Background: an optimization exercise with open tools, aiming at small area. Do not read the settings as production practice. Only simulation tests tie the RTL to the original design; equivalence was not proved. Some runs may be left out. An edit can pass the tests and still lose a function that they never use.

Figure 1. Supply network (run 1).
Drawn at 2 px/um. Pins as bars on the die edge.
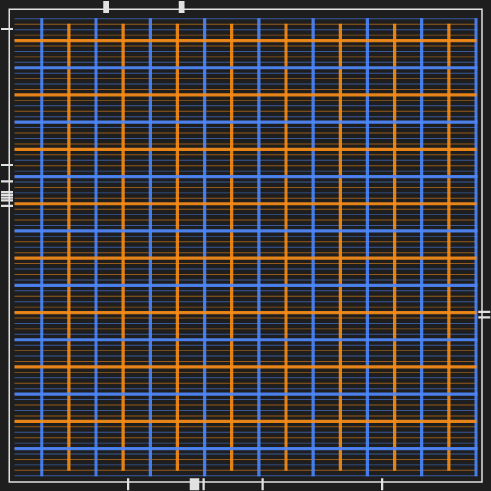
Figure 2. Cell classes on the final placement (run 1).
Drawn at 3 px/um.
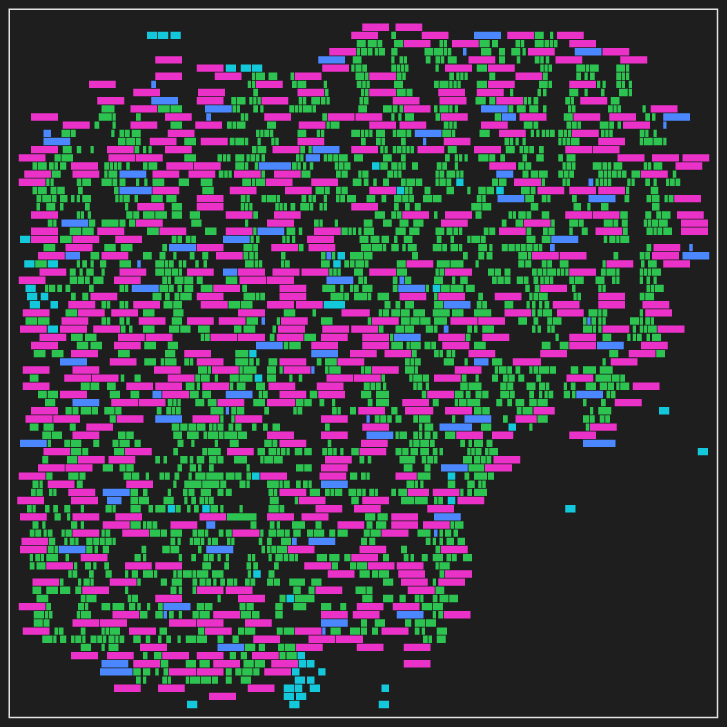
Figure 3. Clock distribution (run 1).
Drawn at 2 px/um.
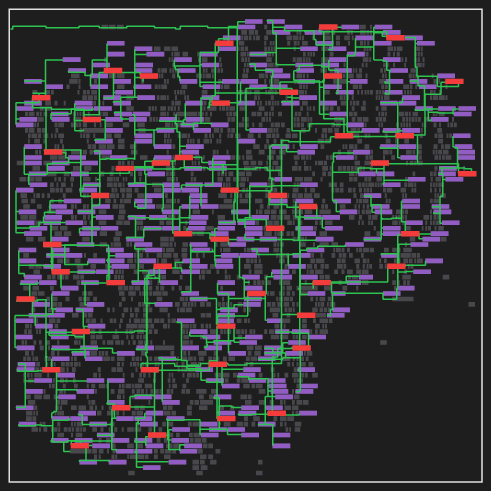
### design.v
`timescale 1ns/1ps
   typedef struct packed {
    logic [1:0] rx_trigger;         
    logic [1:0] reserved;           
    logic       dma_mode;           
    logic       tx_rst;             
    logic       rx_rst;             
    logic       ena;                
  } fcr_t; 
   typedef struct packed {
    logic       dlab;               
    logic       set_break;          
    logic       stick_parity;       
    logic       eps;                
    logic       pen;                
    logic       stb;                
    logic [1:0] wls;                
  } lcr_t;   
typedef struct packed {
    logic       rx_fifo_error;      
    logic       temt;               
    logic       thre;               
    logic       bi;                 
    logic       fe;                 
    logic       pe;                 
    logic       oe;                 
    logic       dr;                 
  } lsr_t; 
 typedef struct packed {
 fcr_t       fcr;                   
 lcr_t       lcr;                   
 lsr_t       lsr;                   
 logic [7:0] scr;                   
 } csr_t;
 typedef struct packed {
    logic [7:0] dmsb;                
    logic [7:0] dlsb;                
  } div_t;
module regs_uart(
    input logic clk,
    input logic rst,
    input logic wr_i,
    input logic rd_i,
    input logic rx_fifo_empty_i,
    input logic rx_oe,
    input logic rx_pe,
    input logic rx_fe,
    input logic rx_bi,
    input logic [7:0] rx_fifo_in,
    input logic [2:0] addr_i,
    input logic [7:0] din_i,
    output logic tx_push_o,
    output logic rx_pop_o,
    output logic baud_out,
    output logic tx_rst,
    output logic rx_rst,
    output logic [3:0] rx_fifo_threshold,
    output logic [7:0] dout_o,
    output csr_t csr_o
);
    csr_t csr;
    assign csr_o = csr;
    assign tx_push_o = wr_i & (addr_i == 3'b000) & (~csr.lcr.dlab);
    assign rx_pop_o = rd_i & (addr_i == 3'b000) & (~csr.lcr.dlab);
    logic [7:0] rx_data;
    always_ff @(posedge clk, posedge rst) begin
        if(rst)                 rx_data <= '0;
        else if(rx_pop_o) begin
            rx_data <= rx_fifo_in;
        end
    end
    div_t dl;
    logic wr_dlsb;
    assign wr_dlsb = wr_i & (addr_i == 3'b000) & (csr.lcr.dlab);
    always_ff @(posedge clk, posedge rst) begin
        if(rst)             dl.dlsb <= '0;
        else if(wr_dlsb)    dl.dlsb <= din_i;
    end
    logic wr_dmsb;
    assign wr_dmsb = wr_i & (addr_i == 3'b001) & (csr.lcr.dlab);
    always_ff @(posedge clk, posedge rst) begin
        if(rst)             dl.dmsb <= '0;
        else if(wr_dmsb)    dl.dmsb <= din_i;
    end
    logic dl_updated;
    always_ff @ (posedge clk, posedge rst) begin
        if(rst)     dl_updated <= 1'b0;
        else        dl_updated <= wr_dlsb | wr_dmsb;
    end
    logic [15:0] baud_counter;
    always_ff @(posedge clk, posedge rst) begin
        if(rst)                                     baud_counter <= '0;
        else if(dl_updated | (baud_counter == 0))   baud_counter <= {dl.dmsb, dl.dlsb};
        else                                        baud_counter <= baud_counter - 1;
    end
    always @(posedge clk, posedge rst) begin
        if(rst)     baud_out <= 1'b0;
        else        baud_out <= (| dl) & (baud_counter == 0); 
    end
    logic wr_fcr;
    assign wr_fcr = wr_i & (addr_i == 3'h2);
    always_ff @(posedge clk, posedge rst) begin
        if(rst)             csr.fcr <= '0;
        else if(wr_fcr) begin
            csr.fcr.rx_trigger <= din_i[7:6];
            csr.fcr.dma_mode   <= din_i[3];
            csr.fcr.tx_rst     <= din_i[2];
            csr.fcr.rx_rst     <= din_i[1];
            csr.fcr.ena        <= din_i[0];
        end
        else begin
            csr.fcr.tx_rst     <= 1'b0;
            csr.fcr.rx_rst     <= 1'b0;
        end
    end
    assign tx_rst = csr.fcr.tx_rst;
    assign rx_rst = csr.fcr.rx_rst;
    always_comb begin
        if(csr.fcr.ena == 1'b0) begin
            rx_fifo_threshold = 4'd0;
        end
        else
            case(csr.fcr.rx_trigger)
            2'b00: rx_fifo_threshold = 4'd1;
            2'b01: rx_fifo_threshold = 4'd4;
            2'b10: rx_fifo_threshold = 4'd8;
            2'b11: rx_fifo_threshold = 4'd14;
            endcase
    end
    logic wr_lcr;
    assign wr_lcr = wr_i & (addr_i == 3'h3);
    always_ff @(posedge clk, posedge rst) begin
        if(rst)             csr.lcr <= '0;
        else if (wr_lcr)    csr.lcr <= din_i;
    end
    logic [7:0] lcr_temp;
    logic read_lcr; 
    assign read_lcr = rd_i & (addr_i == 3'h3);
    always_ff @( posedge clk, posedge rst ) begin
        if(rst)             lcr_temp <= '0;
        else if(read_lcr)   lcr_temp <= csr.lcr;
    end
    always@(posedge clk, posedge rst) begin
        if(rst)     csr.lsr <= 8'h60;                            
        else begin
                    csr.lsr.dr <=  ~rx_fifo_empty_i;
                    csr.lsr.oe <=   rx_oe;
                    csr.lsr.pe <=   rx_pe;
                    csr.lsr.fe <=   rx_fe;
                    csr.lsr.bi <=   rx_bi;
        end
    end
    logic [7:0] lsr_temp; 
    logic read_lsr;
    assign read_lsr = rd_i & (addr_i == 3'h5); 
    always@(posedge clk, posedge rst) begin
        if(rst)             lsr_temp <= '0;
        else if(read_lsr)   lsr_temp <= csr.lsr; 
    end
    logic wr_scr;
    assign wr_scr = wr_i & (addr_i == 3'h7);
    always_ff @(posedge clk, posedge rst) begin
        if(rst)             csr.scr <= '0;
        else if (wr_scr)    csr.scr <= din_i;
    end
    logic [7:0] scr_temp; 
    logic read_scr;
    assign read_scr = rd_i & (addr_i == 3'h7); 
    always@(posedge clk, posedge rst) begin
        if(rst)             scr_temp <= '0;
        else if(read_scr)   scr_temp <= csr.scr; 
    end
    always_ff @(posedge clk, posedge rst) begin
        if(rst)             dout_o <= '0;
        else
        case(addr_i)
            0: dout_o <= csr.lcr.dlab ? dl.dlsb : rx_data;       
            1: dout_o <= csr.lcr.dlab ? dl.dmsb : 8'h00;         
            2: dout_o <= 8'h00;                                  
            3: dout_o <= lcr_temp;                               
            4: dout_o <= 8'h00;                                  
            5: dout_o <= lsr_temp;                               
            6: dout_o <= 8'h00;                                  
            7: dout_o <= scr_temp;                               
            default: ;
        endcase
    end
endmodule
`timescale 1ns/1ps
module fifo_top (
    input  logic clk,
    input  logic rst,
    input  logic en,
    input  logic push_in,
    input  logic pop_in,
    input  logic [7:0] din,
    output logic [7:0] dout,
    output logic empty,
    output logic full,
    output logic overrun,
    output logic underrun,
    input  logic [3:0] threshold,
    output logic thre_trigger
);
    logic [7:0] mem [16];
    logic [3:0] waddr;
    logic push, pop;
    logic empty_t;
    always_ff@(posedge clk, posedge rst) begin
        if(rst) empty_t <= 1'b1;
        else begin
            case({push, pop})
                2'b01: empty_t <= ((waddr <= 4'd1) | ~en );  
                2'b10: empty_t <= 1'b0;
                default: empty_t <= empty_t;
            endcase
        end
    end
    logic full_t;
    always_ff@(posedge clk, posedge rst) begin
        if(rst) full_t <= 1'b0;
        else begin
            case({push, pop})
                2'b10: full_t <= ((waddr == 4'he) | ~en );  
                2'b01: full_t <= 1'b0;
                default: full_t <= full_t;
            endcase
        end
    end
    assign push = push_in & ~full_t;
    assign pop = pop_in & ~empty_t;
    assign dout = mem [0];
    always_ff@(posedge clk, posedge rst) begin
        if(rst) waddr <= 4'b0;
        else begin
            case({push, pop})
                2'b10: if(waddr != 4'hf && full_t == 1'b0)  waddr <= waddr + 1;
                       else                                 waddr <= waddr;
                2'b01: if(waddr != 4'h0 && empty_t == 1'b0) waddr <= waddr - 1;
                       else                                 waddr <= waddr;
                       default:                             waddr <= waddr;
            endcase
        end
    end
    always_ff@(posedge clk, posedge rst) begin
        if(rst) begin
            for(int i = 0; i < 16; i++) begin
                mem[i] <= '0;
            end
        end
        else begin
            case({push, pop})
                2'b01: begin
                    for(int i = 0; i < 15; i++) begin
                        mem[i] <= mem[i + 1];
                    end
                    mem[15] <= 8'h00;
                end
                2'b10: mem[waddr] <= din;
                2'b11: begin
                    for(int i = 0; i < 15; i++) begin
                        mem[i] <= mem[i + 1];
                    end
                    mem[15] <= 8'h00;
                    mem[waddr - 1] <= din;
                end
                default: ;
            endcase
        end
    end
    logic underrun_t;
    always_ff@(posedge clk, posedge rst) begin
        if(rst)                     underrun_t <= 1'b0;
        else if(pop_in & empty_t)   underrun_t <= 1'b1;
        else                        underrun_t <= 1'b0;
    end
    logic overrun_t;
    always_ff@(posedge clk, posedge rst) begin
        if(rst)                     overrun_t <= 1'b0;
        else if(push_in & full_t)   overrun_t <= 1'b1;
        else                        overrun_t <= 1'b0;
    end
    logic thre_t;
    always_ff@(posedge clk, posedge rst) begin
        if(rst)             thre_t <= 1'b0;
        else if(push ^ pop) thre_t <= (waddr >= threshold) ? 1'b1 : 1'b0;
    end
    assign empty = empty_t;
    assign full = full_t;
    assign overrun = overrun_t;
    assign underrun = underrun_t;
    assign thre_trigger = thre_t;
endmodule
`timescale 1ns / 1ps
module uart_tx_top (
    input logic clk, 
    input logic rst,
    input logic baud_pulse,
    input logic thre,
    input logic set_break,
    input logic sticky_parity,
    input logic eps,
    input logic pen,
    input logic stb,
    input logic [1:0] wls,
    input logic [7:0] din,
    output logic pop,
    output logic sreg_empty,
    output logic tx 
);
    localparam STATE_IDLE = 2'b00;
    localparam STATE_STRT = 2'b01;
    localparam STATE_TRAN = 2'b10;
    localparam STATE_PARI = 2'b11;
    logic [1:0] state_reg;
    logic [1:0] state_next;
    logic [4:0] count;
    logic [2:0] bit_count;
    logic [7:0] shift_reg;
    logic tx_data;
    logic next_pop;
    logic next_sreg_empty;
    logic d_parity;
    logic parity_out;
    always_ff @( posedge clk ) begin
        if ( rst )
            state_reg <= STATE_IDLE;
        else
            state_reg <= state_next;
    end
    always_comb begin
        state_next = state_reg;
        if(baud_pulse) begin
            case(state_reg)
                STATE_IDLE: if((~thre) && (count == 0))                         state_next = STATE_STRT;
                STATE_STRT: if(count == 0)                                      state_next = STATE_TRAN;
                STATE_TRAN: if((bit_count == 0) && (count == 0) && pen)         state_next = STATE_PARI;
                            else if((bit_count == 0) && (count == 0) && ~pen)   state_next = STATE_IDLE;
                STATE_PARI: if(count == 0)                                      state_next = STATE_IDLE;
                default:                                                        state_next = STATE_IDLE;
            endcase
        end
    end
    always_ff@(posedge clk, posedge rst) begin
        if(rst)     count <= 0;
        else if(baud_pulse) begin
            case(state_reg)
                STATE_IDLE:     if(count != 0)                    count <= count - 1;
                                else                              count <= 5'd15;
                STATE_STRT:     if(count != 0)                    count <= count - 1;
                                else                              count <= 5'd15;
                STATE_TRAN:     if(count != 0)                    count <= count - 1;
                                else if(bit_count != 0)           count <= 5'd15;
                                else if(pen)                      count <= 5'd15;
                                else                              count <= (~stb)? 5'd15 : (wls == 2'b00) ? 5'd23 : 5'd31;
                STATE_PARI:     if(count != 0)                    count <= count - 1;
                                else                              count <= (~stb)? 5'd15 : (wls == 2'b00) ? 5'd23 : 5'd31;
                default:                                          count <= count;
            endcase
        end
    end
    always@(posedge clk, posedge rst) begin
        if(rst) bit_count <= '0;
        else if(baud_pulse) begin
            case(state_reg)
                STATE_IDLE:   if((~thre) && (count == 0))                   bit_count <= {1'b1, wls};
                STATE_TRAN:   if(bit_count != 0 && (count == 0))            bit_count <= bit_count - 1;
            endcase
        end
    end    
    always_ff@(posedge clk, posedge rst) begin
        if(rst) shift_reg <= '0;
        else if(baud_pulse) begin
            case(state_reg)
                STATE_IDLE:   if((~thre) && (count == 0))                   shift_reg <= din;
                STATE_STRT:   if(count == 0)                                shift_reg  <= (shift_reg >> 1);
                STATE_TRAN:   if(bit_count != 0 && (count == 0))            shift_reg  <= (shift_reg >> 1);
            endcase
        end
    end    
    always_ff@(posedge clk, posedge rst) begin
        if(rst) tx <= 1'b1;
        else    tx <= tx_data & ~set_break;
    end    
    always_ff@(posedge clk, posedge rst) begin
        if(rst) pop <= 1'b0;
        else    pop <= next_pop;
    end    
    always_ff@(posedge clk, posedge rst) begin
        if(rst) sreg_empty <= 1'b0;
        else    sreg_empty <= next_sreg_empty;
    end    
    task cs
    (
        input logic           cs_tx_data,
        input logic           cs_pop,
        input logic           cs_sreg_empty
    );
    begin
        tx_data = cs_tx_data;
        next_pop = cs_pop;
        next_sreg_empty = cs_sreg_empty;
    end
    endtask
    always_comb begin
        cs( tx, 1'b0, sreg_empty);
        if(baud_pulse) begin
            case(state_reg)
                STATE_IDLE: if((~thre) && (count == 0))                         cs( 1'b0,               1'b1,               1'b0     );
                STATE_STRT: if(count == 0)                                      cs( shift_reg[0],       1'b0,               1'b0     );
                STATE_TRAN: if((bit_count != 0) && (count == 0))                cs( shift_reg[0],       1'b0,               1'b0     );
                            else if((bit_count == 0) && (count == 0) && pen)    cs( parity_out,         1'b0,               1'b1     );
                            else if((bit_count == 0) && (count == 0) && ~pen)   cs( 1'b1,               1'b0,               1'b1     );
                STATE_PARI: if(count == 0)                                      cs( 1'b1,               1'b0,               1'b1     );
            endcase
        end
    end
    always_ff @(posedge clk, posedge rst) begin
        if(rst)     d_parity <= 0;
        else if(baud_pulse) begin
            case(state_reg)
                STATE_STRT: begin
                    case(wls)
                        2'b00: d_parity <= ^shift_reg[4:0];
                        2'b01: d_parity <= ^shift_reg[5:0];
                        2'b10: d_parity <= ^shift_reg[6:0];
                        2'b11: d_parity <= ^shift_reg[7:0];
                    endcase
                end
            endcase
        end
    end
   always_ff @(posedge clk, posedge rst) begin
        if(rst)    parity_out <= 0;
        else if(baud_pulse) begin
            case(state_reg)
                STATE_TRAN: begin
                    case({sticky_parity, eps})
                        2'b00: parity_out <= ~d_parity;
                        2'b01: parity_out <= d_parity;
                        2'b10: parity_out <= 1'b1;
                        2'b11: parity_out <= 1'b0;
                    endcase
                end
            endcase
        end
   end
endmodule
`timescale 1ns / 1ps
module uart_rx_top (
    input logic clk, 
    input logic rst,
    input logic baud_pulse,
    input logic sticky_parity,
    input logic eps,
    input logic pen,
    input logic [1:0] wls,
    input logic rx,
    output logic push,
    output logic pe,             
    output logic fe,             
    output logic bi,
    output logic [7:0] data_out
);
    logic rx_reg;
    logic fall_edge;
    always_ff @(posedge clk, posedge rst) begin
        if(rst) rx_reg <= 1;
        else    rx_reg <= rx;
    end
    assign fall_edge = ~ rx_reg;
    localparam STATE_IDLE = 3'b000;
    localparam STATE_STRT = 3'b001;
    localparam STATE_TRAN = 3'b010;
    localparam STATE_PARI = 3'b011;
    localparam STATE_STOP = 3'b100;
    logic [2:0] state_reg;
    logic [2:0] state_next;
    logic [4:0] count;
    logic [2:0] bit_count;
    logic pe_reg;                           
    always_ff @( posedge clk ) begin
        if ( rst )
            state_reg <= STATE_IDLE;
        else
            state_reg <= state_next;
    end
    always_comb begin
        state_next = state_reg;
        if(baud_pulse) begin
            case(state_reg)
                STATE_IDLE: if(fall_edge)                                       state_next = STATE_STRT;
                STATE_STRT: if(count == 7 && rx)                                state_next = STATE_IDLE;
                            else if(count == 0)                                 state_next = STATE_TRAN;
                STATE_TRAN: if((bit_count == 0) && (count == 0) && pen)         state_next = STATE_PARI;
                            else if((bit_count == 0) && (count == 0) && ~pen)   state_next = STATE_STOP;
                STATE_PARI: if(count == 0)                                      state_next = STATE_STOP;
                STATE_STOP: if(count == 0)                                      state_next = STATE_IDLE;
                default:                                                        state_next = STATE_IDLE;
            endcase
        end
    end
    always_ff@(posedge clk, posedge rst) begin
        if(rst)     count <= '0;
        else if(baud_pulse) begin
            case(state_reg)
                STATE_IDLE:     if(fall_edge)                     count <= 5'd15;
                STATE_STRT:     begin                             count <= count - 1;
                                if(count == 7 && rx)              count <= 5'd15;
                                else if(count == 0)               count <= 5'd15;
                                end
                STATE_TRAN:     begin                             count <= count - 1;
                                if(count == 0)                    count <= 5'd15;
                                end
                STATE_PARI:     begin                             count <= count - 1;
                                if(count == 0)                    count <= 5'd15;
                                end
                STATE_STOP:     begin                             count <= count - 1;
                                if(count == 0)                    count <= 5'd15;
                                end
                default:                                          count <= count;
            endcase
        end
    end
    always_ff@(posedge clk, posedge rst) begin
        if(rst) bit_count <= '0;
        else if(baud_pulse) begin
            case(state_reg)
                STATE_STRT:   if(count == 0)                                bit_count <= {1'b1, wls};
                STATE_TRAN:   if(bit_count != 0 && (count == 0))            bit_count <= bit_count - 1;
            endcase
        end
    end    
    always_ff@(posedge clk, posedge rst) begin
        if(rst) data_out <= '0;
        else if(baud_pulse) begin
            case(state_reg)
                STATE_TRAN:   begin
                    if(count == 7)  begin 
                        case(wls)
                        2'b00: data_out <= {3'b000, rx, data_out[4:1]}; 
                        2'b01: data_out <= {2'b00 , rx, data_out[5:1]}; 
                        2'b10: data_out <= {1'b0  , rx, data_out[6:1]}; 
                        2'b11: data_out <= {        rx, data_out[7:1]}; 
                        endcase
                    end
                end
            endcase
        end
    end
    always_ff@(posedge clk, posedge rst) begin
        if(rst) pe_reg <= '0;
        else if(baud_pulse) begin
            case(state_reg)
                STATE_TRAN:   begin
                    if(count == 0 && bit_count == 0)  begin 
                        case({sticky_parity, eps})
                            2'b00: pe_reg <= ~^{rx,data_out};        
                            2'b01: pe_reg <= ^{rx,data_out};         
                            2'b10: pe_reg <= ~rx;                    
                            2'b11: pe_reg <= rx;                     
                        endcase
                    end
                end
            endcase
        end
    end
    always_ff@(posedge clk, posedge rst) begin
        if(rst) pe <= '0;
        else if(baud_pulse) begin
            case(state_reg)
                STATE_PARI: if(count == 7)    pe <= pe_reg;
            endcase
        end
    end
    always_ff @(posedge clk, posedge rst) begin
        if(rst) fe <= 0;
        else if(baud_pulse) begin
            case(state_reg)
                STATE_STOP: if(count == 7)    fe <= ~rx;
            endcase
        end
    end
    always_ff @(posedge clk, posedge rst) begin
        if(rst) push <= 0;
        else begin
            push <= 1'b0;
            if(baud_pulse) begin
                case(state_reg)
                    STATE_STOP: if(count == 7)    push <= 1'b1;
                endcase
            end
        end
    end
    assign bi = 0;
endmodule
`timescale 1ns /1ps
module all_mod(
        input logic clk, rst, wr, rd,
        input logic rx,
        input logic [2:0] addr,
        input logic [7:0] din,
        output logic tx,
        output logic [7:0] dout
    );
    csr_t csr;
    logic baud_pulse, pen, thre, stb; 
    logic tx_fifo_pop;
    logic [7:0] tx_fifo_out;
    logic tx_fifo_push; 
    logic r_oe, r_pe, r_fe, r_bi;
    logic rx_fifo_push, rx_fifo_pop;
    logic tx_rst, rx_rst;
    logic [7:0] rx_fifo_out;
    logic [3:0] rx_fifo_threshold;
    logic [7:0] rx_out;
    logic tx_fifo_empty, rx_fifo_empty;
    regs_uart uart_regs_inst (
        .clk (clk),
        .rst (rst),
        .wr_i (wr),
        .rd_i (rd),
        .rx_fifo_empty_i (rx_fifo_empty),
        .rx_oe (r_oe),
        .rx_pe (r_pe),
        .rx_fe (r_fe),
        .rx_bi (r_bi),
        .rx_fifo_in(rx_fifo_out),
        .addr_i (addr),
        .din_i (din),
        .tx_push_o (tx_fifo_push),
        .rx_pop_o (rx_fifo_pop),
        .baud_out (baud_pulse),
        .tx_rst (tx_rst),
        .rx_rst (rx_rst),
        .rx_fifo_threshold (rx_fifo_threshold),
        .dout_o (dout),
        .csr_o (csr)
    );
    uart_tx_top uart_tx_inst (
        .clk (clk),
        .rst (rst),
        .baud_pulse (baud_pulse),
        .pen (csr.lcr.pen),
        .thre (tx_fifo_empty),
        .stb (csr.lcr.stb),
        .sticky_parity (csr.lcr.stick_parity),
        .eps (csr.lcr.eps),
        .set_break (csr.lcr.set_break),
        .din (tx_fifo_out),
        .wls (csr.lcr.wls),
        .pop (tx_fifo_pop),
        .sreg_empty (),                      
        .tx (tx)
    );
    fifo_top tx_fifo_inst (
        .rst (rst),
        .clk (clk),
        .en (csr.fcr.ena),
        .push_in (tx_fifo_push),
        .pop_in (tx_fifo_pop),
        .din (din),
        .dout (tx_fifo_out),
        .empty (tx_fifo_empty),              
        .full (),
        .overrun (),
        .underrun (),
        .threshold (4'h0),
        .thre_trigger ()
    );
    uart_rx_top uart_rx_inst (
        .clk (clk),
        .rst (rst),
        .baud_pulse (baud_pulse),
        .sticky_parity (csr.lcr.stick_parity),
        .eps (csr.lcr.eps),
        .pen (csr.lcr.pen),
        .wls (csr.lcr.wls),
        .rx (rx),
        .push (rx_fifo_push),
        .pe (r_pe),
        .fe (r_fe),
        .bi (r_bi),
        .data_out(rx_out)
    );
    fifo_top rx_fifo_inst (
        .rst (rst),
        .clk (clk),
        .en (csr.fcr.ena),
        .push_in (rx_fifo_push),
        .pop_in (rx_fifo_pop),
        .din (rx_out),
        .dout (rx_fifo_out),
        .empty (rx_fifo_empty),          
        .full (),
        .overrun (r_oe),
        .underrun (),
        .threshold (rx_fifo_threshold),
        .thre_trigger ()
    );
endmodule
### run.sh
#!/bin/bash
# synth_recipe.tcl (not shown) runs the flow's synth.tcl, then flattens the netlist and writes it again
# the make line also repeats each setting of config.mk as NAME=value (left out here)
make -C /OpenROAD-flow-scripts/flow DESIGN_CONFIG=/design/flow/config.mk WORK_HOME=/design/flow/orfs CLKGATE_MAP_FILE= SYNTH_SCRIPT=/design/flow/synth_recipe.tcl finish
### config.mk
export PLATFORM = sky130hd
export DESIGN_NAME = all_mod
export DESIGN_NICKNAME = all_mod
export VERILOG_FILES = /design/flow/design.v
export SDC_FILE = /design/flow/constraint.sdc
export NUM_CORES = 4
export LEC_CHECK = 0
export CAP_MARGIN = 20
export CORE_MARGIN = 2
export CORE_UTILIZATION = 40
export SLEW_MARGIN = 20
### constraint.sdc
create_clock -name core_clock -period 10.0 [get_ports {clk}]
set_input_delay 2.0000 -clock core_clock [delete_from_list [all_inputs] [get_ports {clk}]]
set_output_delay 2.0000 -clock core_clock [all_outputs]
set_load 0.01 [all_outputs]
==> metrics.yaml, run 1 <==
cp_slowest_cell: "clkdlybuf4s50_1"
startpoint_type: "primary input"
place_hpwl_um: 41100
hold_end: "uart_regs_inst.csr[9]"
skew_ns: 0.0300
relSlewSlack_pct: 19.6
r2r_cells: 9
holdWs_ns: 0.371
ios: 25
clk_pin_slew_ns: 0.06
portBuffers: 24
ctsResizeCount: 0
synth_area_mm2: 0.0215
synth-async-reset-ratio_pct: 98.8
ys_types: 84
ctsRootBufferMaster: "clkbuf_16"
dp_cells: 2876
clk_path_buf_depth: 3
yosys-top-cells-count: "dfrtp_1 (398), nor2_1 (319), a21oi_1 (198)"
fp.dieW_um: 236
rows: 84
synth_top_family_by_area: "compound AO/OA/AOI/OAI gates"
die-area_mm2: 0.0555
status: "complete, no violations"
instances_no_fill: 2959
cts_max_level: 2
synth_area_leader_cell: "dfrtp_1"
avgSynthCellArea_um2: 9.34
synth_most_common_cell: "dfrtp_1"
worstHoldPathCells: 0
synth_top_area_share_pct: 46.4
fin_ws_ns: 4.03
path_cells: "clkdlybuf4s50_1 -> or3_1 -> nor2_1 -> nand3_1 -> inv_1 -> ha_1 -> inv_1 -> nand2_1 -> a21oi_1 -> buf_4 -> a221oi_1"
first_iter_violations: 1714
tightest_slew_ns: 1.21
post_cts_buffers: 0
vias_per_cell: 6.10
worst_path_largest_cell_delay_ns: 0.96
area.growth.synth_to_final_pct: 10.8
About Figure 1:
- VDD: orange
- VSS: blue
- met4 straps: 17
- met5 straps: 16
- rows: 84

About Figure 2:
- clock drivers and dummy loads: blue (cells 83; share of their area 6.7%)
- other buffers and delay cells: cyan (cells 52; share of their area 2.0%)
- flip-flops: magenta (cells 407; share of their area 44%)
- all other logic: green (cells 1,729; share of their area 47%)

About Figure 3:
- cells driving clock nets: red (count 47)
- flip-flops: purple (count 407)
- clock wires: green (length 5,960 um)
- flops lie: spread over the die
- routed clock nets: 48

## run 1: placed cells by master (no fill, tap or decap), types with 24 or more instances in the layout
cell type	count
nor2b_1	70
a221o_1	60
and2_1	28
a22oi_1	34
buf_4	27
o21ai_0	153
nor2_1	317
clkbuf_16	47
a221oi_1	109
inv_1	54
a22o_1	28
mux2i_1	27
a21oi_1	183
xnor2_1	27
dfrtp_1	398
mux2_2	66
nand2_1	194
a31oi_1	50
ha_1	31
nand3_1	27
clkdlybuf4s50_1	24
## run 1: final cells by class
| cell class | instances | area (um^2) |
|---|---|---|
| Fill cell | 5035 | 29000 |
| Sequential cell | 407 | 10200 |
| Inverter | 57 | 218 |
| Multi-Input combinational cell | 1672 | 10500 |
| Timing Repair Buffer | 52 | 463 |
| Tap cell | 688 | 861 |
| Clock inverter | 17 | 231 |
| Clock buffer | 66 | 1310 |
## run 1: per-layer routing
metal	vias to the layer above	wire length, um	global-route usage [%]
met3	127	4060	3.93
met2	616	29100	35.8
li1	8286	-	-
met4	0	1790	7.18
met1	9023	28800	31.6
met5	-	0	0
## run 1: worst max-delay path, delay by kind of cell
family	cells	cell delay, ns
buf+inv	4	1.89
compound gates	2	1.05
simple gates	4	1.08
fa+ha+maj	1	0.35
Figure 4. Signal wires by layer (run 1).
Drawn at 2 px/um. Two of the layers only.
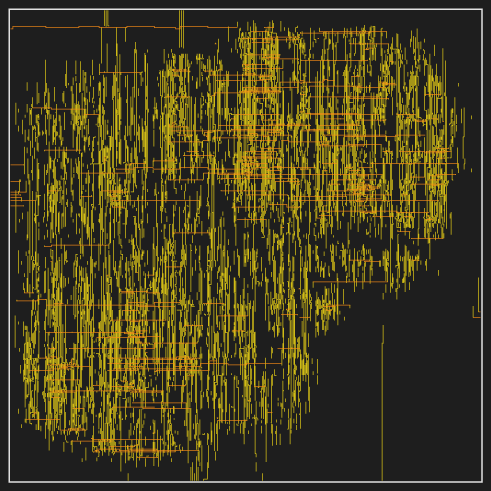

--- run 2 (changed files replaced; the others as in run 1) ---
==> design.v <==
`timescale 1ns/1ps
module regs_uart (
    input  logic       clk,
    input  logic       rst,
    input  logic       wr_i,
    input  logic       rd_i,
    input  logic       rx_fifo_empty_i,
    input  logic       rx_oe,
    input  logic       rx_pe,
    input  logic       rx_fe,
    input  logic [7:0] rx_fifo_in,
    input  logic [2:0] addr_i,
    input  logic [7:0] din_i,
    output logic       tx_push_o,
    output logic       rx_pop_o,
    output logic       baud_out,
    output logic       fifo_en,
    output logic [7:0] lcr,
    output logic [7:0] dout_o
);
    logic dlab;
    assign dlab = lcr[7];
    logic a0, a1, a2, a3, a5, a7;
    assign a0 = (addr_i == 3'd0);
    assign a1 = (addr_i == 3'd1);
    assign a2 = (addr_i == 3'd2);
    assign a3 = (addr_i == 3'd3);
    assign a5 = (addr_i == 3'd5);
    assign a7 = (addr_i == 3'd7);
    assign tx_push_o = wr_i & a0 & ~dlab;
    assign rx_pop_o  = rd_i & a0 & ~dlab;
    logic [7:0] rx_data;
    always_ff @(posedge clk, posedge rst) begin
        if (rst)           rx_data <= '0;
        else if (rx_pop_o) rx_data <= rx_fifo_in;
    end
    logic [7:0] dlsb, dmsb;
    logic wr_dlsb, wr_dmsb;
    assign wr_dlsb = wr_i & a0 & dlab;
    assign wr_dmsb = wr_i & a1 & dlab;
    always_ff @(posedge clk, posedge rst) begin
        if (rst)          dlsb <= '0;
        else if (wr_dlsb) dlsb <= din_i;
    end
    always_ff @(posedge clk, posedge rst) begin
        if (rst)          dmsb <= '0;
        else if (wr_dmsb) dmsb <= din_i;
    end
    logic dl_updated;
    always_ff @(posedge clk, posedge rst) begin
        if (rst) dl_updated <= 1'b0;
        else     dl_updated <= wr_dlsb | wr_dmsb;
    end
    logic [15:0] baud_counter;
    logic        bc_zero;
    assign bc_zero = (baud_counter == 16'd0);
    always_ff @(posedge clk, posedge rst) begin
        if (rst)                         baud_counter <= '0;
        else if (dl_updated | bc_zero)   baud_counter <= {dmsb, dlsb};
        else                             baud_counter <= baud_counter - 16'd1;
    end
    always_ff @(posedge clk, posedge rst) begin
        if (rst) baud_out <= 1'b0;
        else     baud_out <= (|{dmsb, dlsb}) & bc_zero;
    end
    always_ff @(posedge clk, posedge rst) begin
        if (rst)              fifo_en <= 1'b0;
        else if (wr_i & a2)   fifo_en <= din_i[0];
    end
    always_ff @(posedge clk, posedge rst) begin
        if (rst)             lcr <= '0;
        else if (wr_i & a3)  lcr <= din_i;
    end
    logic [7:0] lcr_temp;
    always_ff @(posedge clk, posedge rst) begin
        if (rst)             lcr_temp <= '0;
        else if (rd_i & a3)  lcr_temp <= lcr;
    end
    logic lsr_dr, lsr_oe, lsr_pe, lsr_fe;
    always_ff @(posedge clk, posedge rst) begin
        if (rst) begin
            lsr_dr <= 1'b0;
            lsr_oe <= 1'b0;
            lsr_pe <= 1'b0;
            lsr_fe <= 1'b0;
        end else begin
            lsr_dr <= ~rx_fifo_empty_i;
            lsr_oe <= rx_oe;
            lsr_pe <= rx_pe;
            lsr_fe <= rx_fe;
        end
    end
    logic [4:0] lsr_temp;    
    always_ff @(posedge clk, posedge rst) begin
        if (rst)             lsr_temp <= '0;
        else if (rd_i & a5)  lsr_temp <= {1'b1, lsr_fe, lsr_pe, lsr_oe, lsr_dr};
    end
    logic [7:0] scr, scr_temp;
    always_ff @(posedge clk, posedge rst) begin
        if (rst)             scr <= '0;
        else if (wr_i & a7)  scr <= din_i;
    end
    always_ff @(posedge clk, posedge rst) begin
        if (rst)             scr_temp <= '0;
        else if (rd_i & a7)  scr_temp <= scr;
    end
    always_ff @(posedge clk, posedge rst) begin
        if (rst) dout_o <= '0;
        else case (addr_i)
            3'd0:    dout_o <= dlab ? dlsb : rx_data;
            3'd1:    dout_o <= dlab ? dmsb : 8'h00;
            3'd3:    dout_o <= lcr_temp;
            3'd5:    dout_o <= {1'b0, lsr_temp[4], lsr_temp[4], 1'b0, lsr_temp[3:0]};
            3'd7:    dout_o <= scr_temp;
            default: dout_o <= 8'h00;
        endcase
    end
endmodule
`timescale 1ns/1ps
module fifo_top #(
    parameter bit ZERO_HEAD = 1'b0    
) (
    input  logic       clk,
    input  logic       rst,
    input  logic       en,
    input  logic       push_in,
    input  logic       pop_in,
    input  logic [7:0] din,
    output logic [7:0] dout,
    output logic       empty,
    output logic       overrun
);
    logic [7:0] s [15];
    logic [3:0] p;
    logic       empty_t, full_t;
    logic push, pop;
    assign push = push_in & ~full_t;
    assign pop  = pop_in & ~empty_t;
    always_ff @(posedge clk) begin
        if (push) begin
            s[0] <= din;
            for (int i = 1; i < 15; i++) s[i] <= s[i-1];
        end
    end
    always_ff @(posedge clk, posedge rst) begin
        if (rst) begin
            p       <= 4'hf;
            empty_t <= 1'b1;
            full_t  <= 1'b0;
        end else begin
            case ({push, pop})
                2'b10: begin
                    p       <= p + 4'd1;
                    empty_t <= 1'b0;
                    full_t  <= (p == 4'd13) | ~en;
                end
                2'b01: begin
                    p       <= p - 4'd1;
                    empty_t <= (p == 4'd0) | ~en;
                    full_t  <= 1'b0;
                end
                default: ;
            endcase
        end
    end
    always_comb begin
        dout = ZERO_HEAD ? 8'h00 : s[14];
        for (int i = 0; i < 15; i++)
            if (p == 4'(i)) dout = s[i];
    end
    always_ff @(posedge clk, posedge rst) begin
        if (rst) overrun <= 1'b0;
        else     overrun <= push_in & full_t;
    end
    assign empty = empty_t;
endmodule
`timescale 1ns / 1ps
module uart_tx_top (
    input  logic       clk,
    input  logic       rst,
    input  logic       baud_pulse,
    input  logic       thre,
    input  logic       set_break,
    input  logic       sticky_parity,
    input  logic       eps,
    input  logic       pen,
    input  logic       stb,
    input  logic [1:0] wls,
    input  logic [7:0] din,
    output logic       pop,
    output logic       tx
);
    localparam STATE_IDLE = 2'b00;
    localparam STATE_STRT = 2'b01;
    localparam STATE_TRAN = 2'b10;
    localparam STATE_PARI = 2'b11;
    logic [1:0] state_reg;
    logic [4:0] count;
    logic [2:0] bit_count;
    logic [7:0] shift_reg;
    logic       d_parity, parity_out;
    logic cz, bz, start;
    assign cz    = (count == 5'd0);
    assign bz    = (bit_count == 3'd0);
    assign start = ~thre & cz;
    logic [4:0] stop_len;
    assign stop_len = ~stb ? 5'd15 : (wls == 2'b00) ? 5'd23 : 5'd31;
    always_ff @(posedge clk) begin
        if (rst) state_reg <= STATE_IDLE;
        else if (baud_pulse) begin
            case (state_reg)
                STATE_IDLE: if (start)       state_reg <= STATE_STRT;
                STATE_STRT: if (cz)          state_reg <= STATE_TRAN;
                STATE_TRAN: if (bz & cz)     state_reg <= pen ? STATE_PARI : STATE_IDLE;
                STATE_PARI: if (cz)          state_reg <= STATE_IDLE;
            endcase
        end
    end
    always_ff @(posedge clk, posedge rst) begin
        if (rst) count <= '0;
        else if (baud_pulse) begin
            if (!cz)                                            count <= count - 5'd1;
            else if (state_reg == STATE_PARI ||
                     (state_reg == STATE_TRAN && bz && !pen))   count <= stop_len;
            else                                                count <= 5'd15;
        end
    end
    always_ff @(posedge clk) begin
        if (baud_pulse) begin
            case (state_reg)
                STATE_IDLE: if (start)     bit_count <= {1'b1, wls};
                STATE_TRAN: if (!bz & cz)  bit_count <= bit_count - 3'd1;
                default: ;
            endcase
        end
    end
    always_ff @(posedge clk) begin
        if (baud_pulse) begin
            case (state_reg)
                STATE_IDLE: if (start)     shift_reg <= din;
                STATE_STRT: if (cz)        shift_reg <= shift_reg >> 1;
                STATE_TRAN: if (!bz & cz)  shift_reg <= shift_reg >> 1;
                default: ;
            endcase
        end
    end
    always_ff @(posedge clk) begin
        if (baud_pulse && state_reg == STATE_STRT)
            case (wls)
                2'b00: d_parity <= ^shift_reg[4:0];
                2'b01: d_parity <= ^shift_reg[5:0];
                2'b10: d_parity <= ^shift_reg[6:0];
                2'b11: d_parity <= ^shift_reg[7:0];
            endcase
    end
    always_ff @(posedge clk) begin
        if (baud_pulse && state_reg == STATE_TRAN)
            parity_out <= sticky_parity ? ~eps : (d_parity ^ ~eps);
    end
    logic tx_data, next_pop;
    always_comb begin
        tx_data  = tx;
        next_pop = 1'b0;
        if (baud_pulse) begin
            case (state_reg)
                STATE_IDLE: if (start) begin tx_data = 1'b0; next_pop = 1'b1; end
                STATE_STRT: if (cz) tx_data = shift_reg[0];
                STATE_TRAN: if (cz) tx_data = !bz ? shift_reg[0] : pen ? parity_out : 1'b1;
                STATE_PARI: if (cz) tx_data = 1'b1;
            endcase
        end
    end
    always_ff @(posedge clk, posedge rst) begin
        if (rst) begin
            tx  <= 1'b1;
            pop <= 1'b0;
        end else begin
            tx  <= tx_data & ~set_break;
            pop <= next_pop;
        end
    end
endmodule
`timescale 1ns / 1ps
module uart_rx_top (
    input  logic       clk,
    input  logic       rst,
    input  logic       baud_pulse,
    input  logic       sticky_parity,
    input  logic       eps,
    input  logic       pen,
    input  logic [1:0] wls,
    input  logic       rx,
    output logic       push,
    output logic       pe,
    output logic       fe,
    output logic [7:0] data_out
);
    logic rx_reg;
    always_ff @(posedge clk, posedge rst) begin
        if (rst) rx_reg <= 1'b1;
        else     rx_reg <= rx;
    end
    localparam STATE_IDLE = 3'b000;
    localparam STATE_STRT = 3'b001;
    localparam STATE_TRAN = 3'b010;
    localparam STATE_PARI = 3'b011;
    localparam STATE_STOP = 3'b100;
    logic [2:0] state_reg;
    logic [3:0] count;
    logic [2:0] bit_count;
    logic       pe_reg;
    logic cz, c7, bz;
    assign cz = (count == 4'd0);
    assign c7 = (count == 4'd7);
    assign bz = (bit_count == 3'd0);
    always_ff @(posedge clk) begin
        if (rst) state_reg <= STATE_IDLE;
        else if (baud_pulse) begin
            case (state_reg)
                STATE_IDLE: if (~rx_reg)       state_reg <= STATE_STRT;
                STATE_STRT: if (c7 & rx)       state_reg <= STATE_IDLE;
                            else if (cz)       state_reg <= STATE_TRAN;
                STATE_TRAN: if (bz & cz)       state_reg <= pen ? STATE_PARI : STATE_STOP;
                STATE_PARI: if (cz)            state_reg <= STATE_STOP;
                STATE_STOP: if (cz)            state_reg <= STATE_IDLE;
                default:                       state_reg <= STATE_IDLE;
            endcase
        end
    end
    always_ff @(posedge clk) begin
        if (baud_pulse) begin
            if (state_reg == STATE_IDLE || cz || (state_reg == STATE_STRT && c7 && rx))
                count <= 4'd15;
            else
                count <= count - 4'd1;
        end
    end
    always_ff @(posedge clk) begin
        if (baud_pulse) begin
            case (state_reg)
                STATE_STRT: if (cz)        bit_count <= {1'b1, wls};
                STATE_TRAN: if (!bz & cz)  bit_count <= bit_count - 3'd1;
                default: ;
            endcase
        end
    end
    always_ff @(posedge clk, posedge rst) begin
        if (rst) data_out <= '0;
        else if (baud_pulse && state_reg == STATE_TRAN && c7) begin
            case (wls)
                2'b00: data_out <= {3'b000, rx, data_out[4:1]};
                2'b01: data_out <= {2'b00,  rx, data_out[5:1]};
                2'b10: data_out <= {1'b0,   rx, data_out[6:1]};
                2'b11: data_out <= {        rx, data_out[7:1]};
            endcase
        end
    end
    always_ff @(posedge clk) begin
        if (baud_pulse && state_reg == STATE_TRAN && cz && bz)
            pe_reg <= sticky_parity ? ~(rx ^ eps) : ~^{rx, data_out, eps};
    end
    always_ff @(posedge clk, posedge rst) begin
        if (rst) begin
            pe   <= 1'b0;
            fe   <= 1'b0;
            push <= 1'b0;
        end else begin
            push <= 1'b0;
            if (baud_pulse && c7) begin
                if (state_reg == STATE_PARI) pe <= pe_reg;
                if (state_reg == STATE_STOP) begin
                    fe   <= ~rx;
                    push <= 1'b1;
                end
            end
        end
    end
endmodule
`timescale 1ns /1ps
module all_mod (
    input  logic       clk, rst, wr, rd,
    input  logic       rx,
    input  logic [2:0] addr,
    input  logic [7:0] din,
    output logic       tx,
    output logic [7:0] dout
);
    logic       baud_pulse, fifo_en;
    logic [7:0] lcr;
    logic       tx_fifo_push, tx_fifo_pop, tx_fifo_empty;
    logic [7:0] tx_fifo_out;
    logic       rx_fifo_push, rx_fifo_pop, rx_fifo_empty, r_oe, r_pe, r_fe;
    logic [7:0] rx_fifo_out, rx_out;
    regs_uart uart_regs_inst (
        .clk (clk),
        .rst (rst),
        .wr_i (wr),
        .rd_i (rd),
        .rx_fifo_empty_i (rx_fifo_empty),
        .rx_oe (r_oe),
        .rx_pe (r_pe),
        .rx_fe (r_fe),
        .rx_fifo_in (rx_fifo_out),
        .addr_i (addr),
        .din_i (din),
        .tx_push_o (tx_fifo_push),
        .rx_pop_o (rx_fifo_pop),
        .baud_out (baud_pulse),
        .fifo_en (fifo_en),
        .lcr (lcr),
        .dout_o (dout)
    );
    uart_tx_top uart_tx_inst (
        .clk (clk),
        .rst (rst),
        .baud_pulse (baud_pulse),
        .thre (tx_fifo_empty),
        .set_break (lcr[6]),
        .sticky_parity (lcr[5]),
        .eps (lcr[4]),
        .pen (lcr[3]),
        .stb (lcr[2]),
        .wls (lcr[1:0]),
        .din (tx_fifo_out),
        .pop (tx_fifo_pop),
        .tx (tx)
    );
    fifo_top #(.ZERO_HEAD(1'b0)) tx_fifo_inst (
        .clk (clk),
        .rst (rst),
        .en (fifo_en),
        .push_in (tx_fifo_push),
        .pop_in (tx_fifo_pop),
        .din (din),
        .dout (tx_fifo_out),
        .empty (tx_fifo_empty),
        .overrun ()
    );
    uart_rx_top uart_rx_inst (
        .clk (clk),
        .rst (rst),
        .baud_pulse (baud_pulse),
        .sticky_parity (lcr[5]),
        .eps (lcr[4]),
        .pen (lcr[3]),
        .wls (lcr[1:0]),
        .rx (rx),
        .push (rx_fifo_push),
        .pe (r_pe),
        .fe (r_fe),
        .data_out (rx_out)
    );
    fifo_top #(.ZERO_HEAD(1'b1)) rx_fifo_inst (
        .clk (clk),
        .rst (rst),
        .en (fifo_en),
        .push_in (rx_fifo_push),
        .pop_in (rx_fifo_pop),
        .din (rx_out),
        .dout (rx_fifo_out),
        .empty (rx_fifo_empty),
        .overrun (r_oe)
    );
endmodule
==> config.mk <==
export PLATFORM = sky130hd
export DESIGN_NAME = all_mod
export DESIGN_NICKNAME = all_mod
export VERILOG_FILES = /design/flow/design.v
export SDC_FILE = /design/flow/constraint.sdc
export NUM_CORES = 4
export LEC_CHECK = 0
export CAP_MARGIN = 20
export CORE_MARGIN = 2
export CORE_UTILIZATION = 40
export CTS_BUF_LIST = sky130_fd_sc_hd__clkbuf_4
export CTS_CLUSTER_SIZE = 30
export SLEW_MARGIN = 20
Figure 5. Signal wires by layer (run 2).
Drawn at 2 px/um. Two of the layers only.
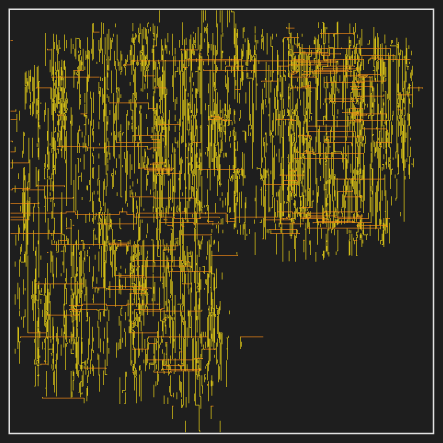
- met3: orange (wire length 2,700 um)
- met2: yellow (wire length 18,600 um)

Figure 6. Clock distribution (run 2).
Drawn at 3 px/um.
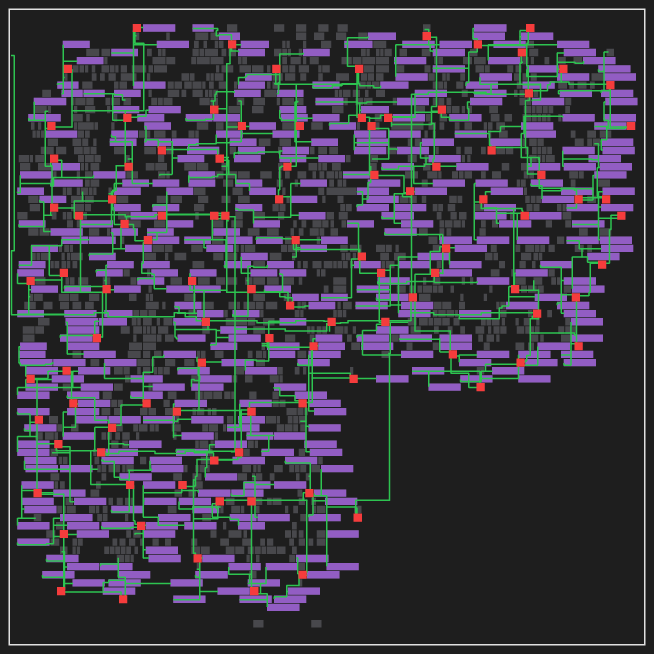
- cells driving clock nets: red (count 101)
- clock wires: green (length 5,780 um)
- flip-flops: purple (count 390)
- routed clock nets: 102

==> metrics.yaml, run 2 <==
status: "complete, no violations"
first_iter_violations: 1006  # -41%
cp_num_buf_inv: 3  # -1
fill_cells: 3873  # -23%
post_cts_buffers: 0  # unchanged
ios: 25  # unchanged
fp.dieW_um: 211  # -10%
avgSynthCellArea_um2: 12.7  # +36%
rows: 75  # -11%
grt_util_met2_pct: 28.5  # -7.3 points
yosys-top-cells-count: "edfxtp_1 (261), dfrtp_1 (112), nand2_1 (93)"
instances_no_fill: 2032  # -31%
vias_per_cell: 5.69  # -6.7%
holdWs_ns: 0.360  # -0.0110 ns
ctsRootBufferMaster: "clkbuf_4"
critPathTopFamily: "buffers and inverters"
tightest_slew_ns: 1.15  # -0.0559 ns
place_hpwl_um: 25700  # -38%
area.growth.synth_to_final_pct: 11.7
cp_slowest_cell: "buf_4"
startpoint_type: "primary input"
synth_area_mm2: 0.0172  # -20%
synth_top_area_share_pct: 45.6  # -0.86 points
clk_pin_slew_ns: 0.07  # about the same
ctsResizeCount: 0  # unchanged
synth_most_common_cell: "edfxtp_1"
worstHoldPathCells: 0  # unchanged
worst_path_largest_cell_delay_ns: 0.70  # -0.26 ns
grt.busiest_layer: "met2"
synth_area_leader_cell: "edfxtp_1"
wl_met3_um: 2700  # -34%
relSlewSlack_pct: 23.0  # +3.4 points
fin_ws_ns: 5.70  # +1.68 ns
portBuffers: 24  # unchanged
topRoutingLayerUsed: "met4"
layout_commonest_cell: "edfxtp_1"
synth-async-reset-ratio_pct: 31.8  # -67 points
wl_met2_um: 18600  # -36%
clk_path_buf_depth: 3  # unchanged
Figure 7. Supply network (run 2).
Drawn at 2 px/um. Pins as bars on the die edge.
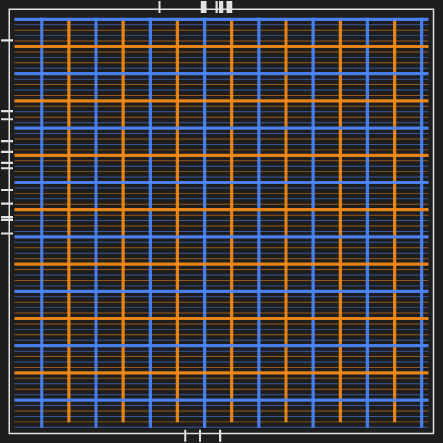
- VSS: blue
- VDD: orange
- signal pins: 25
- met5 straps: 15
- met1 rails: 76

## run 2: changes by cell type in the layout (fill, tap and decap cells not counted), sizes merged, moves of 81 or more
cell,before,now
o21ai,161,77
a21oi,198,75
nand2,194,94
edfxtp,0,261
clkbuf,66,147
dfrtp,398,112
nor2,322,72
## run 2: cells by family (layout without fill, tap and decap cells)
| group | after synthesis | count (layout) | synth area share, % |
|---|---|---|---|
| flops | 390 | 390 | 64.3 |
| compound gates | 356 | 356 | 14.2 |
| simple gates | 327 | 327 | 9.57 |
| buf+inv | 134 | 275 | 3.02 |
| mux | 77 | 77 | 4.97 |
| xor+xnor | 43 | 43 | 2.19 |
| fa+ha+maj | 24 | 24 | 1.75 |
| other cells | 0 | 1 | 0 |
## run 2: layout make-up
type | count | area (um^2) | share of cell area (%)
antenna | 1 | 2.50 | 0.0130
clock buffer | 147 | 1100 | 5.74
clock inverter | 33 | 174 | 0.905
inverter | 58 | 225 | 1.17
multi-input combinational | 827 | 5640 | 29.3
sequential | 390 | 11100 | 57.5
tap | 539 | 674 | 3.51
timing repair buffer | 37 | 338 | 1.76
Figure 8. Wires after detailed routing (run 2).
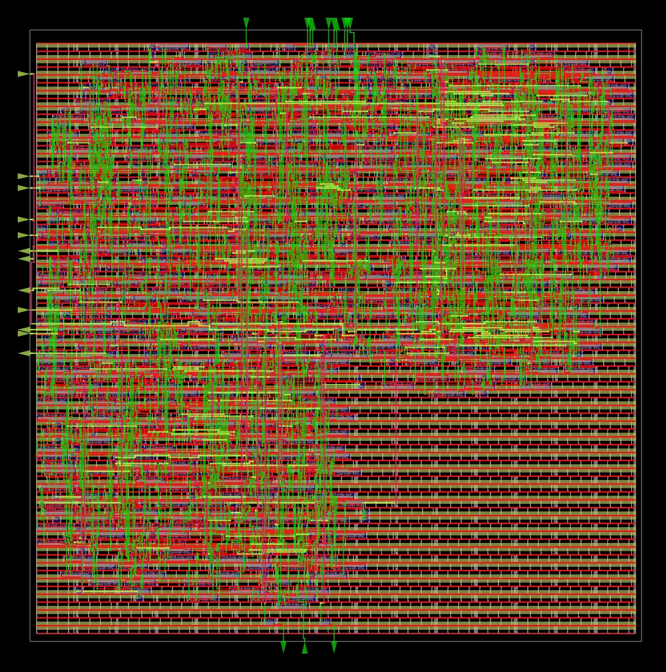

==> inputs of run 3 (changes only) <==
--- a/config.mk
+++ b/config.mk
@@ -10,4 +10,2 @@
 export CORE_UTILIZATION = 40
-export CTS_BUF_LIST = sky130_fd_sc_hd__clkbuf_4
-export CTS_CLUSTER_SIZE = 30
 export SLEW_MARGIN = 20
Figure 9. Wires after detailed routing (run 3).
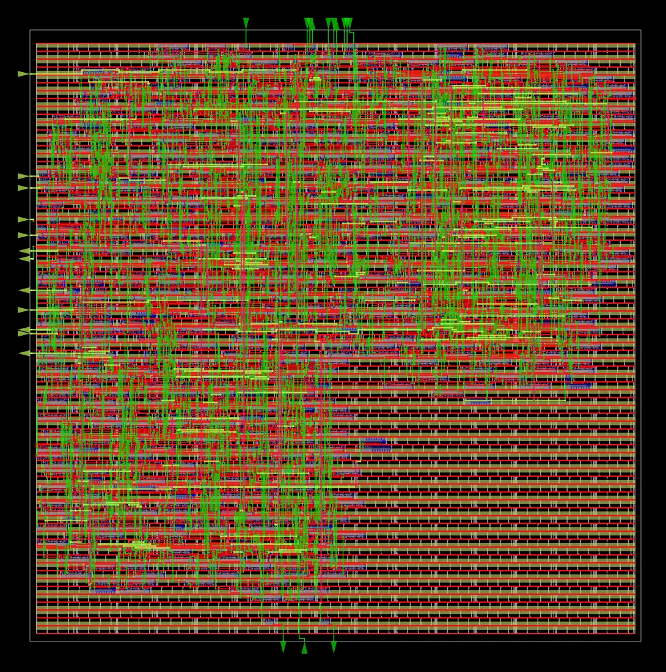
met3 WL: 2400 um
M1 WL: 18,500 um
total global routing track utilization: 18.6%
vias: 11.2k
DR WL met2: 18,700 um

Figure 10. Cell classes on the final placement (run 3).
Drawn at 3 px/um.
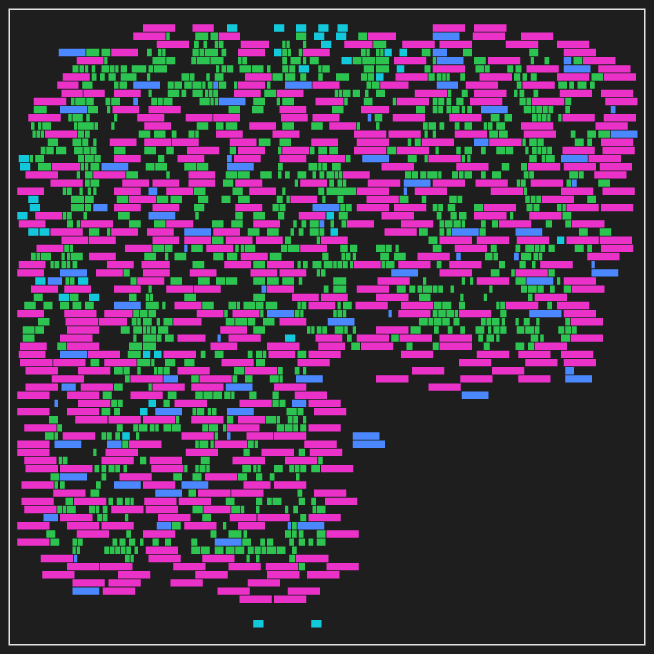
- flip-flops: magenta (cells 390; share of their area 59%)
- all other logic: green (cells 885; share of their area 31%)
- other buffers and delay cells: cyan (cells 37; share of their area 1.8%)
- clock drivers and dummy loads: blue (cells 78; share of their area 7.5%)

==> metrics.yaml, run 3 <==
post_cts_buffers: 0  # unchanged
ctsRootBufferMaster: "clkbuf_16"
fin_ws_ns: 5.49  # -0.216 ns
tightest_slew_ns: 1.12  # -0.0319 ns
antenna_cells: 1  # unchanged
multi_input_area_share_pct: 29.2  # -0.19 points
synth_compound_area_share_pct: 14.2  # unchanged
cp_slowest_cell: "buf_4"
grt_util_met2_pct: 29.1  # +0.61 points
startpoint_type: "primary input"
inverters: 58  # unchanged
synth-async-reset-ratio_pct: 31.8  # unchanged
synth_top_family_by_area: "compound AO/OA/AOI/OAI gates"
synth_area_leader_cell: "edfxtp_1"
synthAdderAreaFrac_pct: 1.75  # unchanged
worstHoldPathCells: 0  # unchanged
fp.dieW_um: 211  # unchanged
avgSynthCellArea_um2: 12.7  # unchanged
synthXorXnorAreaFrac_pct: 2.19  # unchanged
synth.area.mux_share_pct: 4.97  # unchanged
synth_top_area_share_pct: 45.6  # unchanged
clkCellAreaFrac_pct: 7.25  # +0.60 points
layout.area.top_class: "flip-flops and latches"
layout_commonest_cell: "edfxtp_1"
topRoutingLayerUsed: "met4"
clk_pin_slew_ns: 0.06  # about the same
seq_cell_count: 390  # unchanged
taps: 539  # unchanged
critPathTopFamily: "buffers and inverters"
multi_input_area_mm2: 0.00564  # unchanged
ctsResizeCount: 0  # unchanged
ios: 25  # unchanged
portBuffers: 24  # unchanged
rows: 75  # unchanged
yosys-top-cells-count: "edfxtp_1 (261), dfrtp_1 (112), nand2_1 (93)"
area.growth.synth_to_final_pct: 12.4
nonClockBufferCount: 37  # unchanged
fill_cells: 3808  # -1.7%
synth-simple-area-share_pct: 9.57  # unchanged
first_iter_violations: 999  # -0.70%
cp_num_buf_inv: 3  # unchanged
clk_path_buf_depth: 3  # unchanged
regArea_mm2: 0.0111  # unchanged
status: "complete, no violations"
multi_input_gates: 827  # unchanged
place_hpwl_um: 25700  # unchanged
Figure 11. Signal wires by layer (run 3).
Drawn at 2 px/um. Two of the layers only.
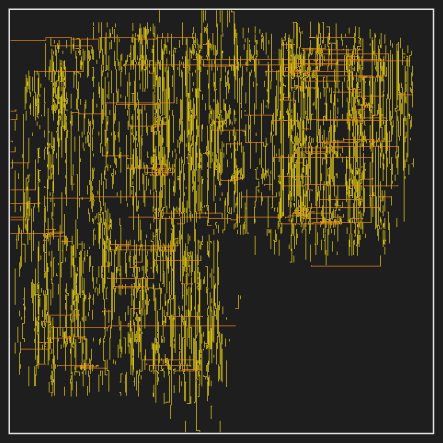
- met3: orange (wire length 2,400 um)
- met2: yellow (wire length 18,700 um)

[run 3: cell counts after synthesis]
No cell type changed its count.
[run 3: per-stage QoR]
stage / util (%) / hold slack, ns / area (um^2) / cells
floorplan: - / 0.331 / 17200 / 1351
global route: 45.8 / 0.370 / 19300 / 1929
finish: 45.8 / 0.356 / 19300 / 1930
global placement: 42.5 / 0.338 / 17900 / 1851
detailed placement: 42.5 / 0.342 / 17900 / 1851
CTS: 45.8 / 0.357 / 19300 / 1929
[run 3: path summary, 6_finish.rpt]
| check | slack (ns) | start | end |
|---|---|---|---|
| worst max-delay path | 5.49 | addr[2] | tx_fifo_inst.s[4][7] |
| worst min-delay path | 0.36 | rx_fifo_inst.overrun | uart_regs_inst.lsr_oe |
| worst max register to register | 6.86 | rx_fifo_inst.p[0] | uart_regs_inst.rx_data[4] |
| worst min register to register | 0.36 | rx_fifo_inst.overrun | uart_regs_inst.lsr_oe |
| max in group asynchronous | 6.51 | rst | uart_tx_inst.count[2] |
| min in group asynchronous | 2.11 | rst | uart_tx_inst.count[0] |
Figure 12. Clock distribution (run 3).
Drawn at 3 px/um.
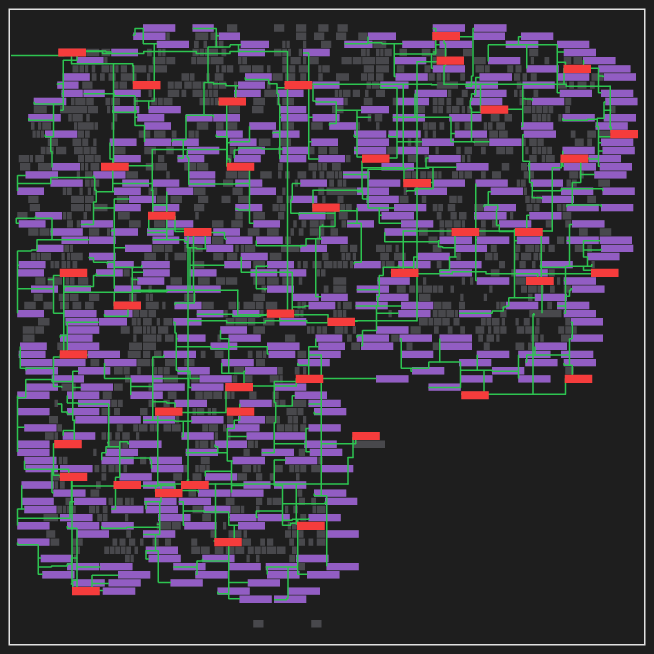

==> inputs of run 4 (changes only) <==
--- a/config.mk
+++ b/config.mk
@@ -10,2 +10,5 @@
 export CORE_UTILIZATION = 40
+export CTS_BUF_LIST = sky130_fd_sc_hd__clkbuf_8
+export CTS_CLUSTER_DIAMETER = 60
+export CTS_CLUSTER_SIZE = 18
 export SLEW_MARGIN = 20
Figure 13. Clock distribution (run 4).
Drawn at 3 px/um.
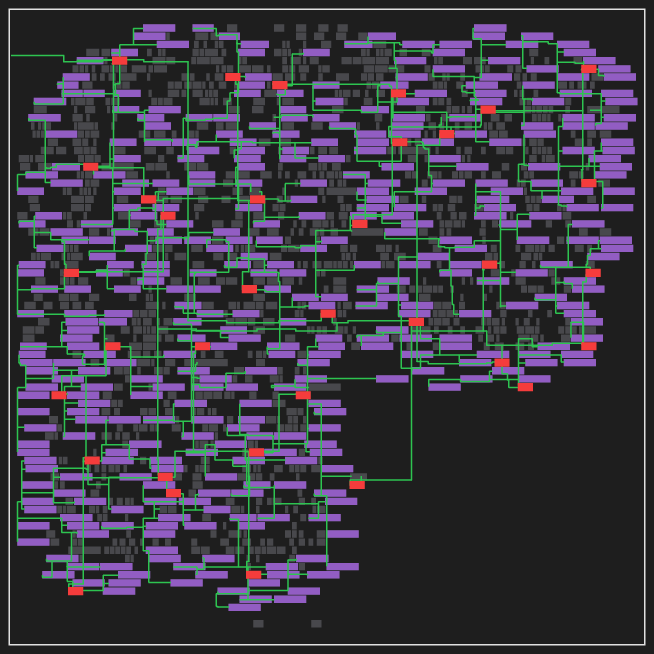
- clock wires: green (length 4,920 um)
- flip-flops: purple (count 390)
- cells driving clock nets: red (count 34)
- flops lie: spread over the die

Figure 14. Cell classes on the final placement (run 4).
Drawn at 3 px/um.
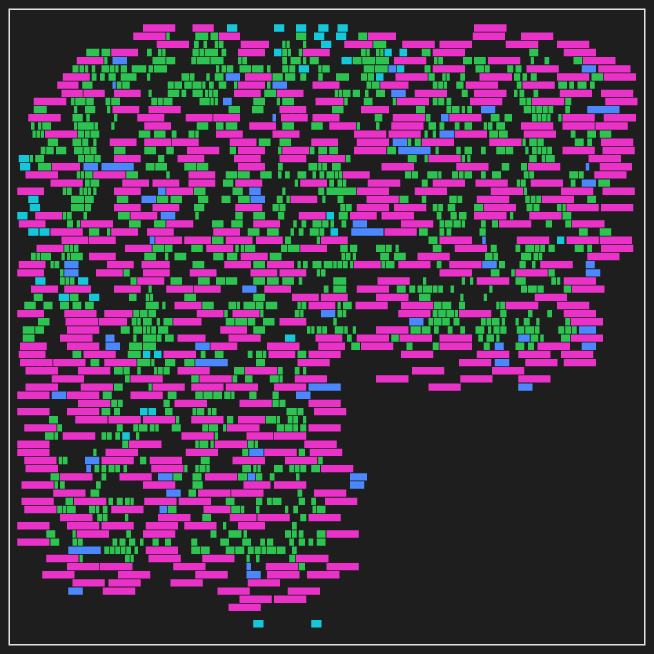
- other buffers and delay cells: cyan (cells 37; share of their area 1.9%)
- all other logic: green (cells 885; share of their area 32%)
- flip-flops: magenta (cells 390; share of their area 61%)
- clock drivers and dummy loads: blue (cells 62; share of their area 4.7%)

Figure 15. Signal wires by layer (run 4).
Drawn at 2 px/um. Two of the layers only.
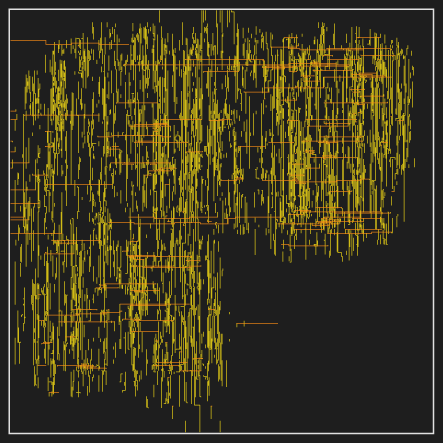
- met3: orange (wire length 2,380 um)
- met2: yellow (wire length 18,400 um)

==> metrics.yaml, run 4 <==
status: "complete, no violations"
critPathCapture: "tx_fifo_inst.s[12][5]"
ctsResizeCount: 0  # unchanged
clkCellAreaFrac_pct: 4.52  # -2.7 points
finalInstanceArea_mm2: 0.0188  # -2.9%
multi_input_area_share_pct: 30.0  # +0.86 points
worstHoldPathCells: 0  # unchanged
synth_top_area_share_pct: 45.6  # unchanged
inverters: 58  # unchanged
layout_commonest_cell: "edfxtp_1"
tightest_slew_ns: 1.22  # +0.105 ns
fill_cells: 3859  # +1.3%
reg2reg_slack_ns: 6.82  # -0.04 ns
ios: 25  # unchanged
holdWs_ns: 0.362  # +0.00612 ns
regArea_mm2: 0.0111  # unchanged
place_hpwl_um: 25700  # unchanged
crit_start: "addr[2]"
post_dp_cell_area_mm2: 0.0179  # unchanged
hold_end: "uart_regs_inst.lsr_oe"
portBuffers: 24  # unchanged
post_cts_buffers: 0  # unchanged
rows: 75  # unchanged
multi_input_gates: 827  # unchanged
fp.dieW_um: 211  # unchanged
wl_met1_um: 18400  # -0.82%
synth_area_leader_cell: "edfxtp_1"
multi_input_area_mm2: 0.00564  # unchanged
yosys-top-cells-count: "edfxtp_1 (261), dfrtp_1 (112), nand2_1 (93)"
seq_cell_count: 390  # unchanged
startpoint_type: "primary input"
antenna_cells: 0  # -1
grt_util_all_layers_pct: 18.5  # -0.14 points
cp_slowest_cell: "buf_4"
cp_num_buf_inv: 3  # unchanged
avgSynthCellArea_um2: 12.7  # unchanged
layout.area.top_class: "flip-flops and latches"
topRoutingLayerUsed: "met4"
critPathTopFamily: "buffers and inverters"
vias: 11200  # +0.045%
nonClockBufferCount: 37  # unchanged
dp_cells: 1851  # unchanged
area.growth.synth_to_final_pct: 9.18
fin_ws_ns: 5.51  # +0.0265 ns
-- run 4: cell count changes in the layout (fill, tap and decap cells not counted), moves of 4 or more --
cell and delta:
clkinvlp_4 +5, clkbuf_8 +25, clkbuf_1 -8, inv_1 +4, bufinv_16 +6, clkinv_2 -6
clkbuf_16 -43
-- run 4: logic make-up after synthesis --
family | after synthesis | share of synthesized area, %
AO/OA/AOI/OAI | 356 | 14.2
XOR/XNOR | 43 | 2.19
adder cells (fa/ha/maj) | 24 | 1.75
buffers and inverters | 134 | 3.02
flip-flops | 390 | 64.3
multiplexers | 77 | 4.97
AND/OR/NAND/NOR | 327 | 9.57
-- run 4: layer usage --
metal | global-route usage, % | up-vias
li1 | - | 5113
met1 | 26.0 | 5615
met5 | 0 | -
met2 | 28.6 | 388
met3 | 2.66 | 75
met4 | 8.01 | 0
Figure 16. Wires after detailed routing (run 4).
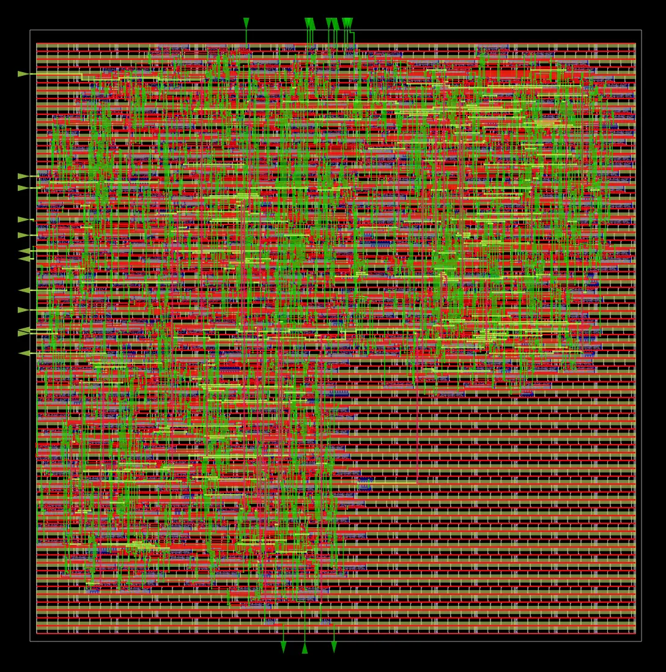

==> inputs of run 5 (changes only) <==
--- a/config.mk
+++ b/config.mk
@@ -9,6 +9,4 @@
 export CORE_MARGIN = 2
-export CORE_UTILIZATION = 40
-export CTS_BUF_LIST = sky130_fd_sc_hd__clkbuf_8
-export CTS_CLUSTER_DIAMETER = 60
-export CTS_CLUSTER_SIZE = 18
+export CORE_UTILIZATION = 60
+export CTS_BUF_LIST = sky130_fd_sc_hd__clkbuf_2 sky130_fd_sc_hd__clkbuf_4 sky130_fd_sc_hd__clkbuf_8
 export SLEW_MARGIN = 20
Figure 17. Wires after detailed routing (run 5).
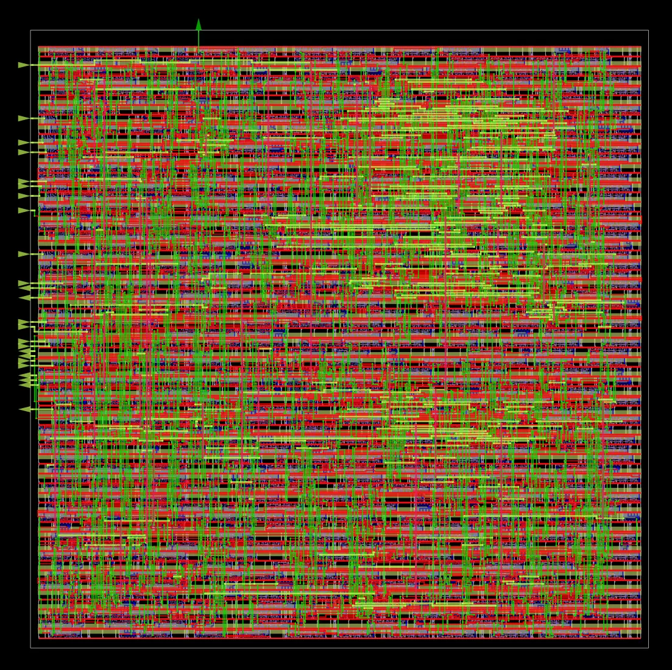
post-DR wirelength/cell: 22.1 um
total global routing track utilization: 27.1%

Figure 18. Supply network (run 5).
Drawn at 3 px/um. Pins as bars on the die edge.
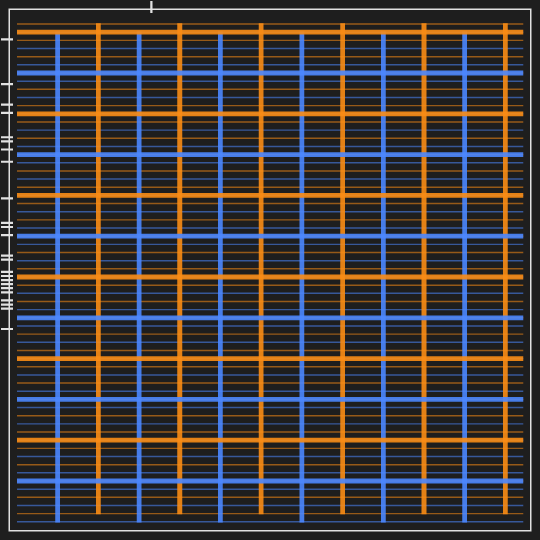
- VDD: orange
- VSS: blue
- signal pins: 25
- rows: 61
- met1 rails: 62
- met4 straps: 12

Figure 19. Cell classes on the final placement (run 5).
Drawn at 4 px/um.
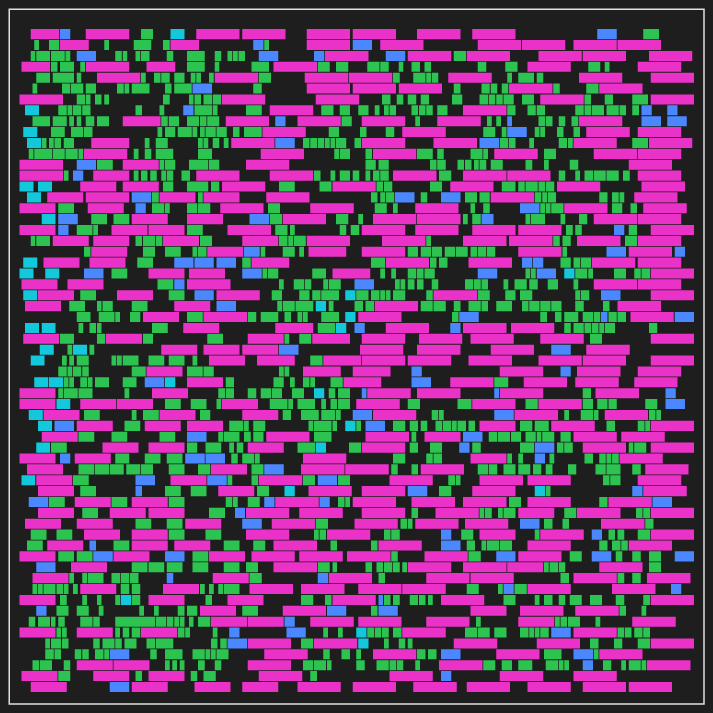
- flip-flops: magenta (cells 390; share of their area 60%)
- other buffers and delay cells: cyan (cells 38; share of their area 1.9%)
- all other logic: green (cells 885; share of their area 32%)
- clock drivers and dummy loads: blue (cells 118; share of their area 7.1%)

==> metrics.yaml, run 5 <==
status: "complete, no violations"
wl_met3_um: 3320
fin_setup_tns_ns: 0
vias: 11400  # +2.1%
fp.coreArea_mm2: 0.0280
fp.dieW_um: 173  # -18%
fill_cells: 2098  # -46%
ys_seq_elements: 390
hold_end: "uart_regs_inst.lsr_oe"
rows: 61  # -19%
wl_met1_um: 18100  # -1.4%
grt_pass1_vias: 11300
synth_top_area_share_pct: 45.6  # unchanged
critPathCapture: "tx_fifo_inst.s[1][7]"
cp_slowest_cell: "buf_4"
startpoint_type: "primary input"
crit_start: "addr[2]"
reg2reg_slack_ns: 6.90  # +0.08 ns
yosys-top-cells-count: "edfxtp_1 (261), dfrtp_1 (112), nand2_1 (93)"
dp_cells: 1691  # -8.6%
tightest_slew_ns: 1.10  # -0.125 ns
topRoutingLayerUsed: "met4"
area.growth.synth_to_final_pct: 10.7
ys_seq_area_share_pct: 64.3
ctsResizeCount: 0  # unchanged
synth_area_leader_cell: "edfxtp_1"
holdWs_ns: 0.350  # -0.0123 ns
avgSynthCellArea_um2: 12.7  # unchanged
portBuffers: 24  # unchanged
post_cts_buffers: 0  # unchanged
post_dp_cell_area_mm2: 0.0177  # -1.1%
post-route-period-util_pct: 45.8
ios: 25  # unchanged
fin_ws_ns: 5.42  # -0.0954 ns
==> run 5: cell count changes in the layout (fill, tap and decap cells not counted), sizes merged <==
| cell | before | now |
|---|---|---|
| buf | 13 | 14 |
| clkinv | 6 | 9 |
| bufinv | 7 | 0 |
| inv | 67 | 59 |
| clkinvlp | 5 | 3 |
| clkbuf | 35 | 105 |
==> run 5: area by class of cell <==
cell class              count  area [um^2]  share of cell area [%]
clock buffers             105         1230                    6.47
clock inverters            13         77.6                   0.407
inverters                  58          225                    1.18
multi-input cells         827         5640                    29.6
flip-flops and latches    390        11100                    58.0
well taps                 378          473                    2.48
repair buffers             38          345                    1.81
==> run 5: critical path: cells and delay by family <==
| family | cells | cell delay, ns |
|---|---|---|
| buffers and inverters | 3 | 1.86 |
| and+or+nand+nor | 3 | 0.83 |
==> run 5: logic make-up after synthesis <==
logic type      count (synthesis)  share of synthesized area (%)
buf+inv                       134                           3.02
fa+ha+maj                      24                           1.75
compound gates                356                           14.2
simple gates                  327                           9.57
flops                         390                           64.3
mux                            77                           4.97
xor+xnor                       43                           2.19
==> run 5: routing by layer <==
layer	GRT usage [%]	vias up
met3	5.39	82
met2	39.5	503
met4	9.60	0
li1	-	5184
met1	40.9	5659
met5	0	-
Figure 20. Clock distribution (run 5).
Drawn at 3 px/um.
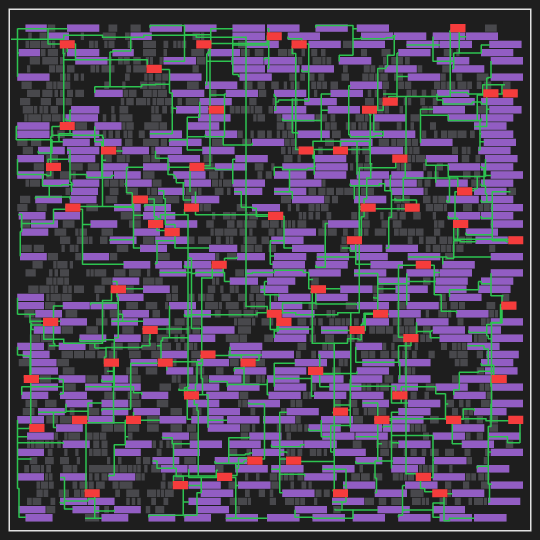

==> inputs of run 6 (changes only) <==
--- a/config.mk
+++ b/config.mk
@@ -9,4 +9,6 @@
 export CORE_MARGIN = 2
-export CORE_UTILIZATION = 60
-export CTS_BUF_LIST = sky130_fd_sc_hd__clkbuf_2 sky130_fd_sc_hd__clkbuf_4 sky130_fd_sc_hd__clkbuf_8
+export CORE_UTILIZATION = 40
+export CTS_BUF_LIST = sky130_fd_sc_hd__clkbuf_16
+export CTS_CLUSTER_DIAMETER = 100
+export CTS_CLUSTER_SIZE = 30
 export SLEW_MARGIN = 20
Figure 21. Clock distribution (run 6).
Drawn at 3 px/um.
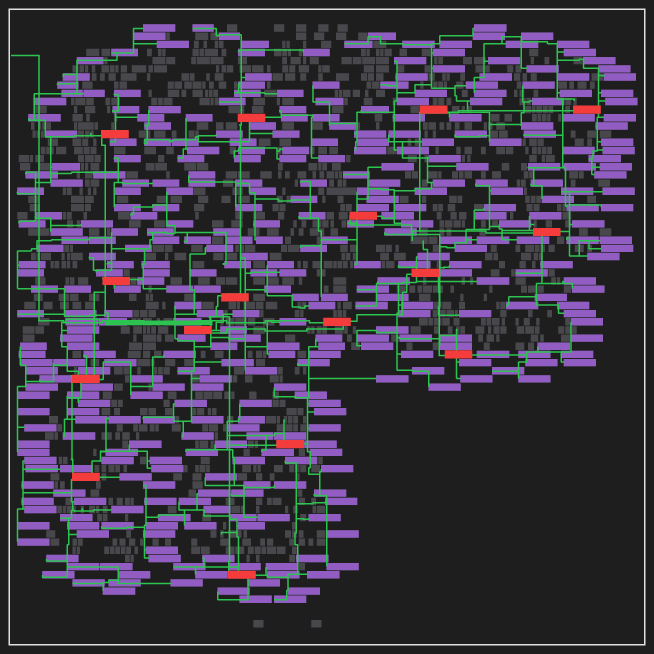
- flip-flops: purple (count 390)
- cells driving clock nets: red (count 16)
- clock wires: green (length 4,280 um)
- routed clock nets: 17

Figure 22. Wires after detailed routing (run 6).
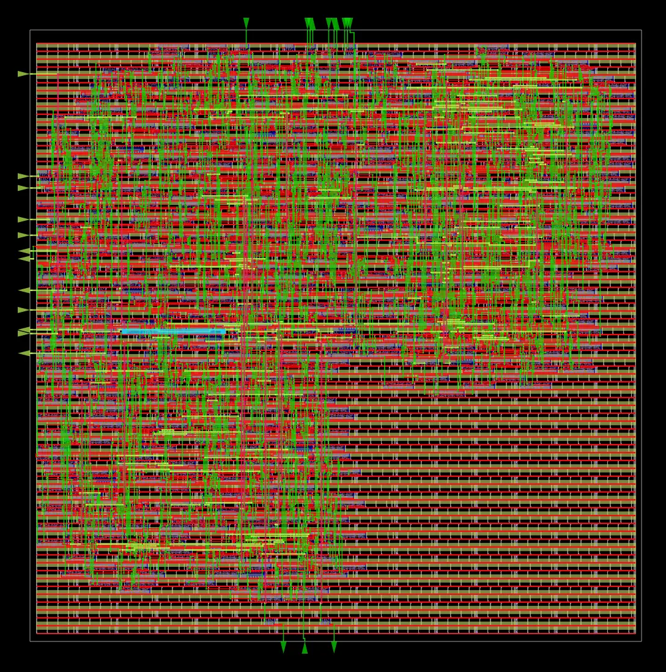
vias: 10.9k
M1 WL: 18,100 um
total global routing track utilization: 17.9%

==> metrics.yaml, run 6 <==
status: "complete, no violations"
wl_met3_um: 2110  # -37%
synth_top_family_by_area: "compound AO/OA/AOI/OAI gates"
ys_seq_elements: 390  # unchanged
startpoint_type: "primary input"
fp.dieW_um: 211  # +22%
post-route-period-util_pct: 45.4  # -0.46 points
regArea_mm2: 0.0111  # unchanged
fp.coreArea_mm2: 0.0422  # +51%
grtUsageMet3_pct: 2.31  # -3.1 points
area.growth.synth_to_final_pct: 6.90
portBuffers: 24  # unchanged
cp_slowest_cell: "buf_4"
ys_seq_area_share_pct: 64.3  # unchanged
avgSynthCellArea_um2: 12.7  # unchanged
ctsResizeCount: 0  # unchanged
rows: 75  # +23%
grt_util_met2_pct: 27.9  # -12 points
grt.busiest_layer: "met2"
fin_ws_ns: 5.46  # +0.0456 ns
synth.area.mux_share_pct: 4.97  # unchanged
synth_compound_area_share_pct: 14.2  # unchanged
grt_pass1_vias: 10800  # -4.6%
topRoutingLayerUsed: "met5"
holdWs_ns: 0.366  # +0.0162 ns
fill_cells: 3898  # +86%
synth-simple-area-share_pct: 9.57  # unchanged
wire_per_inst_um: 21.2  # -4.1%
tightest_slew_ns: 1.14  # +0.0380 ns
synthAdderAreaFrac_pct: 1.75  # unchanged
multi_input_area_mm2: 0.00564  # unchanged
use_met1_pct: 25.6  # -15 points
dp_cells: 1851  # +9.5%
Figure 23. Cell classes on the final placement (run 6).
Drawn at 3 px/um.
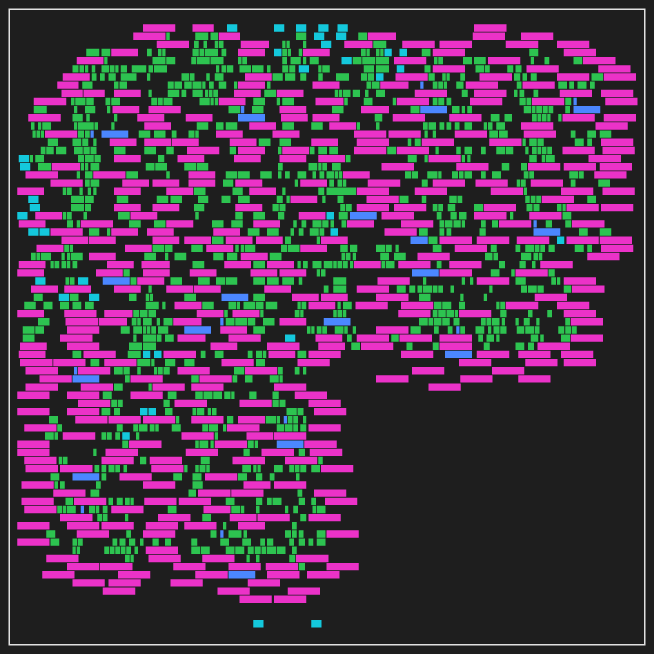
- other buffers and delay cells: cyan (cells 37; share of their area 1.9%)
- flip-flops: magenta (cells 390; share of their area 62%)
- clock drivers and dummy loads: blue (cells 28; share of their area 2.6%)
- all other logic: green (cells 885; share of their area 33%)

[run 6: cell counts after synthesis]
No cell type changed its count.
[run 6: worst paths after layout]
path | start | end | slack (ns) | cells after the start
max | addr[2] | tx_fifo_inst.s[1][4] | 5.46 | 6
min | rx_fifo_inst.overrun | uart_regs_inst.lsr_oe | 0.37 | 0
max reg2reg | rx_fifo_inst.p[0] | uart_regs_inst.rx_data[2] | 6.87 | 8
min reg2reg | rx_fifo_inst.overrun | uart_regs_inst.lsr_oe | 0.37 | 0
max in group asynchronous | rst | uart_regs_inst.scr_temp[2] | 6.50 | 3
min in group asynchronous | rst | uart_tx_inst.count[0] | 2.12 | 2
[run 6: cell type report]
cell class | instances | area share (%)
repair buffers | 37 | 1.84
multi-input cells | 827 | 30.7
well taps | 539 | 3.67
clock buffers | 16 | 2.18
clock inverters | 12 | 0.313
inverters | 58 | 1.22
flip-flops and latches | 390 | 60.1
[run 6: critical path, delay by kind of cell]
kind	cells	cell delay, ns
buffers and inverters	3	1.83
and+or+nand+nor	3	0.77
Figure 24. Signal wires by layer (run 6).
Drawn at 2 px/um. Two of the layers only.
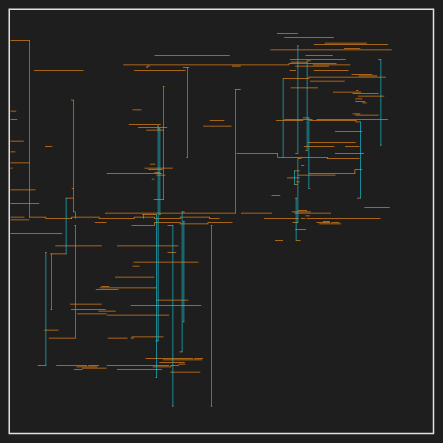

==> inputs of run 7 (changes only) <==
--- a/design.v
+++ b/design.v
@@ -16,2 +16,3 @@
     output logic       baud_out,
+    output logic       baud_d,
     output logic       fifo_en,
@@ -66,2 +67,6 @@
     always_ff @(posedge clk, posedge rst) begin
+        if (rst) baud_d <= 1'b0;
+        else     baud_d <= baud_out;
+    end
+    always_ff @(posedge clk, posedge rst) begin
         if (rst)              fifo_en <= 1'b0;
@@ -78,3 +83,3 @@
     end
-    logic lsr_dr, lsr_oe, lsr_pe, lsr_fe;
+    logic lsr_dr, lsr_oe;
     always_ff @(posedge clk, posedge rst) begin
@@ -83,4 +88,2 @@
             lsr_oe <= 1'b0;
-            lsr_pe <= 1'b0;
-            lsr_fe <= 1'b0;
         end else begin
@@ -88,4 +91,2 @@
             lsr_oe <= rx_oe;
-            lsr_pe <= rx_pe;
-            lsr_fe <= rx_fe;
         end
@@ -95,3 +96,3 @@
         if (rst)             lsr_temp <= '0;
-        else if (rd_i & a5)  lsr_temp <= {1'b1, lsr_fe, lsr_pe, lsr_oe, lsr_dr};
+        else if (rd_i & a5)  lsr_temp <= {1'b1, rx_fe, rx_pe, lsr_oe, lsr_dr};
     end
@@ -133,7 +134,7 @@
     logic [7:0] s [15];
-    logic [3:0] p;
-    logic       empty_t, full_t;
+    logic [3:0] n;
+    logic       nonempty, full_t;
     logic push, pop;
     assign push = push_in & ~full_t;
-    assign pop  = pop_in & ~empty_t;
+    assign pop  = pop_in & nonempty;
     always_ff @(posedge clk) begin
@@ -146,5 +147,5 @@
         if (rst) begin
-            p       <= 4'hf;
-            empty_t <= 1'b1;
-            full_t  <= 1'b0;
+            n        <= 4'd0;
+            nonempty <= 1'b0;
+            full_t   <= 1'b0;
         end else begin
@@ -152,10 +153,10 @@
                 2'b10: begin
-                    p       <= p + 4'd1;
-                    empty_t <= 1'b0;
-                    full_t  <= (p == 4'd13) | ~en;
+                    n        <= n + 4'd1;
+                    nonempty <= 1'b1;
+                    full_t   <= (n == 4'd14) | ~en;
                 end
                 2'b01: begin
-                    p       <= p - 4'd1;
-                    empty_t <= (p == 4'd0) | ~en;
-                    full_t  <= 1'b0;
+                    n        <= n - 4'd1;
+                    nonempty <= (n != 4'd1) & en;
+                    full_t   <= 1'b0;
                 end
@@ -166,5 +167,9 @@
     always_comb begin
-        dout = ZERO_HEAD ? 8'h00 : s[14];
-        for (int i = 0; i < 15; i++)
-            if (p == 4'(i)) dout = s[i];
+        case (n)
+            4'd1: dout = s[0];   4'd2: dout = s[1];   4'd3: dout = s[2];   4'd4: dout = s[3];
+            4'd5: dout = s[4];   4'd6: dout = s[5];   4'd7: dout = s[6];   4'd8: dout = s[7];
+            4'd9: dout = s[8];   4'd10: dout = s[9];  4'd11: dout = s[10]; 4'd12: dout = s[11];
+            4'd13: dout = s[12]; 4'd14: dout = s[13]; 4'd15: dout = s[14];
+            default: dout = ZERO_HEAD ? 8'h00 : s[0];
+        endcase
     end
@@ -174,3 +179,3 @@
     end
-    assign empty = empty_t;
+    assign empty = ~nonempty;
 endmodule
@@ -181,2 +186,3 @@
     input  logic       baud_pulse,
+    input  logic       baud_d,        
     input  logic       thre,
@@ -259,9 +265,9 @@
     end
-    logic tx_data, next_pop;
+    assign pop = baud_d & (state_reg == STATE_STRT) & (count == 5'd15);
+    logic tx_data;
     always_comb begin
         tx_data  = tx;
-        next_pop = 1'b0;
         if (baud_pulse) begin
             case (state_reg)
-                STATE_IDLE: if (start) begin tx_data = 1'b0; next_pop = 1'b1; end
+                STATE_IDLE: if (start) tx_data = 1'b0;
                 STATE_STRT: if (cz) tx_data = shift_reg[0];
@@ -273,9 +279,4 @@
     always_ff @(posedge clk, posedge rst) begin
-        if (rst) begin
-            tx  <= 1'b1;
-            pop <= 1'b0;
-        end else begin
-            tx  <= tx_data & ~set_break;
-            pop <= next_pop;
-        end
+        if (rst) tx <= 1'b1;
+        else     tx <= tx_data & ~set_break;
     end
@@ -287,2 +288,3 @@
     input  logic       baud_pulse,
+    input  logic       baud_d,        
     input  logic       sticky_parity,
@@ -293,4 +295,4 @@
     output logic       push,
-    output logic       pe,
-    output logic       fe,
+    output logic       pe,            
+    output logic       fe,            
     output logic [7:0] data_out
@@ -311,5 +313,6 @@
     logic       pe_reg;
-    logic cz, c7, bz;
+    logic cz, c7, c6, bz;
     assign cz = (count == 4'd0);
     assign c7 = (count == 4'd7);
+    assign c6 = (count == 4'd6);
     assign bz = (bit_count == 3'd0);
@@ -361,16 +364,12 @@
     end
+    logic pe_strobe;
+    assign pe_strobe = baud_d & c6 & (state_reg == STATE_PARI);
+    assign push      = baud_d & c6 & (state_reg == STATE_STOP);
     always_ff @(posedge clk, posedge rst) begin
         if (rst) begin
-            pe   <= 1'b0;
-            fe   <= 1'b0;
-            push <= 1'b0;
+            pe <= 1'b0;
+            fe <= 1'b0;
         end else begin
-            push <= 1'b0;
-            if (baud_pulse && c7) begin
-                if (state_reg == STATE_PARI) pe <= pe_reg;
-                if (state_reg == STATE_STOP) begin
-                    fe   <= ~rx;
-                    push <= 1'b1;
-                end
-            end
+            if (pe_strobe) pe <= pe_reg;
+            if (push)      fe <= ~rx_reg;
         end
@@ -387,3 +386,3 @@
 );
-    logic       baud_pulse, fifo_en;
+    logic       baud_pulse, baud_d, fifo_en;
     logic [7:0] lcr;
@@ -408,2 +407,3 @@
         .baud_out (baud_pulse),
+        .baud_d (baud_d),
         .fifo_en (fifo_en),
@@ -416,2 +416,3 @@
         .baud_pulse (baud_pulse),
+        .baud_d (baud_d),
         .thre (tx_fifo_empty),
@@ -442,2 +443,3 @@
         .baud_pulse (baud_pulse),
+        .baud_d (baud_d),
         .sticky_parity (lcr[5]),
--- a/config.mk
+++ b/config.mk
@@ -11,3 +11,3 @@
 export CTS_BUF_LIST = sky130_fd_sc_hd__clkbuf_16
-export CTS_CLUSTER_DIAMETER = 100
+export CTS_CLUSTER_DIAMETER = 70
 export CTS_CLUSTER_SIZE = 30
Figure 25. Signal wires by layer (run 7).
Drawn at 2 px/um. Two of the layers only.
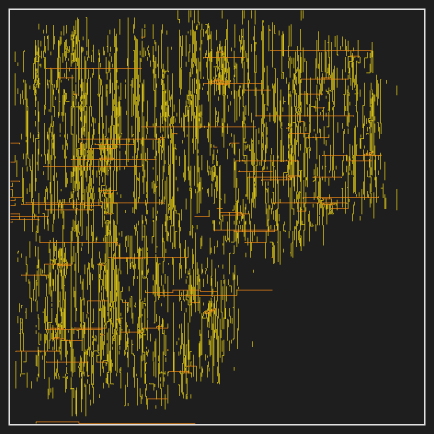
- met3: orange (wire length 1,630 um)
- met2: yellow (wire length 16,100 um)

Figure 26. Cell classes on the final placement (run 7).
Drawn at 3 px/um.
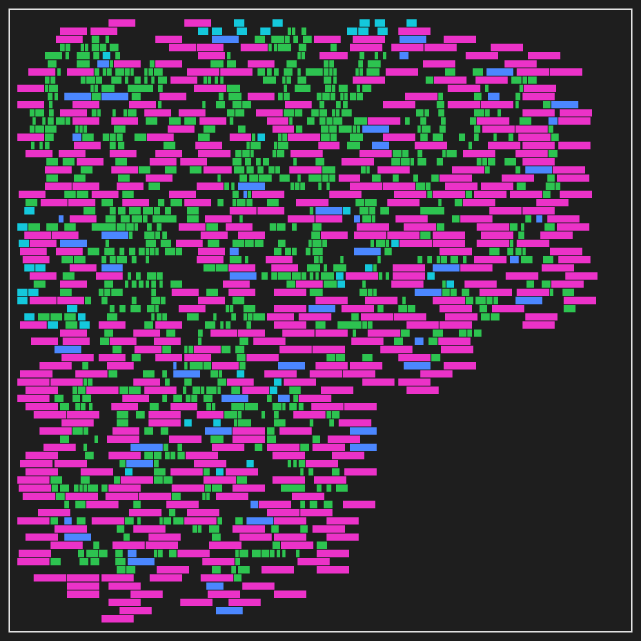
- clock drivers and dummy loads: blue (cells 52; share of their area 5.6%)
- all other logic: green (cells 731; share of their area 30%)
- flip-flops: magenta (cells 387; share of their area 62%)
- other buffers and delay cells: cyan (cells 42; share of their area 2.1%)

==> metrics.yaml, run 7 <==
status: "complete, no violations"
cp_data_arrival_time_ns: 5.07
cts_max_level: 1
post_cts_buffers: 0
fill_cells: 3714  # -4.7%
final_nets: 1234
reg2reg_slack_ns: 6.78  # -0.09 ns
grt.busiest_layer: "met2"
holdWs_ns: 0.358  # -0.00827 ns
grt_pass1_vias: 9499  # -12%
fin_setup_tns_ns: 0
post_dp_cell_area_mm2: 0.0173
synthAdderAreaFrac_pct: 2.13  # +0.38 points
ios: 25
finalInstanceArea_mm2: 0.0183
crit_type: "primary input to flop"
first_iter_violations: 887
ctsHoldBuffers: 0
clk_latency_ns: 0.59
tightest_slew_ns: 1.02  # -0.121 ns
fp.coreArea_mm2: 0.0407  # -3.5%
synth_top_family_by_area: "compound AO/OA/AOI/OAI gates"
synth.area.mux_share_pct: 7.44  # +2.5 points
synthCells: 1183
first_pass_iters: 7
place_ws_ns: 4.52
layout-drive-gt1-share_pct: 13.4
wire_per_inst_um: 20.0  # -5.5%
synth-async-reset-ratio_pct: 31.3
synth_area_mm2: 0.0165
portBuffers: 24  # unchanged
ys.flop_type: "edfxtp_1"
critical_path_peak_fanout: 87
synth_compound_area_share_pct: 10.7  # -3.5 points
grt_max_degree: 88
ys_warn_count: 7
hold_viol_final: 0
grt_util_met2_pct: 25.8  # -2.1 points
fin_crit_ns: 4.87
drc_errors: 0
layout_commonest_cell: "edfxtp_1"
ys_types: 76
clk_pin_slew_ns: 0.09
gr-total-overflow: 0
slew_violations: 0
largest_registers: "rx_fifo_inst.s x120, tx_fifo_inst.s x120, uart_regs_inst.baud_counter x16"
yosys-top-cells-count: "edfxtp_1 (261), dfrtp_1 (119), mux2_2 (73)"
topRoutingLayerUsed: "met4"
synth_area_leader_cell: "edfxtp_1"
rsz0062_at_grt: "false"
fin_ws_ns: 5.13  # -0.333 ns
grt_antenna_before_repair: 0
synth_edf_count: 261
synth-simple-area-share_pct: 8.43  # -1.1 points
place_hpwl_um: 22400
mostFrequentLayoutCells: "edfxtp_1 (261), dfrtp_1 (119), mux2_2 (73)"
required_ns: 10.20
die-area_mm2: 0.0428
mappedNetlistNets: 1227
area.growth.synth_to_final_pct: 10.8
gp_congestion: 0.818
use_met1_pct: 24.6  # -1.0 points
synth_most_common_cell: "edfxtp_1"
synth_top_area_share_pct: 47.6
clk_path_buf_depth: 3
start_util_pct: 40.5
grt_pass1_wl_um: 55400
rows: 74  # -1.3%
ctsResizeCount: 0  # unchanged
ys_seq_area_share_pct: 66.5  # +2.3 points
min_path_type: "flop to flop"
synthXorXnorAreaFrac_pct: 2.28
ys_seq_elements: 387  # -0.77%
wirelength_um: 34900
fp.dieW_um: 207  # -2.1%
startpoint_type: "primary input"
postRouteAntennaNets: 0
ys_top_cells_by_area: "edfxtp_1 (48%), dfrtp_1 (18%), mux2_2 (5.0%)"
dp_cells: 1692  # -8.6%
vias_per_cell: 5.60
ctsRootBufferMaster: "clkbuf_16"
numCtsBuffers: 28
fmax_mhz: 205
relSlewSlack_pct: 30.5
grtUsageMet3_pct: 2.26  # -0.054 points
cts_tree: "built"
finalSetupViolations: 0
avgSynthCellArea_um2: 13.9  # +9.4%
instances_no_fill: 1745
post-route-period-util_pct: 48.7  # +3.3 points
cap_viol_max_count: 0
Figure 27. Wires after detailed routing (run 7).
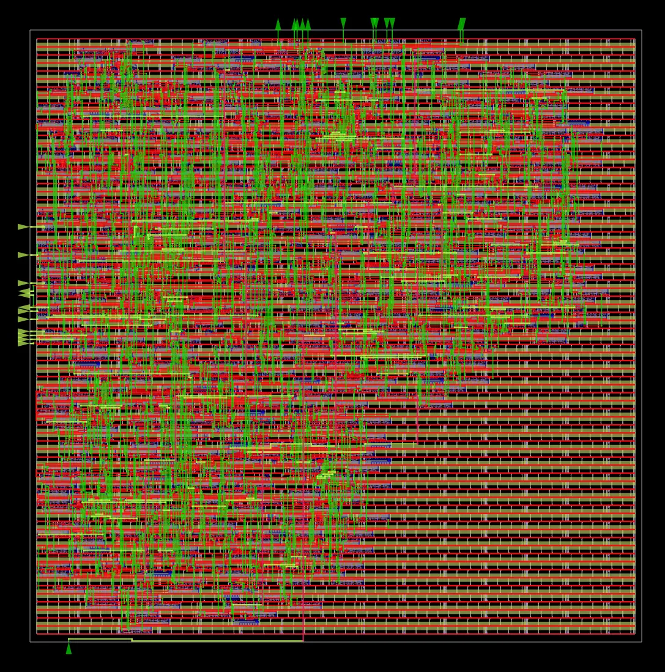
DR WL met2: 16,100 um
M1 WL: 16,500 um
total global routing track utilization: 16.5%
met3 WL: 1630 um
vias: 9,768

==> run 7: final cells by class <==
cell class	instances	area, um^2	share of cell area, %
diodes	1	2.50	0.0137
clock buffers	31	776	4.25
clock inverters	21	218	1.19
inverters	34	135	0.740
multi-input cells	697	5120	28.0
flip-flops and latches	387	11000	60.1
well taps	532	666	3.65
repair buffers	42	375	2.06
==> run 7: path summary, 6_finish.rpt <==
| kind | endpoint | startpoint | cells after the start |
|---|---|---|---|
| setup reg to reg | rx_fifo_inst.s[11][0] | uart_rx_inst.state_reg[2] | 4 |
| min in group asynchronous | uart_tx_inst.count[4] | rst | 2 |
| hold reg to reg | uart_regs_inst.lsr_oe | rx_fifo_inst.overrun | 0 |
| setup / recovery | tx_fifo_inst.s[9][6] | addr[0] | 6 |
| max in group asynchronous | uart_regs_inst.dmsb[7] | rst | 3 |
| hold / removal | uart_regs_inst.lsr_oe | rx_fifo_inst.overrun | 0 |
==> run 7: worst max-delay path, cell delays in order <==
cell and delay [ns]:
clkdlybuf4s50_1 0.83, nor3_1 0.42, nand2_1 0.13, or3_1 0.39
inv_4 0.35, buf_4 0.89
Figure 28. Clock distribution (run 7).
Drawn at 3 px/um.
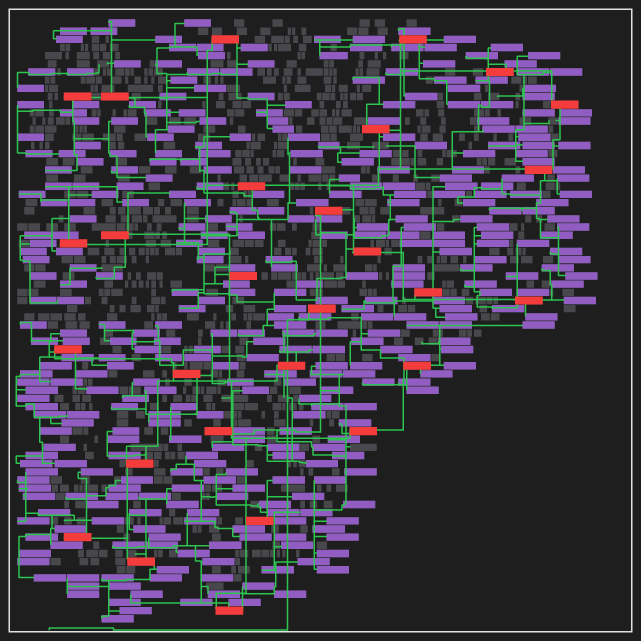

==> inputs of run 8 (changes only) <==
--- a/config.mk
+++ b/config.mk
@@ -11,4 +11,4 @@
 export CTS_BUF_LIST = sky130_fd_sc_hd__clkbuf_16
-export CTS_CLUSTER_DIAMETER = 70
-export CTS_CLUSTER_SIZE = 30
+export CTS_CLUSTER_DIAMETER = 100
+export CTS_CLUSTER_SIZE = 26
 export SLEW_MARGIN = 20
Figure 29. Clock distribution (run 8).
Drawn at 3 px/um.
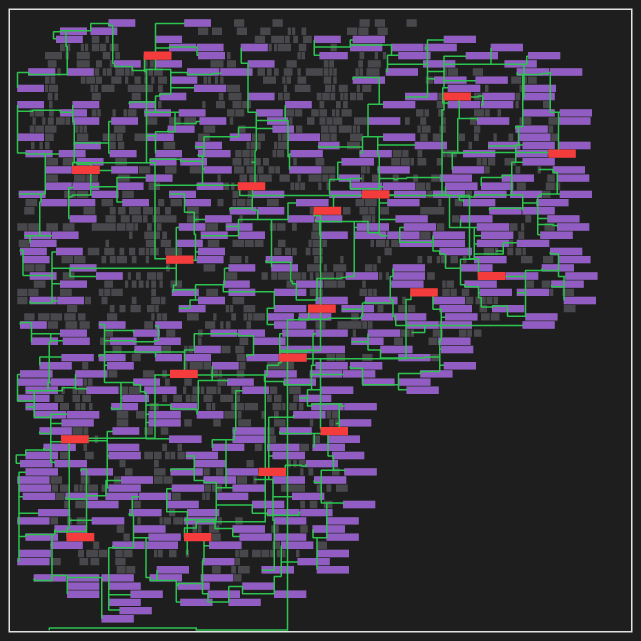
- flip-flops: purple (count 387)
- clock wires: green (length 4,290 um)
- cells driving clock nets: red (count 18)
- routed clock nets: 19
- flops lie: spread over the die

Figure 30. Signal wires by layer (run 8).
Drawn at 2 px/um. Two of the layers only.
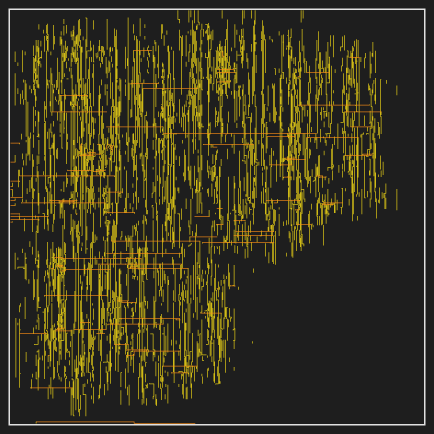
- met2: yellow (wire length 16,100 um)
- met3: orange (wire length 1,390 um)

Figure 31. Supply network (run 8).
Drawn at 2 px/um. Pins as bars on the die edge.
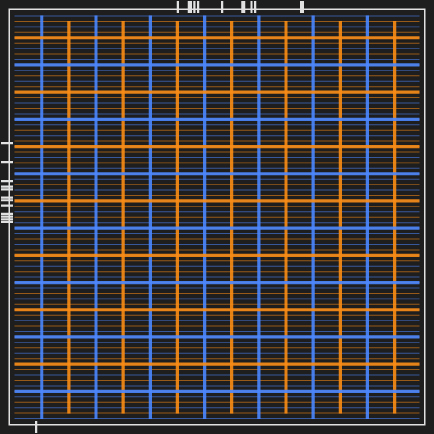
- VSS: blue
- VDD: orange
- met1 rails: 75
- signal pins: 25

==> metrics.yaml, run 8 <==
synth_area_mm2: 0.0165  # unchanged
grt_max_degree: 88  # unchanged
timing.rr.start: "uart_rx_inst.state_reg[2]"
wl_met3_um: 1390  # -15%
first_pass_iters: 7  # unchanged
layout-drive-gt1-share_pct: 11.2  # -2.3 points
synthAdderAreaFrac_pct: 2.13  # unchanged
seq_share_pct: 61.7  # +1.6 points
synthCells: 1183  # unchanged
avgSynthCellArea_um2: 13.9  # unchanged
ios: 25  # unchanged
place_hpwl_um: 22400  # unchanged
fin_crit_ns: 4.95  # +0.0818 ns
inverters: 34  # unchanged
relSlewSlack_pct: 29.0  # -1.5 points
synth.area.mux_share_pct: 7.44  # unchanged
ys_seq_area_share_pct: 66.5  # unchanged
grtUsageMet3_pct: 1.51  # -0.75 points
area.growth.synth_to_final_pct: 7.93
min_from: "rx_fifo_inst.overrun"
synth_compound_area_share_pct: 10.7  # unchanged
fill_cells: 3736  # +0.59%
ctsRootBufferMaster: "clkbuf_16"
grt_util_met2_pct: 25.7  # -0.12 points
final-nonclk-buf-share_pct: 2.11  # +0.054 points
post_dp_cell_area_mm2: 0.0173  # unchanged
clk_pin_slew_ns: 0.10  # about the same
slew_violations: 0  # unchanged
gr-total-overflow: 0  # unchanged
worst_path_largest_cell_delay_ns: 0.91  # +0.02 ns
die-area_mm2: 0.0428  # unchanged
cp_data_arrival_time_ns: 5.10  # +0.03 ns
dp_cells: 1692  # unchanged
wl_met1_um: 16500  # -0.36%
r2r_cells: 4  # unchanged
portBuffers: 24  # unchanged
numCtsBuffers: 18  # -36%
grt_antenna_before_repair: 0  # unchanged
required_ns: 10.15  # -0.05 ns
finalInstanceArea_mm2: 0.0178  # -2.6%
reg2reg_slack_ns: 6.77  # about the same
cp_slowest_cell: "buf_4"
grt_util_all_layers_pct: 16.2  # -0.31 points
fmax_mhz: 202  # -1.7%
wirelength_um: 34500  # -1.3%
path_cells: "clkdlybuf4s50_1 -> nor3_1 -> nand2_1 -> or3_1 -> inv_4 -> buf_4"
clk_latency_ns: 0.53  # -0.06 ns
cts_max_level: 1  # unchanged
first_iter_violations: 931  # +5.0%
ys_types: 76  # unchanged
vias_per_cell: 5.63  # +0.54%
grt.busiest_layer: "met2"
ctsHoldBuffers: 0  # unchanged
multi_input_area_mm2: 0.00512  # unchanged
postRouteAntennaNets: 0  # unchanged
post_cts_buffers: 0  # unchanged
critical_path_peak_fanout: 87  # unchanged
place_ws_ns: 4.52  # unchanged
startpoint_type: "primary input"
nonClockBufferCount: 42  # unchanged
status: "complete, no violations"
synth-simple-area-share_pct: 8.43  # unchanged
ys_top_cells_by_area: "edfxtp_1 (48%), dfrtp_1 (18%), mux2_2 (5.0%)"
clk_path_buf_depth: 3  # unchanged
cts_tree: "built"
rsz0062_at_grt: "false"
synth_edf_count: 261  # unchanged
hold_viol_final: 0  # unchanged
cp_num_buf_inv: 3  # unchanged
tightest_slew_ns: 1.07  # +0.0494 ns
taps: 532  # unchanged
fin_setup_tns_ns: 0  # unchanged
synth_top_area_share_pct: 47.6  # unchanged
rows: 74  # unchanged
clkCellAreaFrac_pct: 2.95  # -2.5 points
fp.coreArea_mm2: 0.0407  # unchanged
use_met1_pct: 24.5  # -0.10 points
multi_input_area_share_pct: 28.8  # +0.74 points
synthXorXnorAreaFrac_pct: 2.28  # unchanged
mappedNetlistNets: 1227  # unchanged
min_path_type: "flop to flop"
ys.flop_type: "edfxtp_1"
cap_viol_max_count: 0  # unchanged
synth_area_leader_cell: "edfxtp_1"
antenna_cells: 0  # -1
drc_errors: 0  # unchanged
worstHoldPathCells: 0  # unchanged
ys_warn_count: 7  # unchanged
wl_met2_um: 16100  # -0.30%
largest_registers: "rx_fifo_inst.s x120, tx_fifo_inst.s x120, uart_regs_inst.baud_counter x16"
fp.dieW_um: 207  # unchanged
start_util_pct: 40.5  # unchanged
fin_ws_ns: 5.05  # -0.0818 ns
yosys-top-cells-count: "edfxtp_1 (261), dfrtp_1 (119), mux2_2 (73)"
clkbuf_count: 19  # -39%
layout.area.top_class: "flip-flops and latches"
grt_pass1_wl_um: 54600  # -1.4%
run 8: worst max-delay path by stage:
stage          startpoint                    end  slack, ns  cells past startpoint
2_1_floorplan     addr[1]   tx_fifo_inst.s[0][0]       4.40                      5
3_3_place_gp      addr[0]   tx_fifo_inst.s[2][6]       4.63                      6
3_5_place_dp      addr[0]  tx_fifo_inst.s[12][6]       4.52                      6
4_1_cts           addr[0]  tx_fifo_inst.s[12][6]       5.11                      6
5_1_grt           addr[0]  tx_fifo_inst.s[12][6]       4.79                      6
6_report          addr[0]  tx_fifo_inst.s[14][3]       5.05                      6
run 8: cell families (layout without fill, tap and decap cells):
| logic type | count (synthesis) | after routing |
|---|---|---|
| buf+inv | 99 | 108 |
| fa+ha+maj | 28 | 28 |
| xor+xnor | 43 | 43 |
| simple gates | 269 | 269 |
| mux | 107 | 107 |
| compound gates | 250 | 250 |
| flops | 387 | 387 |
Figure 32. Cell classes on the final placement (run 8).
Drawn at 3 px/um.
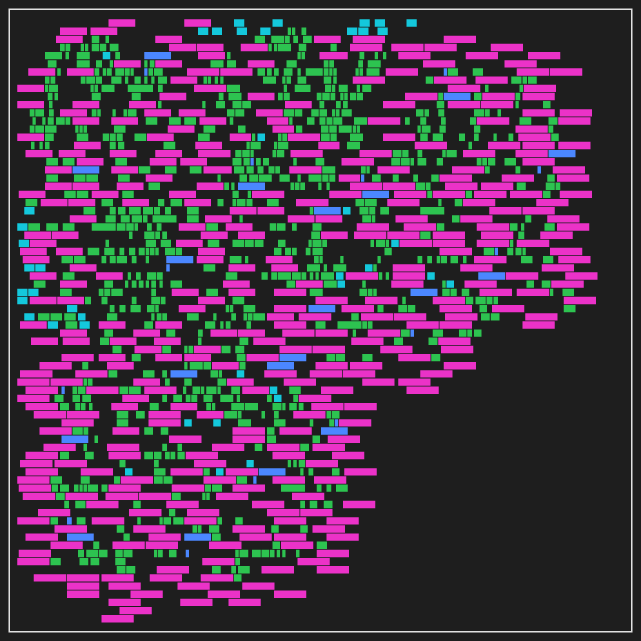

==> inputs of run 9 (changes only) <==
--- a/config.mk
+++ b/config.mk
@@ -9,3 +9,3 @@
 export CORE_MARGIN = 2
-export CORE_UTILIZATION = 40
+export CORE_UTILIZATION = 60
 export CTS_BUF_LIST = sky130_fd_sc_hd__clkbuf_16
Figure 33. Cell classes on the final placement (run 9).
Drawn at 4 px/um.
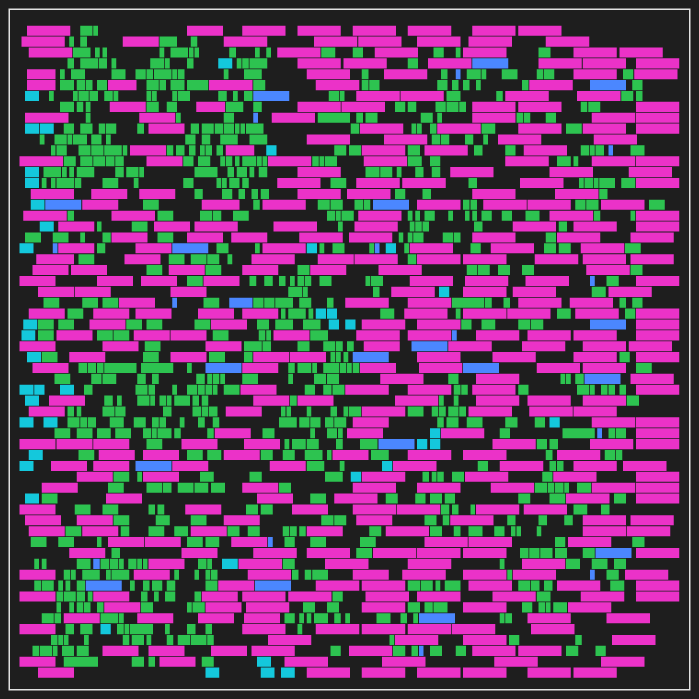
- flip-flops: magenta (cells 387; share of their area 64%)
- all other logic: green (cells 731; share of their area 31%)
- other buffers and delay cells: cyan (cells 41; share of their area 2.2%)
- clock drivers and dummy loads: blue (cells 32; share of their area 3.0%)

Figure 34. Supply network (run 9).
Drawn at 3 px/um. Pins as bars on the die edge.
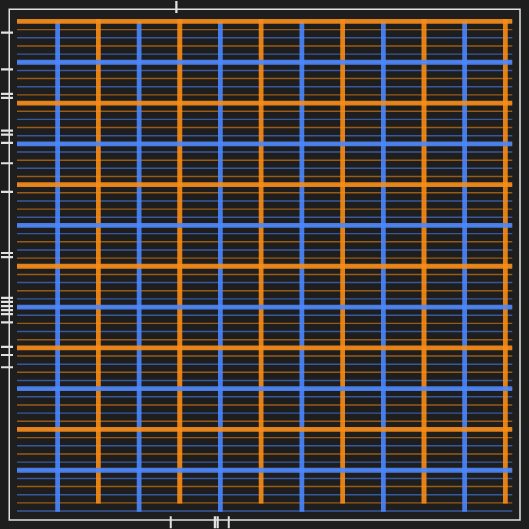
- VSS: blue
- VDD: orange
- met5 straps: 12
- met4 straps: 12
- signal pins: 25
- rows: 60

Figure 35. Clock distribution (run 9).
Drawn at 3 px/um.
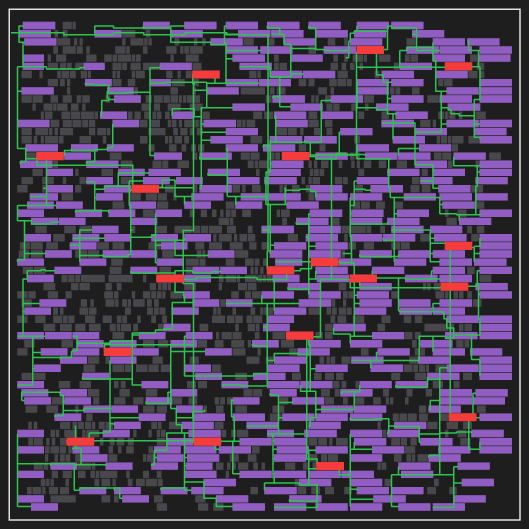
- cells driving clock nets: red (count 18)
- flip-flops: purple (count 387)
- clock wires: green (length 3,910 um)
- routed clock nets: 19
- flops lie: spread over the die

==> metrics.yaml, run 9 <==
cts_tree: "built"
grt.busiest_layer: "met1"
fin_crit_ns: 4.94  # -0.00972 ns
fill_cells: 2014  # -46%
slew_violations: 0  # unchanged
startpoint_type: "primary input"
antenna_cells: 0  # unchanged
relSlewSlack_pct: 26.3  # -2.7 points
die-area_mm2: 0.0288  # -33%
post_cts_buffers: 0  # unchanged
postRouteAntennaNets: 0  # unchanged
portBuffers: 24  # unchanged
critPathCapture: "tx_fifo_inst.s[12][1]"
fin_setup_tns_ns: 0  # unchanged
critical_path_peak_fanout: 81  # -6.9%
required_ns: 10.15  # about the same
cp_slowest_cell: "clkdlybuf4s50_1"
synth_edf_count: 261  # unchanged
hold_viol_final: 0  # unchanged
wirelength_um: 33600  # -2.5%
r2r_cells: 4  # unchanged
grtUsageMet3_pct: 2.59  # +1.1 points
grt_antenna_before_repair: 0  # unchanged
drc_errors: 0  # unchanged
rows: 60  # -19%
grt_util_all_layers_pct: 23.8  # +7.6 points
clk_pin_slew_ns: 0.10  # about the same
synth_area_leader_cell: "edfxtp_1"
grt_max_degree: 87  # -1.1%
ys_types: 76  # unchanged
reg2reg_slack_ns: 6.75  # -0.02 ns
grt_pass1_wl_um: 53500  # -1.9%
ctsHoldBuffers: 0  # unchanged
use_met1_pct: 37.5  # +13 points
tightest_slew_ns: 1.10  # +0.0378 ns
wl_met2_um: 15100  # -5.9%
cp_data_arrival_time_ns: 5.09  # about the same
status: "complete, no violations"
mappedNetlistNets: 1227  # unchanged
ys_warn_count: 7  # unchanged
run 9: cell counts after synthesis:
Identical to the previous run, type by type.
run 9: kinds of logic (layout without fill, tap and decap cells):
family	count (synthesis)	count (layout)	share of synthesized area (%)
adders and majority gates	28	28	2.13
AOI/OAI and AO/OA	250	250	10.7
xor gates and xnor gates	43	43	2.28
and+or+nand+nor	269	269	8.43
DFF	387	387	66.5
muxes	107	107	7.44
buffers and inverters	99	107	2.43
run 9: area by class of cell:
cell class | count | area (um^2) | share of cell area, %
sequential | 387 | 11000 | 62.6
multi-input combinational | 697 | 5110 | 29.2
clock buffer | 18 | 450 | 2.57
tap | 341 | 427 | 2.43
timing repair buffer | 41 | 372 | 2.12
inverter | 34 | 135 | 0.771
clock inverter | 14 | 66.3 | 0.378
run 9: critical path, delay by kind of cell:
kind / cells / cell delay, ns
buf+inv: 3 / 2.05
simple gates: 3 / 0.95
run 9: through the flow:
step	hold slack (ns)	cells	cell area, um^2	util [%]
after global routing	0.373	1532	17500	65.1
final	0.361	1532	17500	65.1
after detailed placement	0.342	1500	17000	63.1
after CTS	0.366	1532	17500	65.0
after global placement	0.334	1500	17000	63.1
after floorplan	0.331	1183	16500	-
Figure 36. Signal wires by layer (run 9).
Drawn at 3 px/um. Two of the layers only.
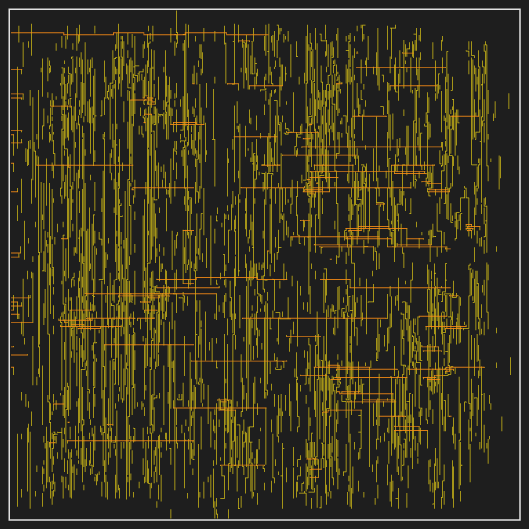

==> inputs of run 10 (changes only) <==
--- a/design.v
+++ b/design.v
@@ -50,6 +50,3 @@
     logic dl_updated;
-    always_ff @(posedge clk, posedge rst) begin
-        if (rst) dl_updated <= 1'b0;
-        else     dl_updated <= wr_dlsb | wr_dmsb;
-    end
+    always_ff @(posedge clk) dl_updated <= wr_dlsb | wr_dmsb;
     logic [15:0] baud_counter;
@@ -62,10 +59,4 @@
     end
-    always_ff @(posedge clk, posedge rst) begin
-        if (rst) baud_out <= 1'b0;
-        else     baud_out <= (|{dmsb, dlsb}) & bc_zero;
-    end
-    always_ff @(posedge clk, posedge rst) begin
-        if (rst) baud_d <= 1'b0;
-        else     baud_d <= baud_out;
-    end
+    always_ff @(posedge clk) baud_out <= (|{dmsb, dlsb}) & bc_zero;
+    always_ff @(posedge clk) baud_d <= baud_out;
     always_ff @(posedge clk, posedge rst) begin
@@ -84,10 +75,5 @@
     logic lsr_dr, lsr_oe;
-    always_ff @(posedge clk, posedge rst) begin
-        if (rst) begin
-            lsr_dr <= 1'b0;
-            lsr_oe <= 1'b0;
-        end else begin
-            lsr_dr <= ~rx_fifo_empty_i;
-            lsr_oe <= rx_oe;
-        end
+    always_ff @(posedge clk) begin
+        lsr_dr <= ~rx_fifo_empty_i;
+        lsr_oe <= rx_oe;
     end
@@ -300,6 +286,3 @@
     logic rx_reg;
-    always_ff @(posedge clk, posedge rst) begin
-        if (rst) rx_reg <= 1'b1;
-        else     rx_reg <= rx;
-    end
+    always_ff @(posedge clk) rx_reg <= rx;
     localparam STATE_IDLE = 3'b000;
--- a/config.mk
+++ b/config.mk
@@ -9,3 +9,3 @@
 export CORE_MARGIN = 2
-export CORE_UTILIZATION = 60
+export CORE_UTILIZATION = 40
 export CTS_BUF_LIST = sky130_fd_sc_hd__clkbuf_16
Figure 37. Signal wires by layer (run 10).
Drawn at 2 px/um. Two of the layers only.
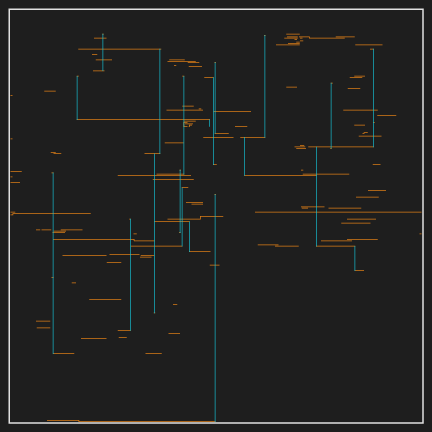
- met4: cyan (wire length 852 um)
- met3: orange (wire length 1,330 um)

Figure 38. Wires after detailed routing (run 10).
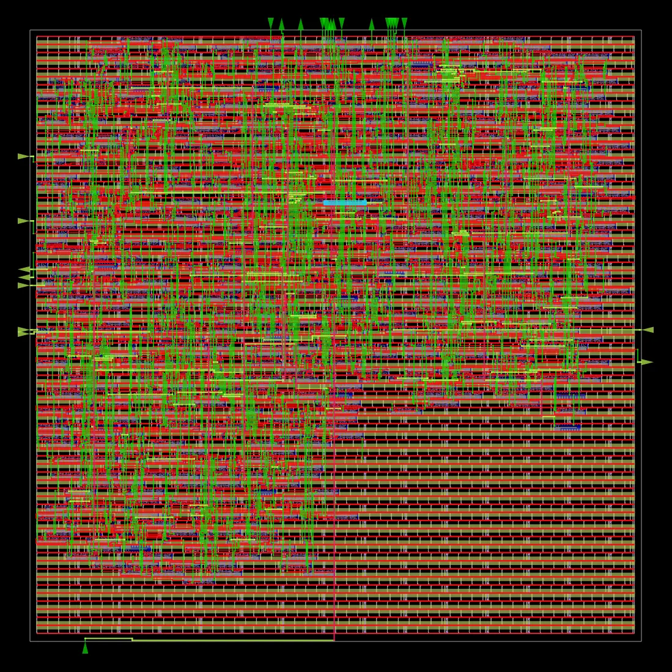
DR WL met2: 15,900 um
M1 WL: 16,700 um
met3 WL: 1330 um
final wirelength: 34,800 um
post-DR wirelength/cell: 20.3 um

Figure 39. Clock distribution (run 10).
Drawn at 3 px/um.
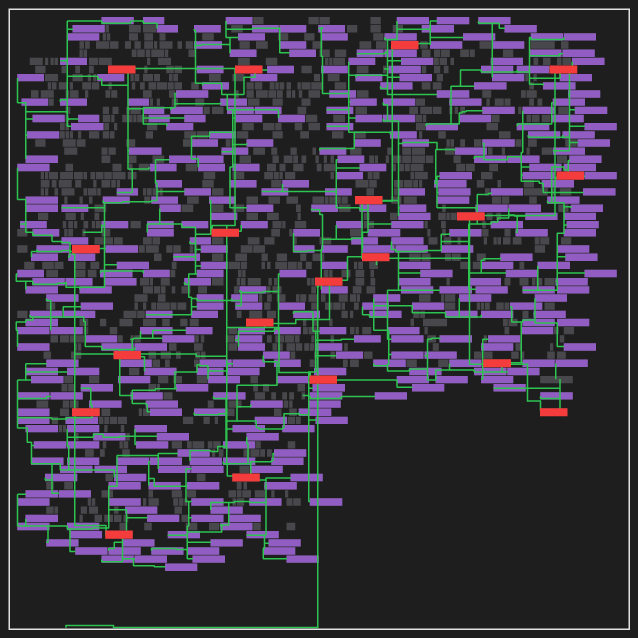
- clock wires: green (length 4,360 um)
- flip-flops: purple (count 387)
- cells driving clock nets: red (count 19)
- routed clock nets: 20
- flops lie: spread over the die

==> metrics.yaml, run 10 <==
tightest_slew_ns: 1.08  # -0.0248 ns
synth_top_family_by_area: "compound AO/OA/AOI/OAI gates"
ctsHoldBuffers: 0  # unchanged
multi_input_area_mm2: 0.00504  # -1.4%
synthAdderAreaFrac_pct: 2.14  # +0.017 points
status: "complete, no violations"
reg2reg_slack_ns: 7.07  # +0.32 ns
clk_pin_slew_ns: 0.11  # about the same
use_met1_pct: 24.7  # -13 points
startpoint_type: "primary input"
instances_no_fill: 1714  # +12%
cp_data_arrival_time_ns: 5.05  # -0.04 ns
regArea_mm2: 0.0109  # -0.29%
postRouteAntennaNets: 0  # unchanged
post_dp_cell_area_mm2: 0.0171  # +0.63%
grt.busiest_layer: "met2"
portBuffers: 24  # unchanged
grt_pass1_wl_um: 55000  # +2.8%
r2r_cells: 6  # +2
synth_area_leader_cell: "edfxtp_1"
mappedNetlistNets: 1217  # -0.81%
final_core_util_pct: 43.6  # -21 points
fill_cells: 3706  # +84%
grt_util_all_layers_pct: 16.5  # -7.3 points
fin_crit_ns: 4.89  # -0.0464 ns
critPathCapture: "tx_fifo_inst.s[7][5]"
synth_compound_area_share_pct: 11.3  # +0.60 points
hold_viol_final: 0  # unchanged
drc_errors: 0  # unchanged
synth.area.mux_share_pct: 6.96  # -0.48 points
die-area_mm2: 0.0425  # +48%
critical_path_peak_fanout: 68  # -16%
## run 10: changes by cell type after synthesis, moves of 7 or more
cell      delta
o22ai_1      -7
nand2_1     +25
a32oi_1      -7
clkbuf_1    +13
o21ai_0     +23
a222oi_1    +11
a21oi_1     -18
buf_1       -10
nor2_1      -21
mux2i_1     -10
## run 10: logic make-up after synthesis
kind of cell | after synthesis
AOI/OAI and AO/OA | 258
xor gates and xnor gates | 44
adders and majority gates | 28
buffers and inverters | 96
DFF | 387
muxes | 100
and+or+nand+nor | 260
## run 10: worst max-delay path, stage by stage
cell and delay [ns]:
clkdlybuf4s50_1 0.71, nor3_2 0.52, nand2_1 0.10, or3_1 0.39
inv_4 0.50, buf_4 0.77
## run 10: final cells by class
| class | count | area share, % |
|---|---|---|
| Antenna cell | 1 | 0.0141 |
| Clock buffer | 19 | 2.69 |
| Clock inverter | 15 | 0.523 |
| Inverter | 31 | 0.700 |
| Multi-Input combinational cell | 690 | 28.5 |
| Sequential cell | 387 | 61.8 |
| Tap cell | 532 | 3.76 |
| Timing Repair Buffer | 39 | 2.01 |

## Gallery

Wires after detailed routing.
picture 1
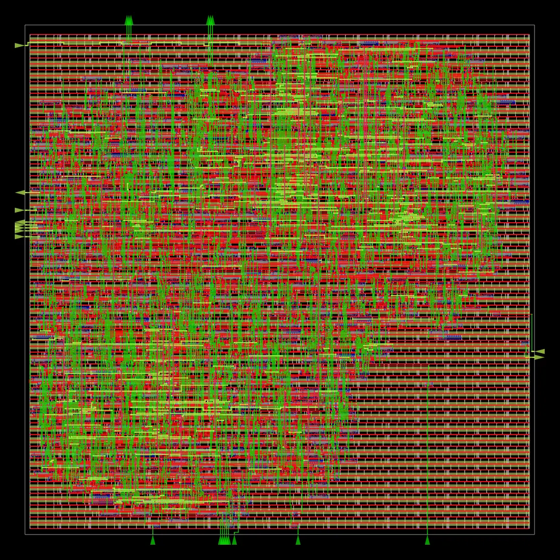
picture 2
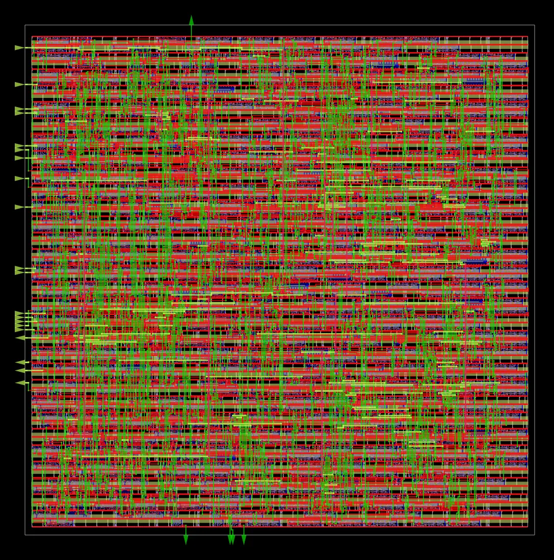
picture 3
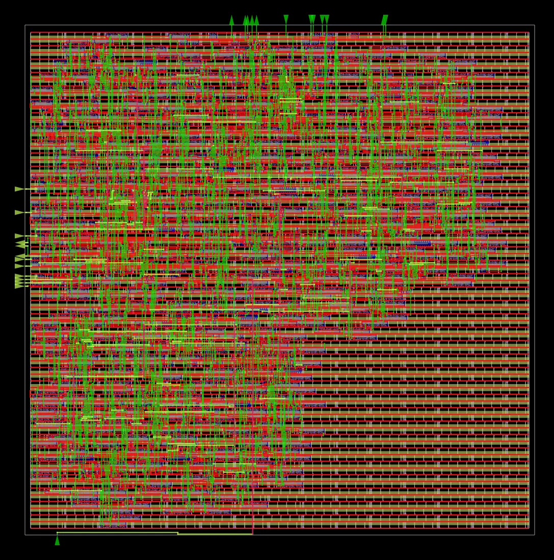
run 1: picture 1
run 8: picture 3
run 9: picture 2

separate check: timing with driven ports:
How much do the figures lean on ideal ports? The routed layouts below were timed once more, with nothing changed but the port constraints. Step 1, drivers: a clkbuf_16 drives clk and a buf_2 each remaining input, both assumed. Step 2 adds t to the input delays and takes it off the output delays; t is the mean of the earliest and latest rising clock arrival at the registers after step 1. Input paths then give back, and output paths get back, about the clock's delay inside the block. a / b / c = ideal / step 1 / step 2; a / b = the first two.
| run | t, ns | slack for setup (ns) | latest minus earliest clock arrival (ns) |
|---|---|---|---|
| run 1 | 0.647 | 4.026 / 4.062 / 3.414 | 0.030 / 0.031 |
| run 2 | 0.855 | 5.704 / 5.722 / 4.867 | 0.096 / 0.096 |
| run 3 | 0.627 | 5.488 / 5.516 / 4.889 | 0.025 / 0.025 |
| run 4 | 0.647 | 5.515 / 5.537 / 4.889 | 0.053 / 0.053 |
| run 5 | 0.618 | 5.419 / 5.440 / 4.822 | 0.026 / 0.026 |
| run 6 | 0.587 | 5.465 / 5.492 / 4.905 | 0.040 / 0.039 |
| run 7 | 0.625 | 5.132 / 5.147 / 4.522 | 0.021 / 0.022 |
| run 8 | 0.571 | 5.050 / 5.065 / 4.494 | 0.015 / 0.015 |
| run 9 | 0.571 | 5.060 / 5.087 / 4.516 | 0.014 / 0.015 |
| run 10 | 0.574 | 5.106 / 5.125 / 4.552 | 0.053 / 0.053 |
After both steps every run listed still meets setup and hold. The setup slack of run 2, which loses most, moves by +0.018 ns with the drivers and by -0.837 ns with both steps.
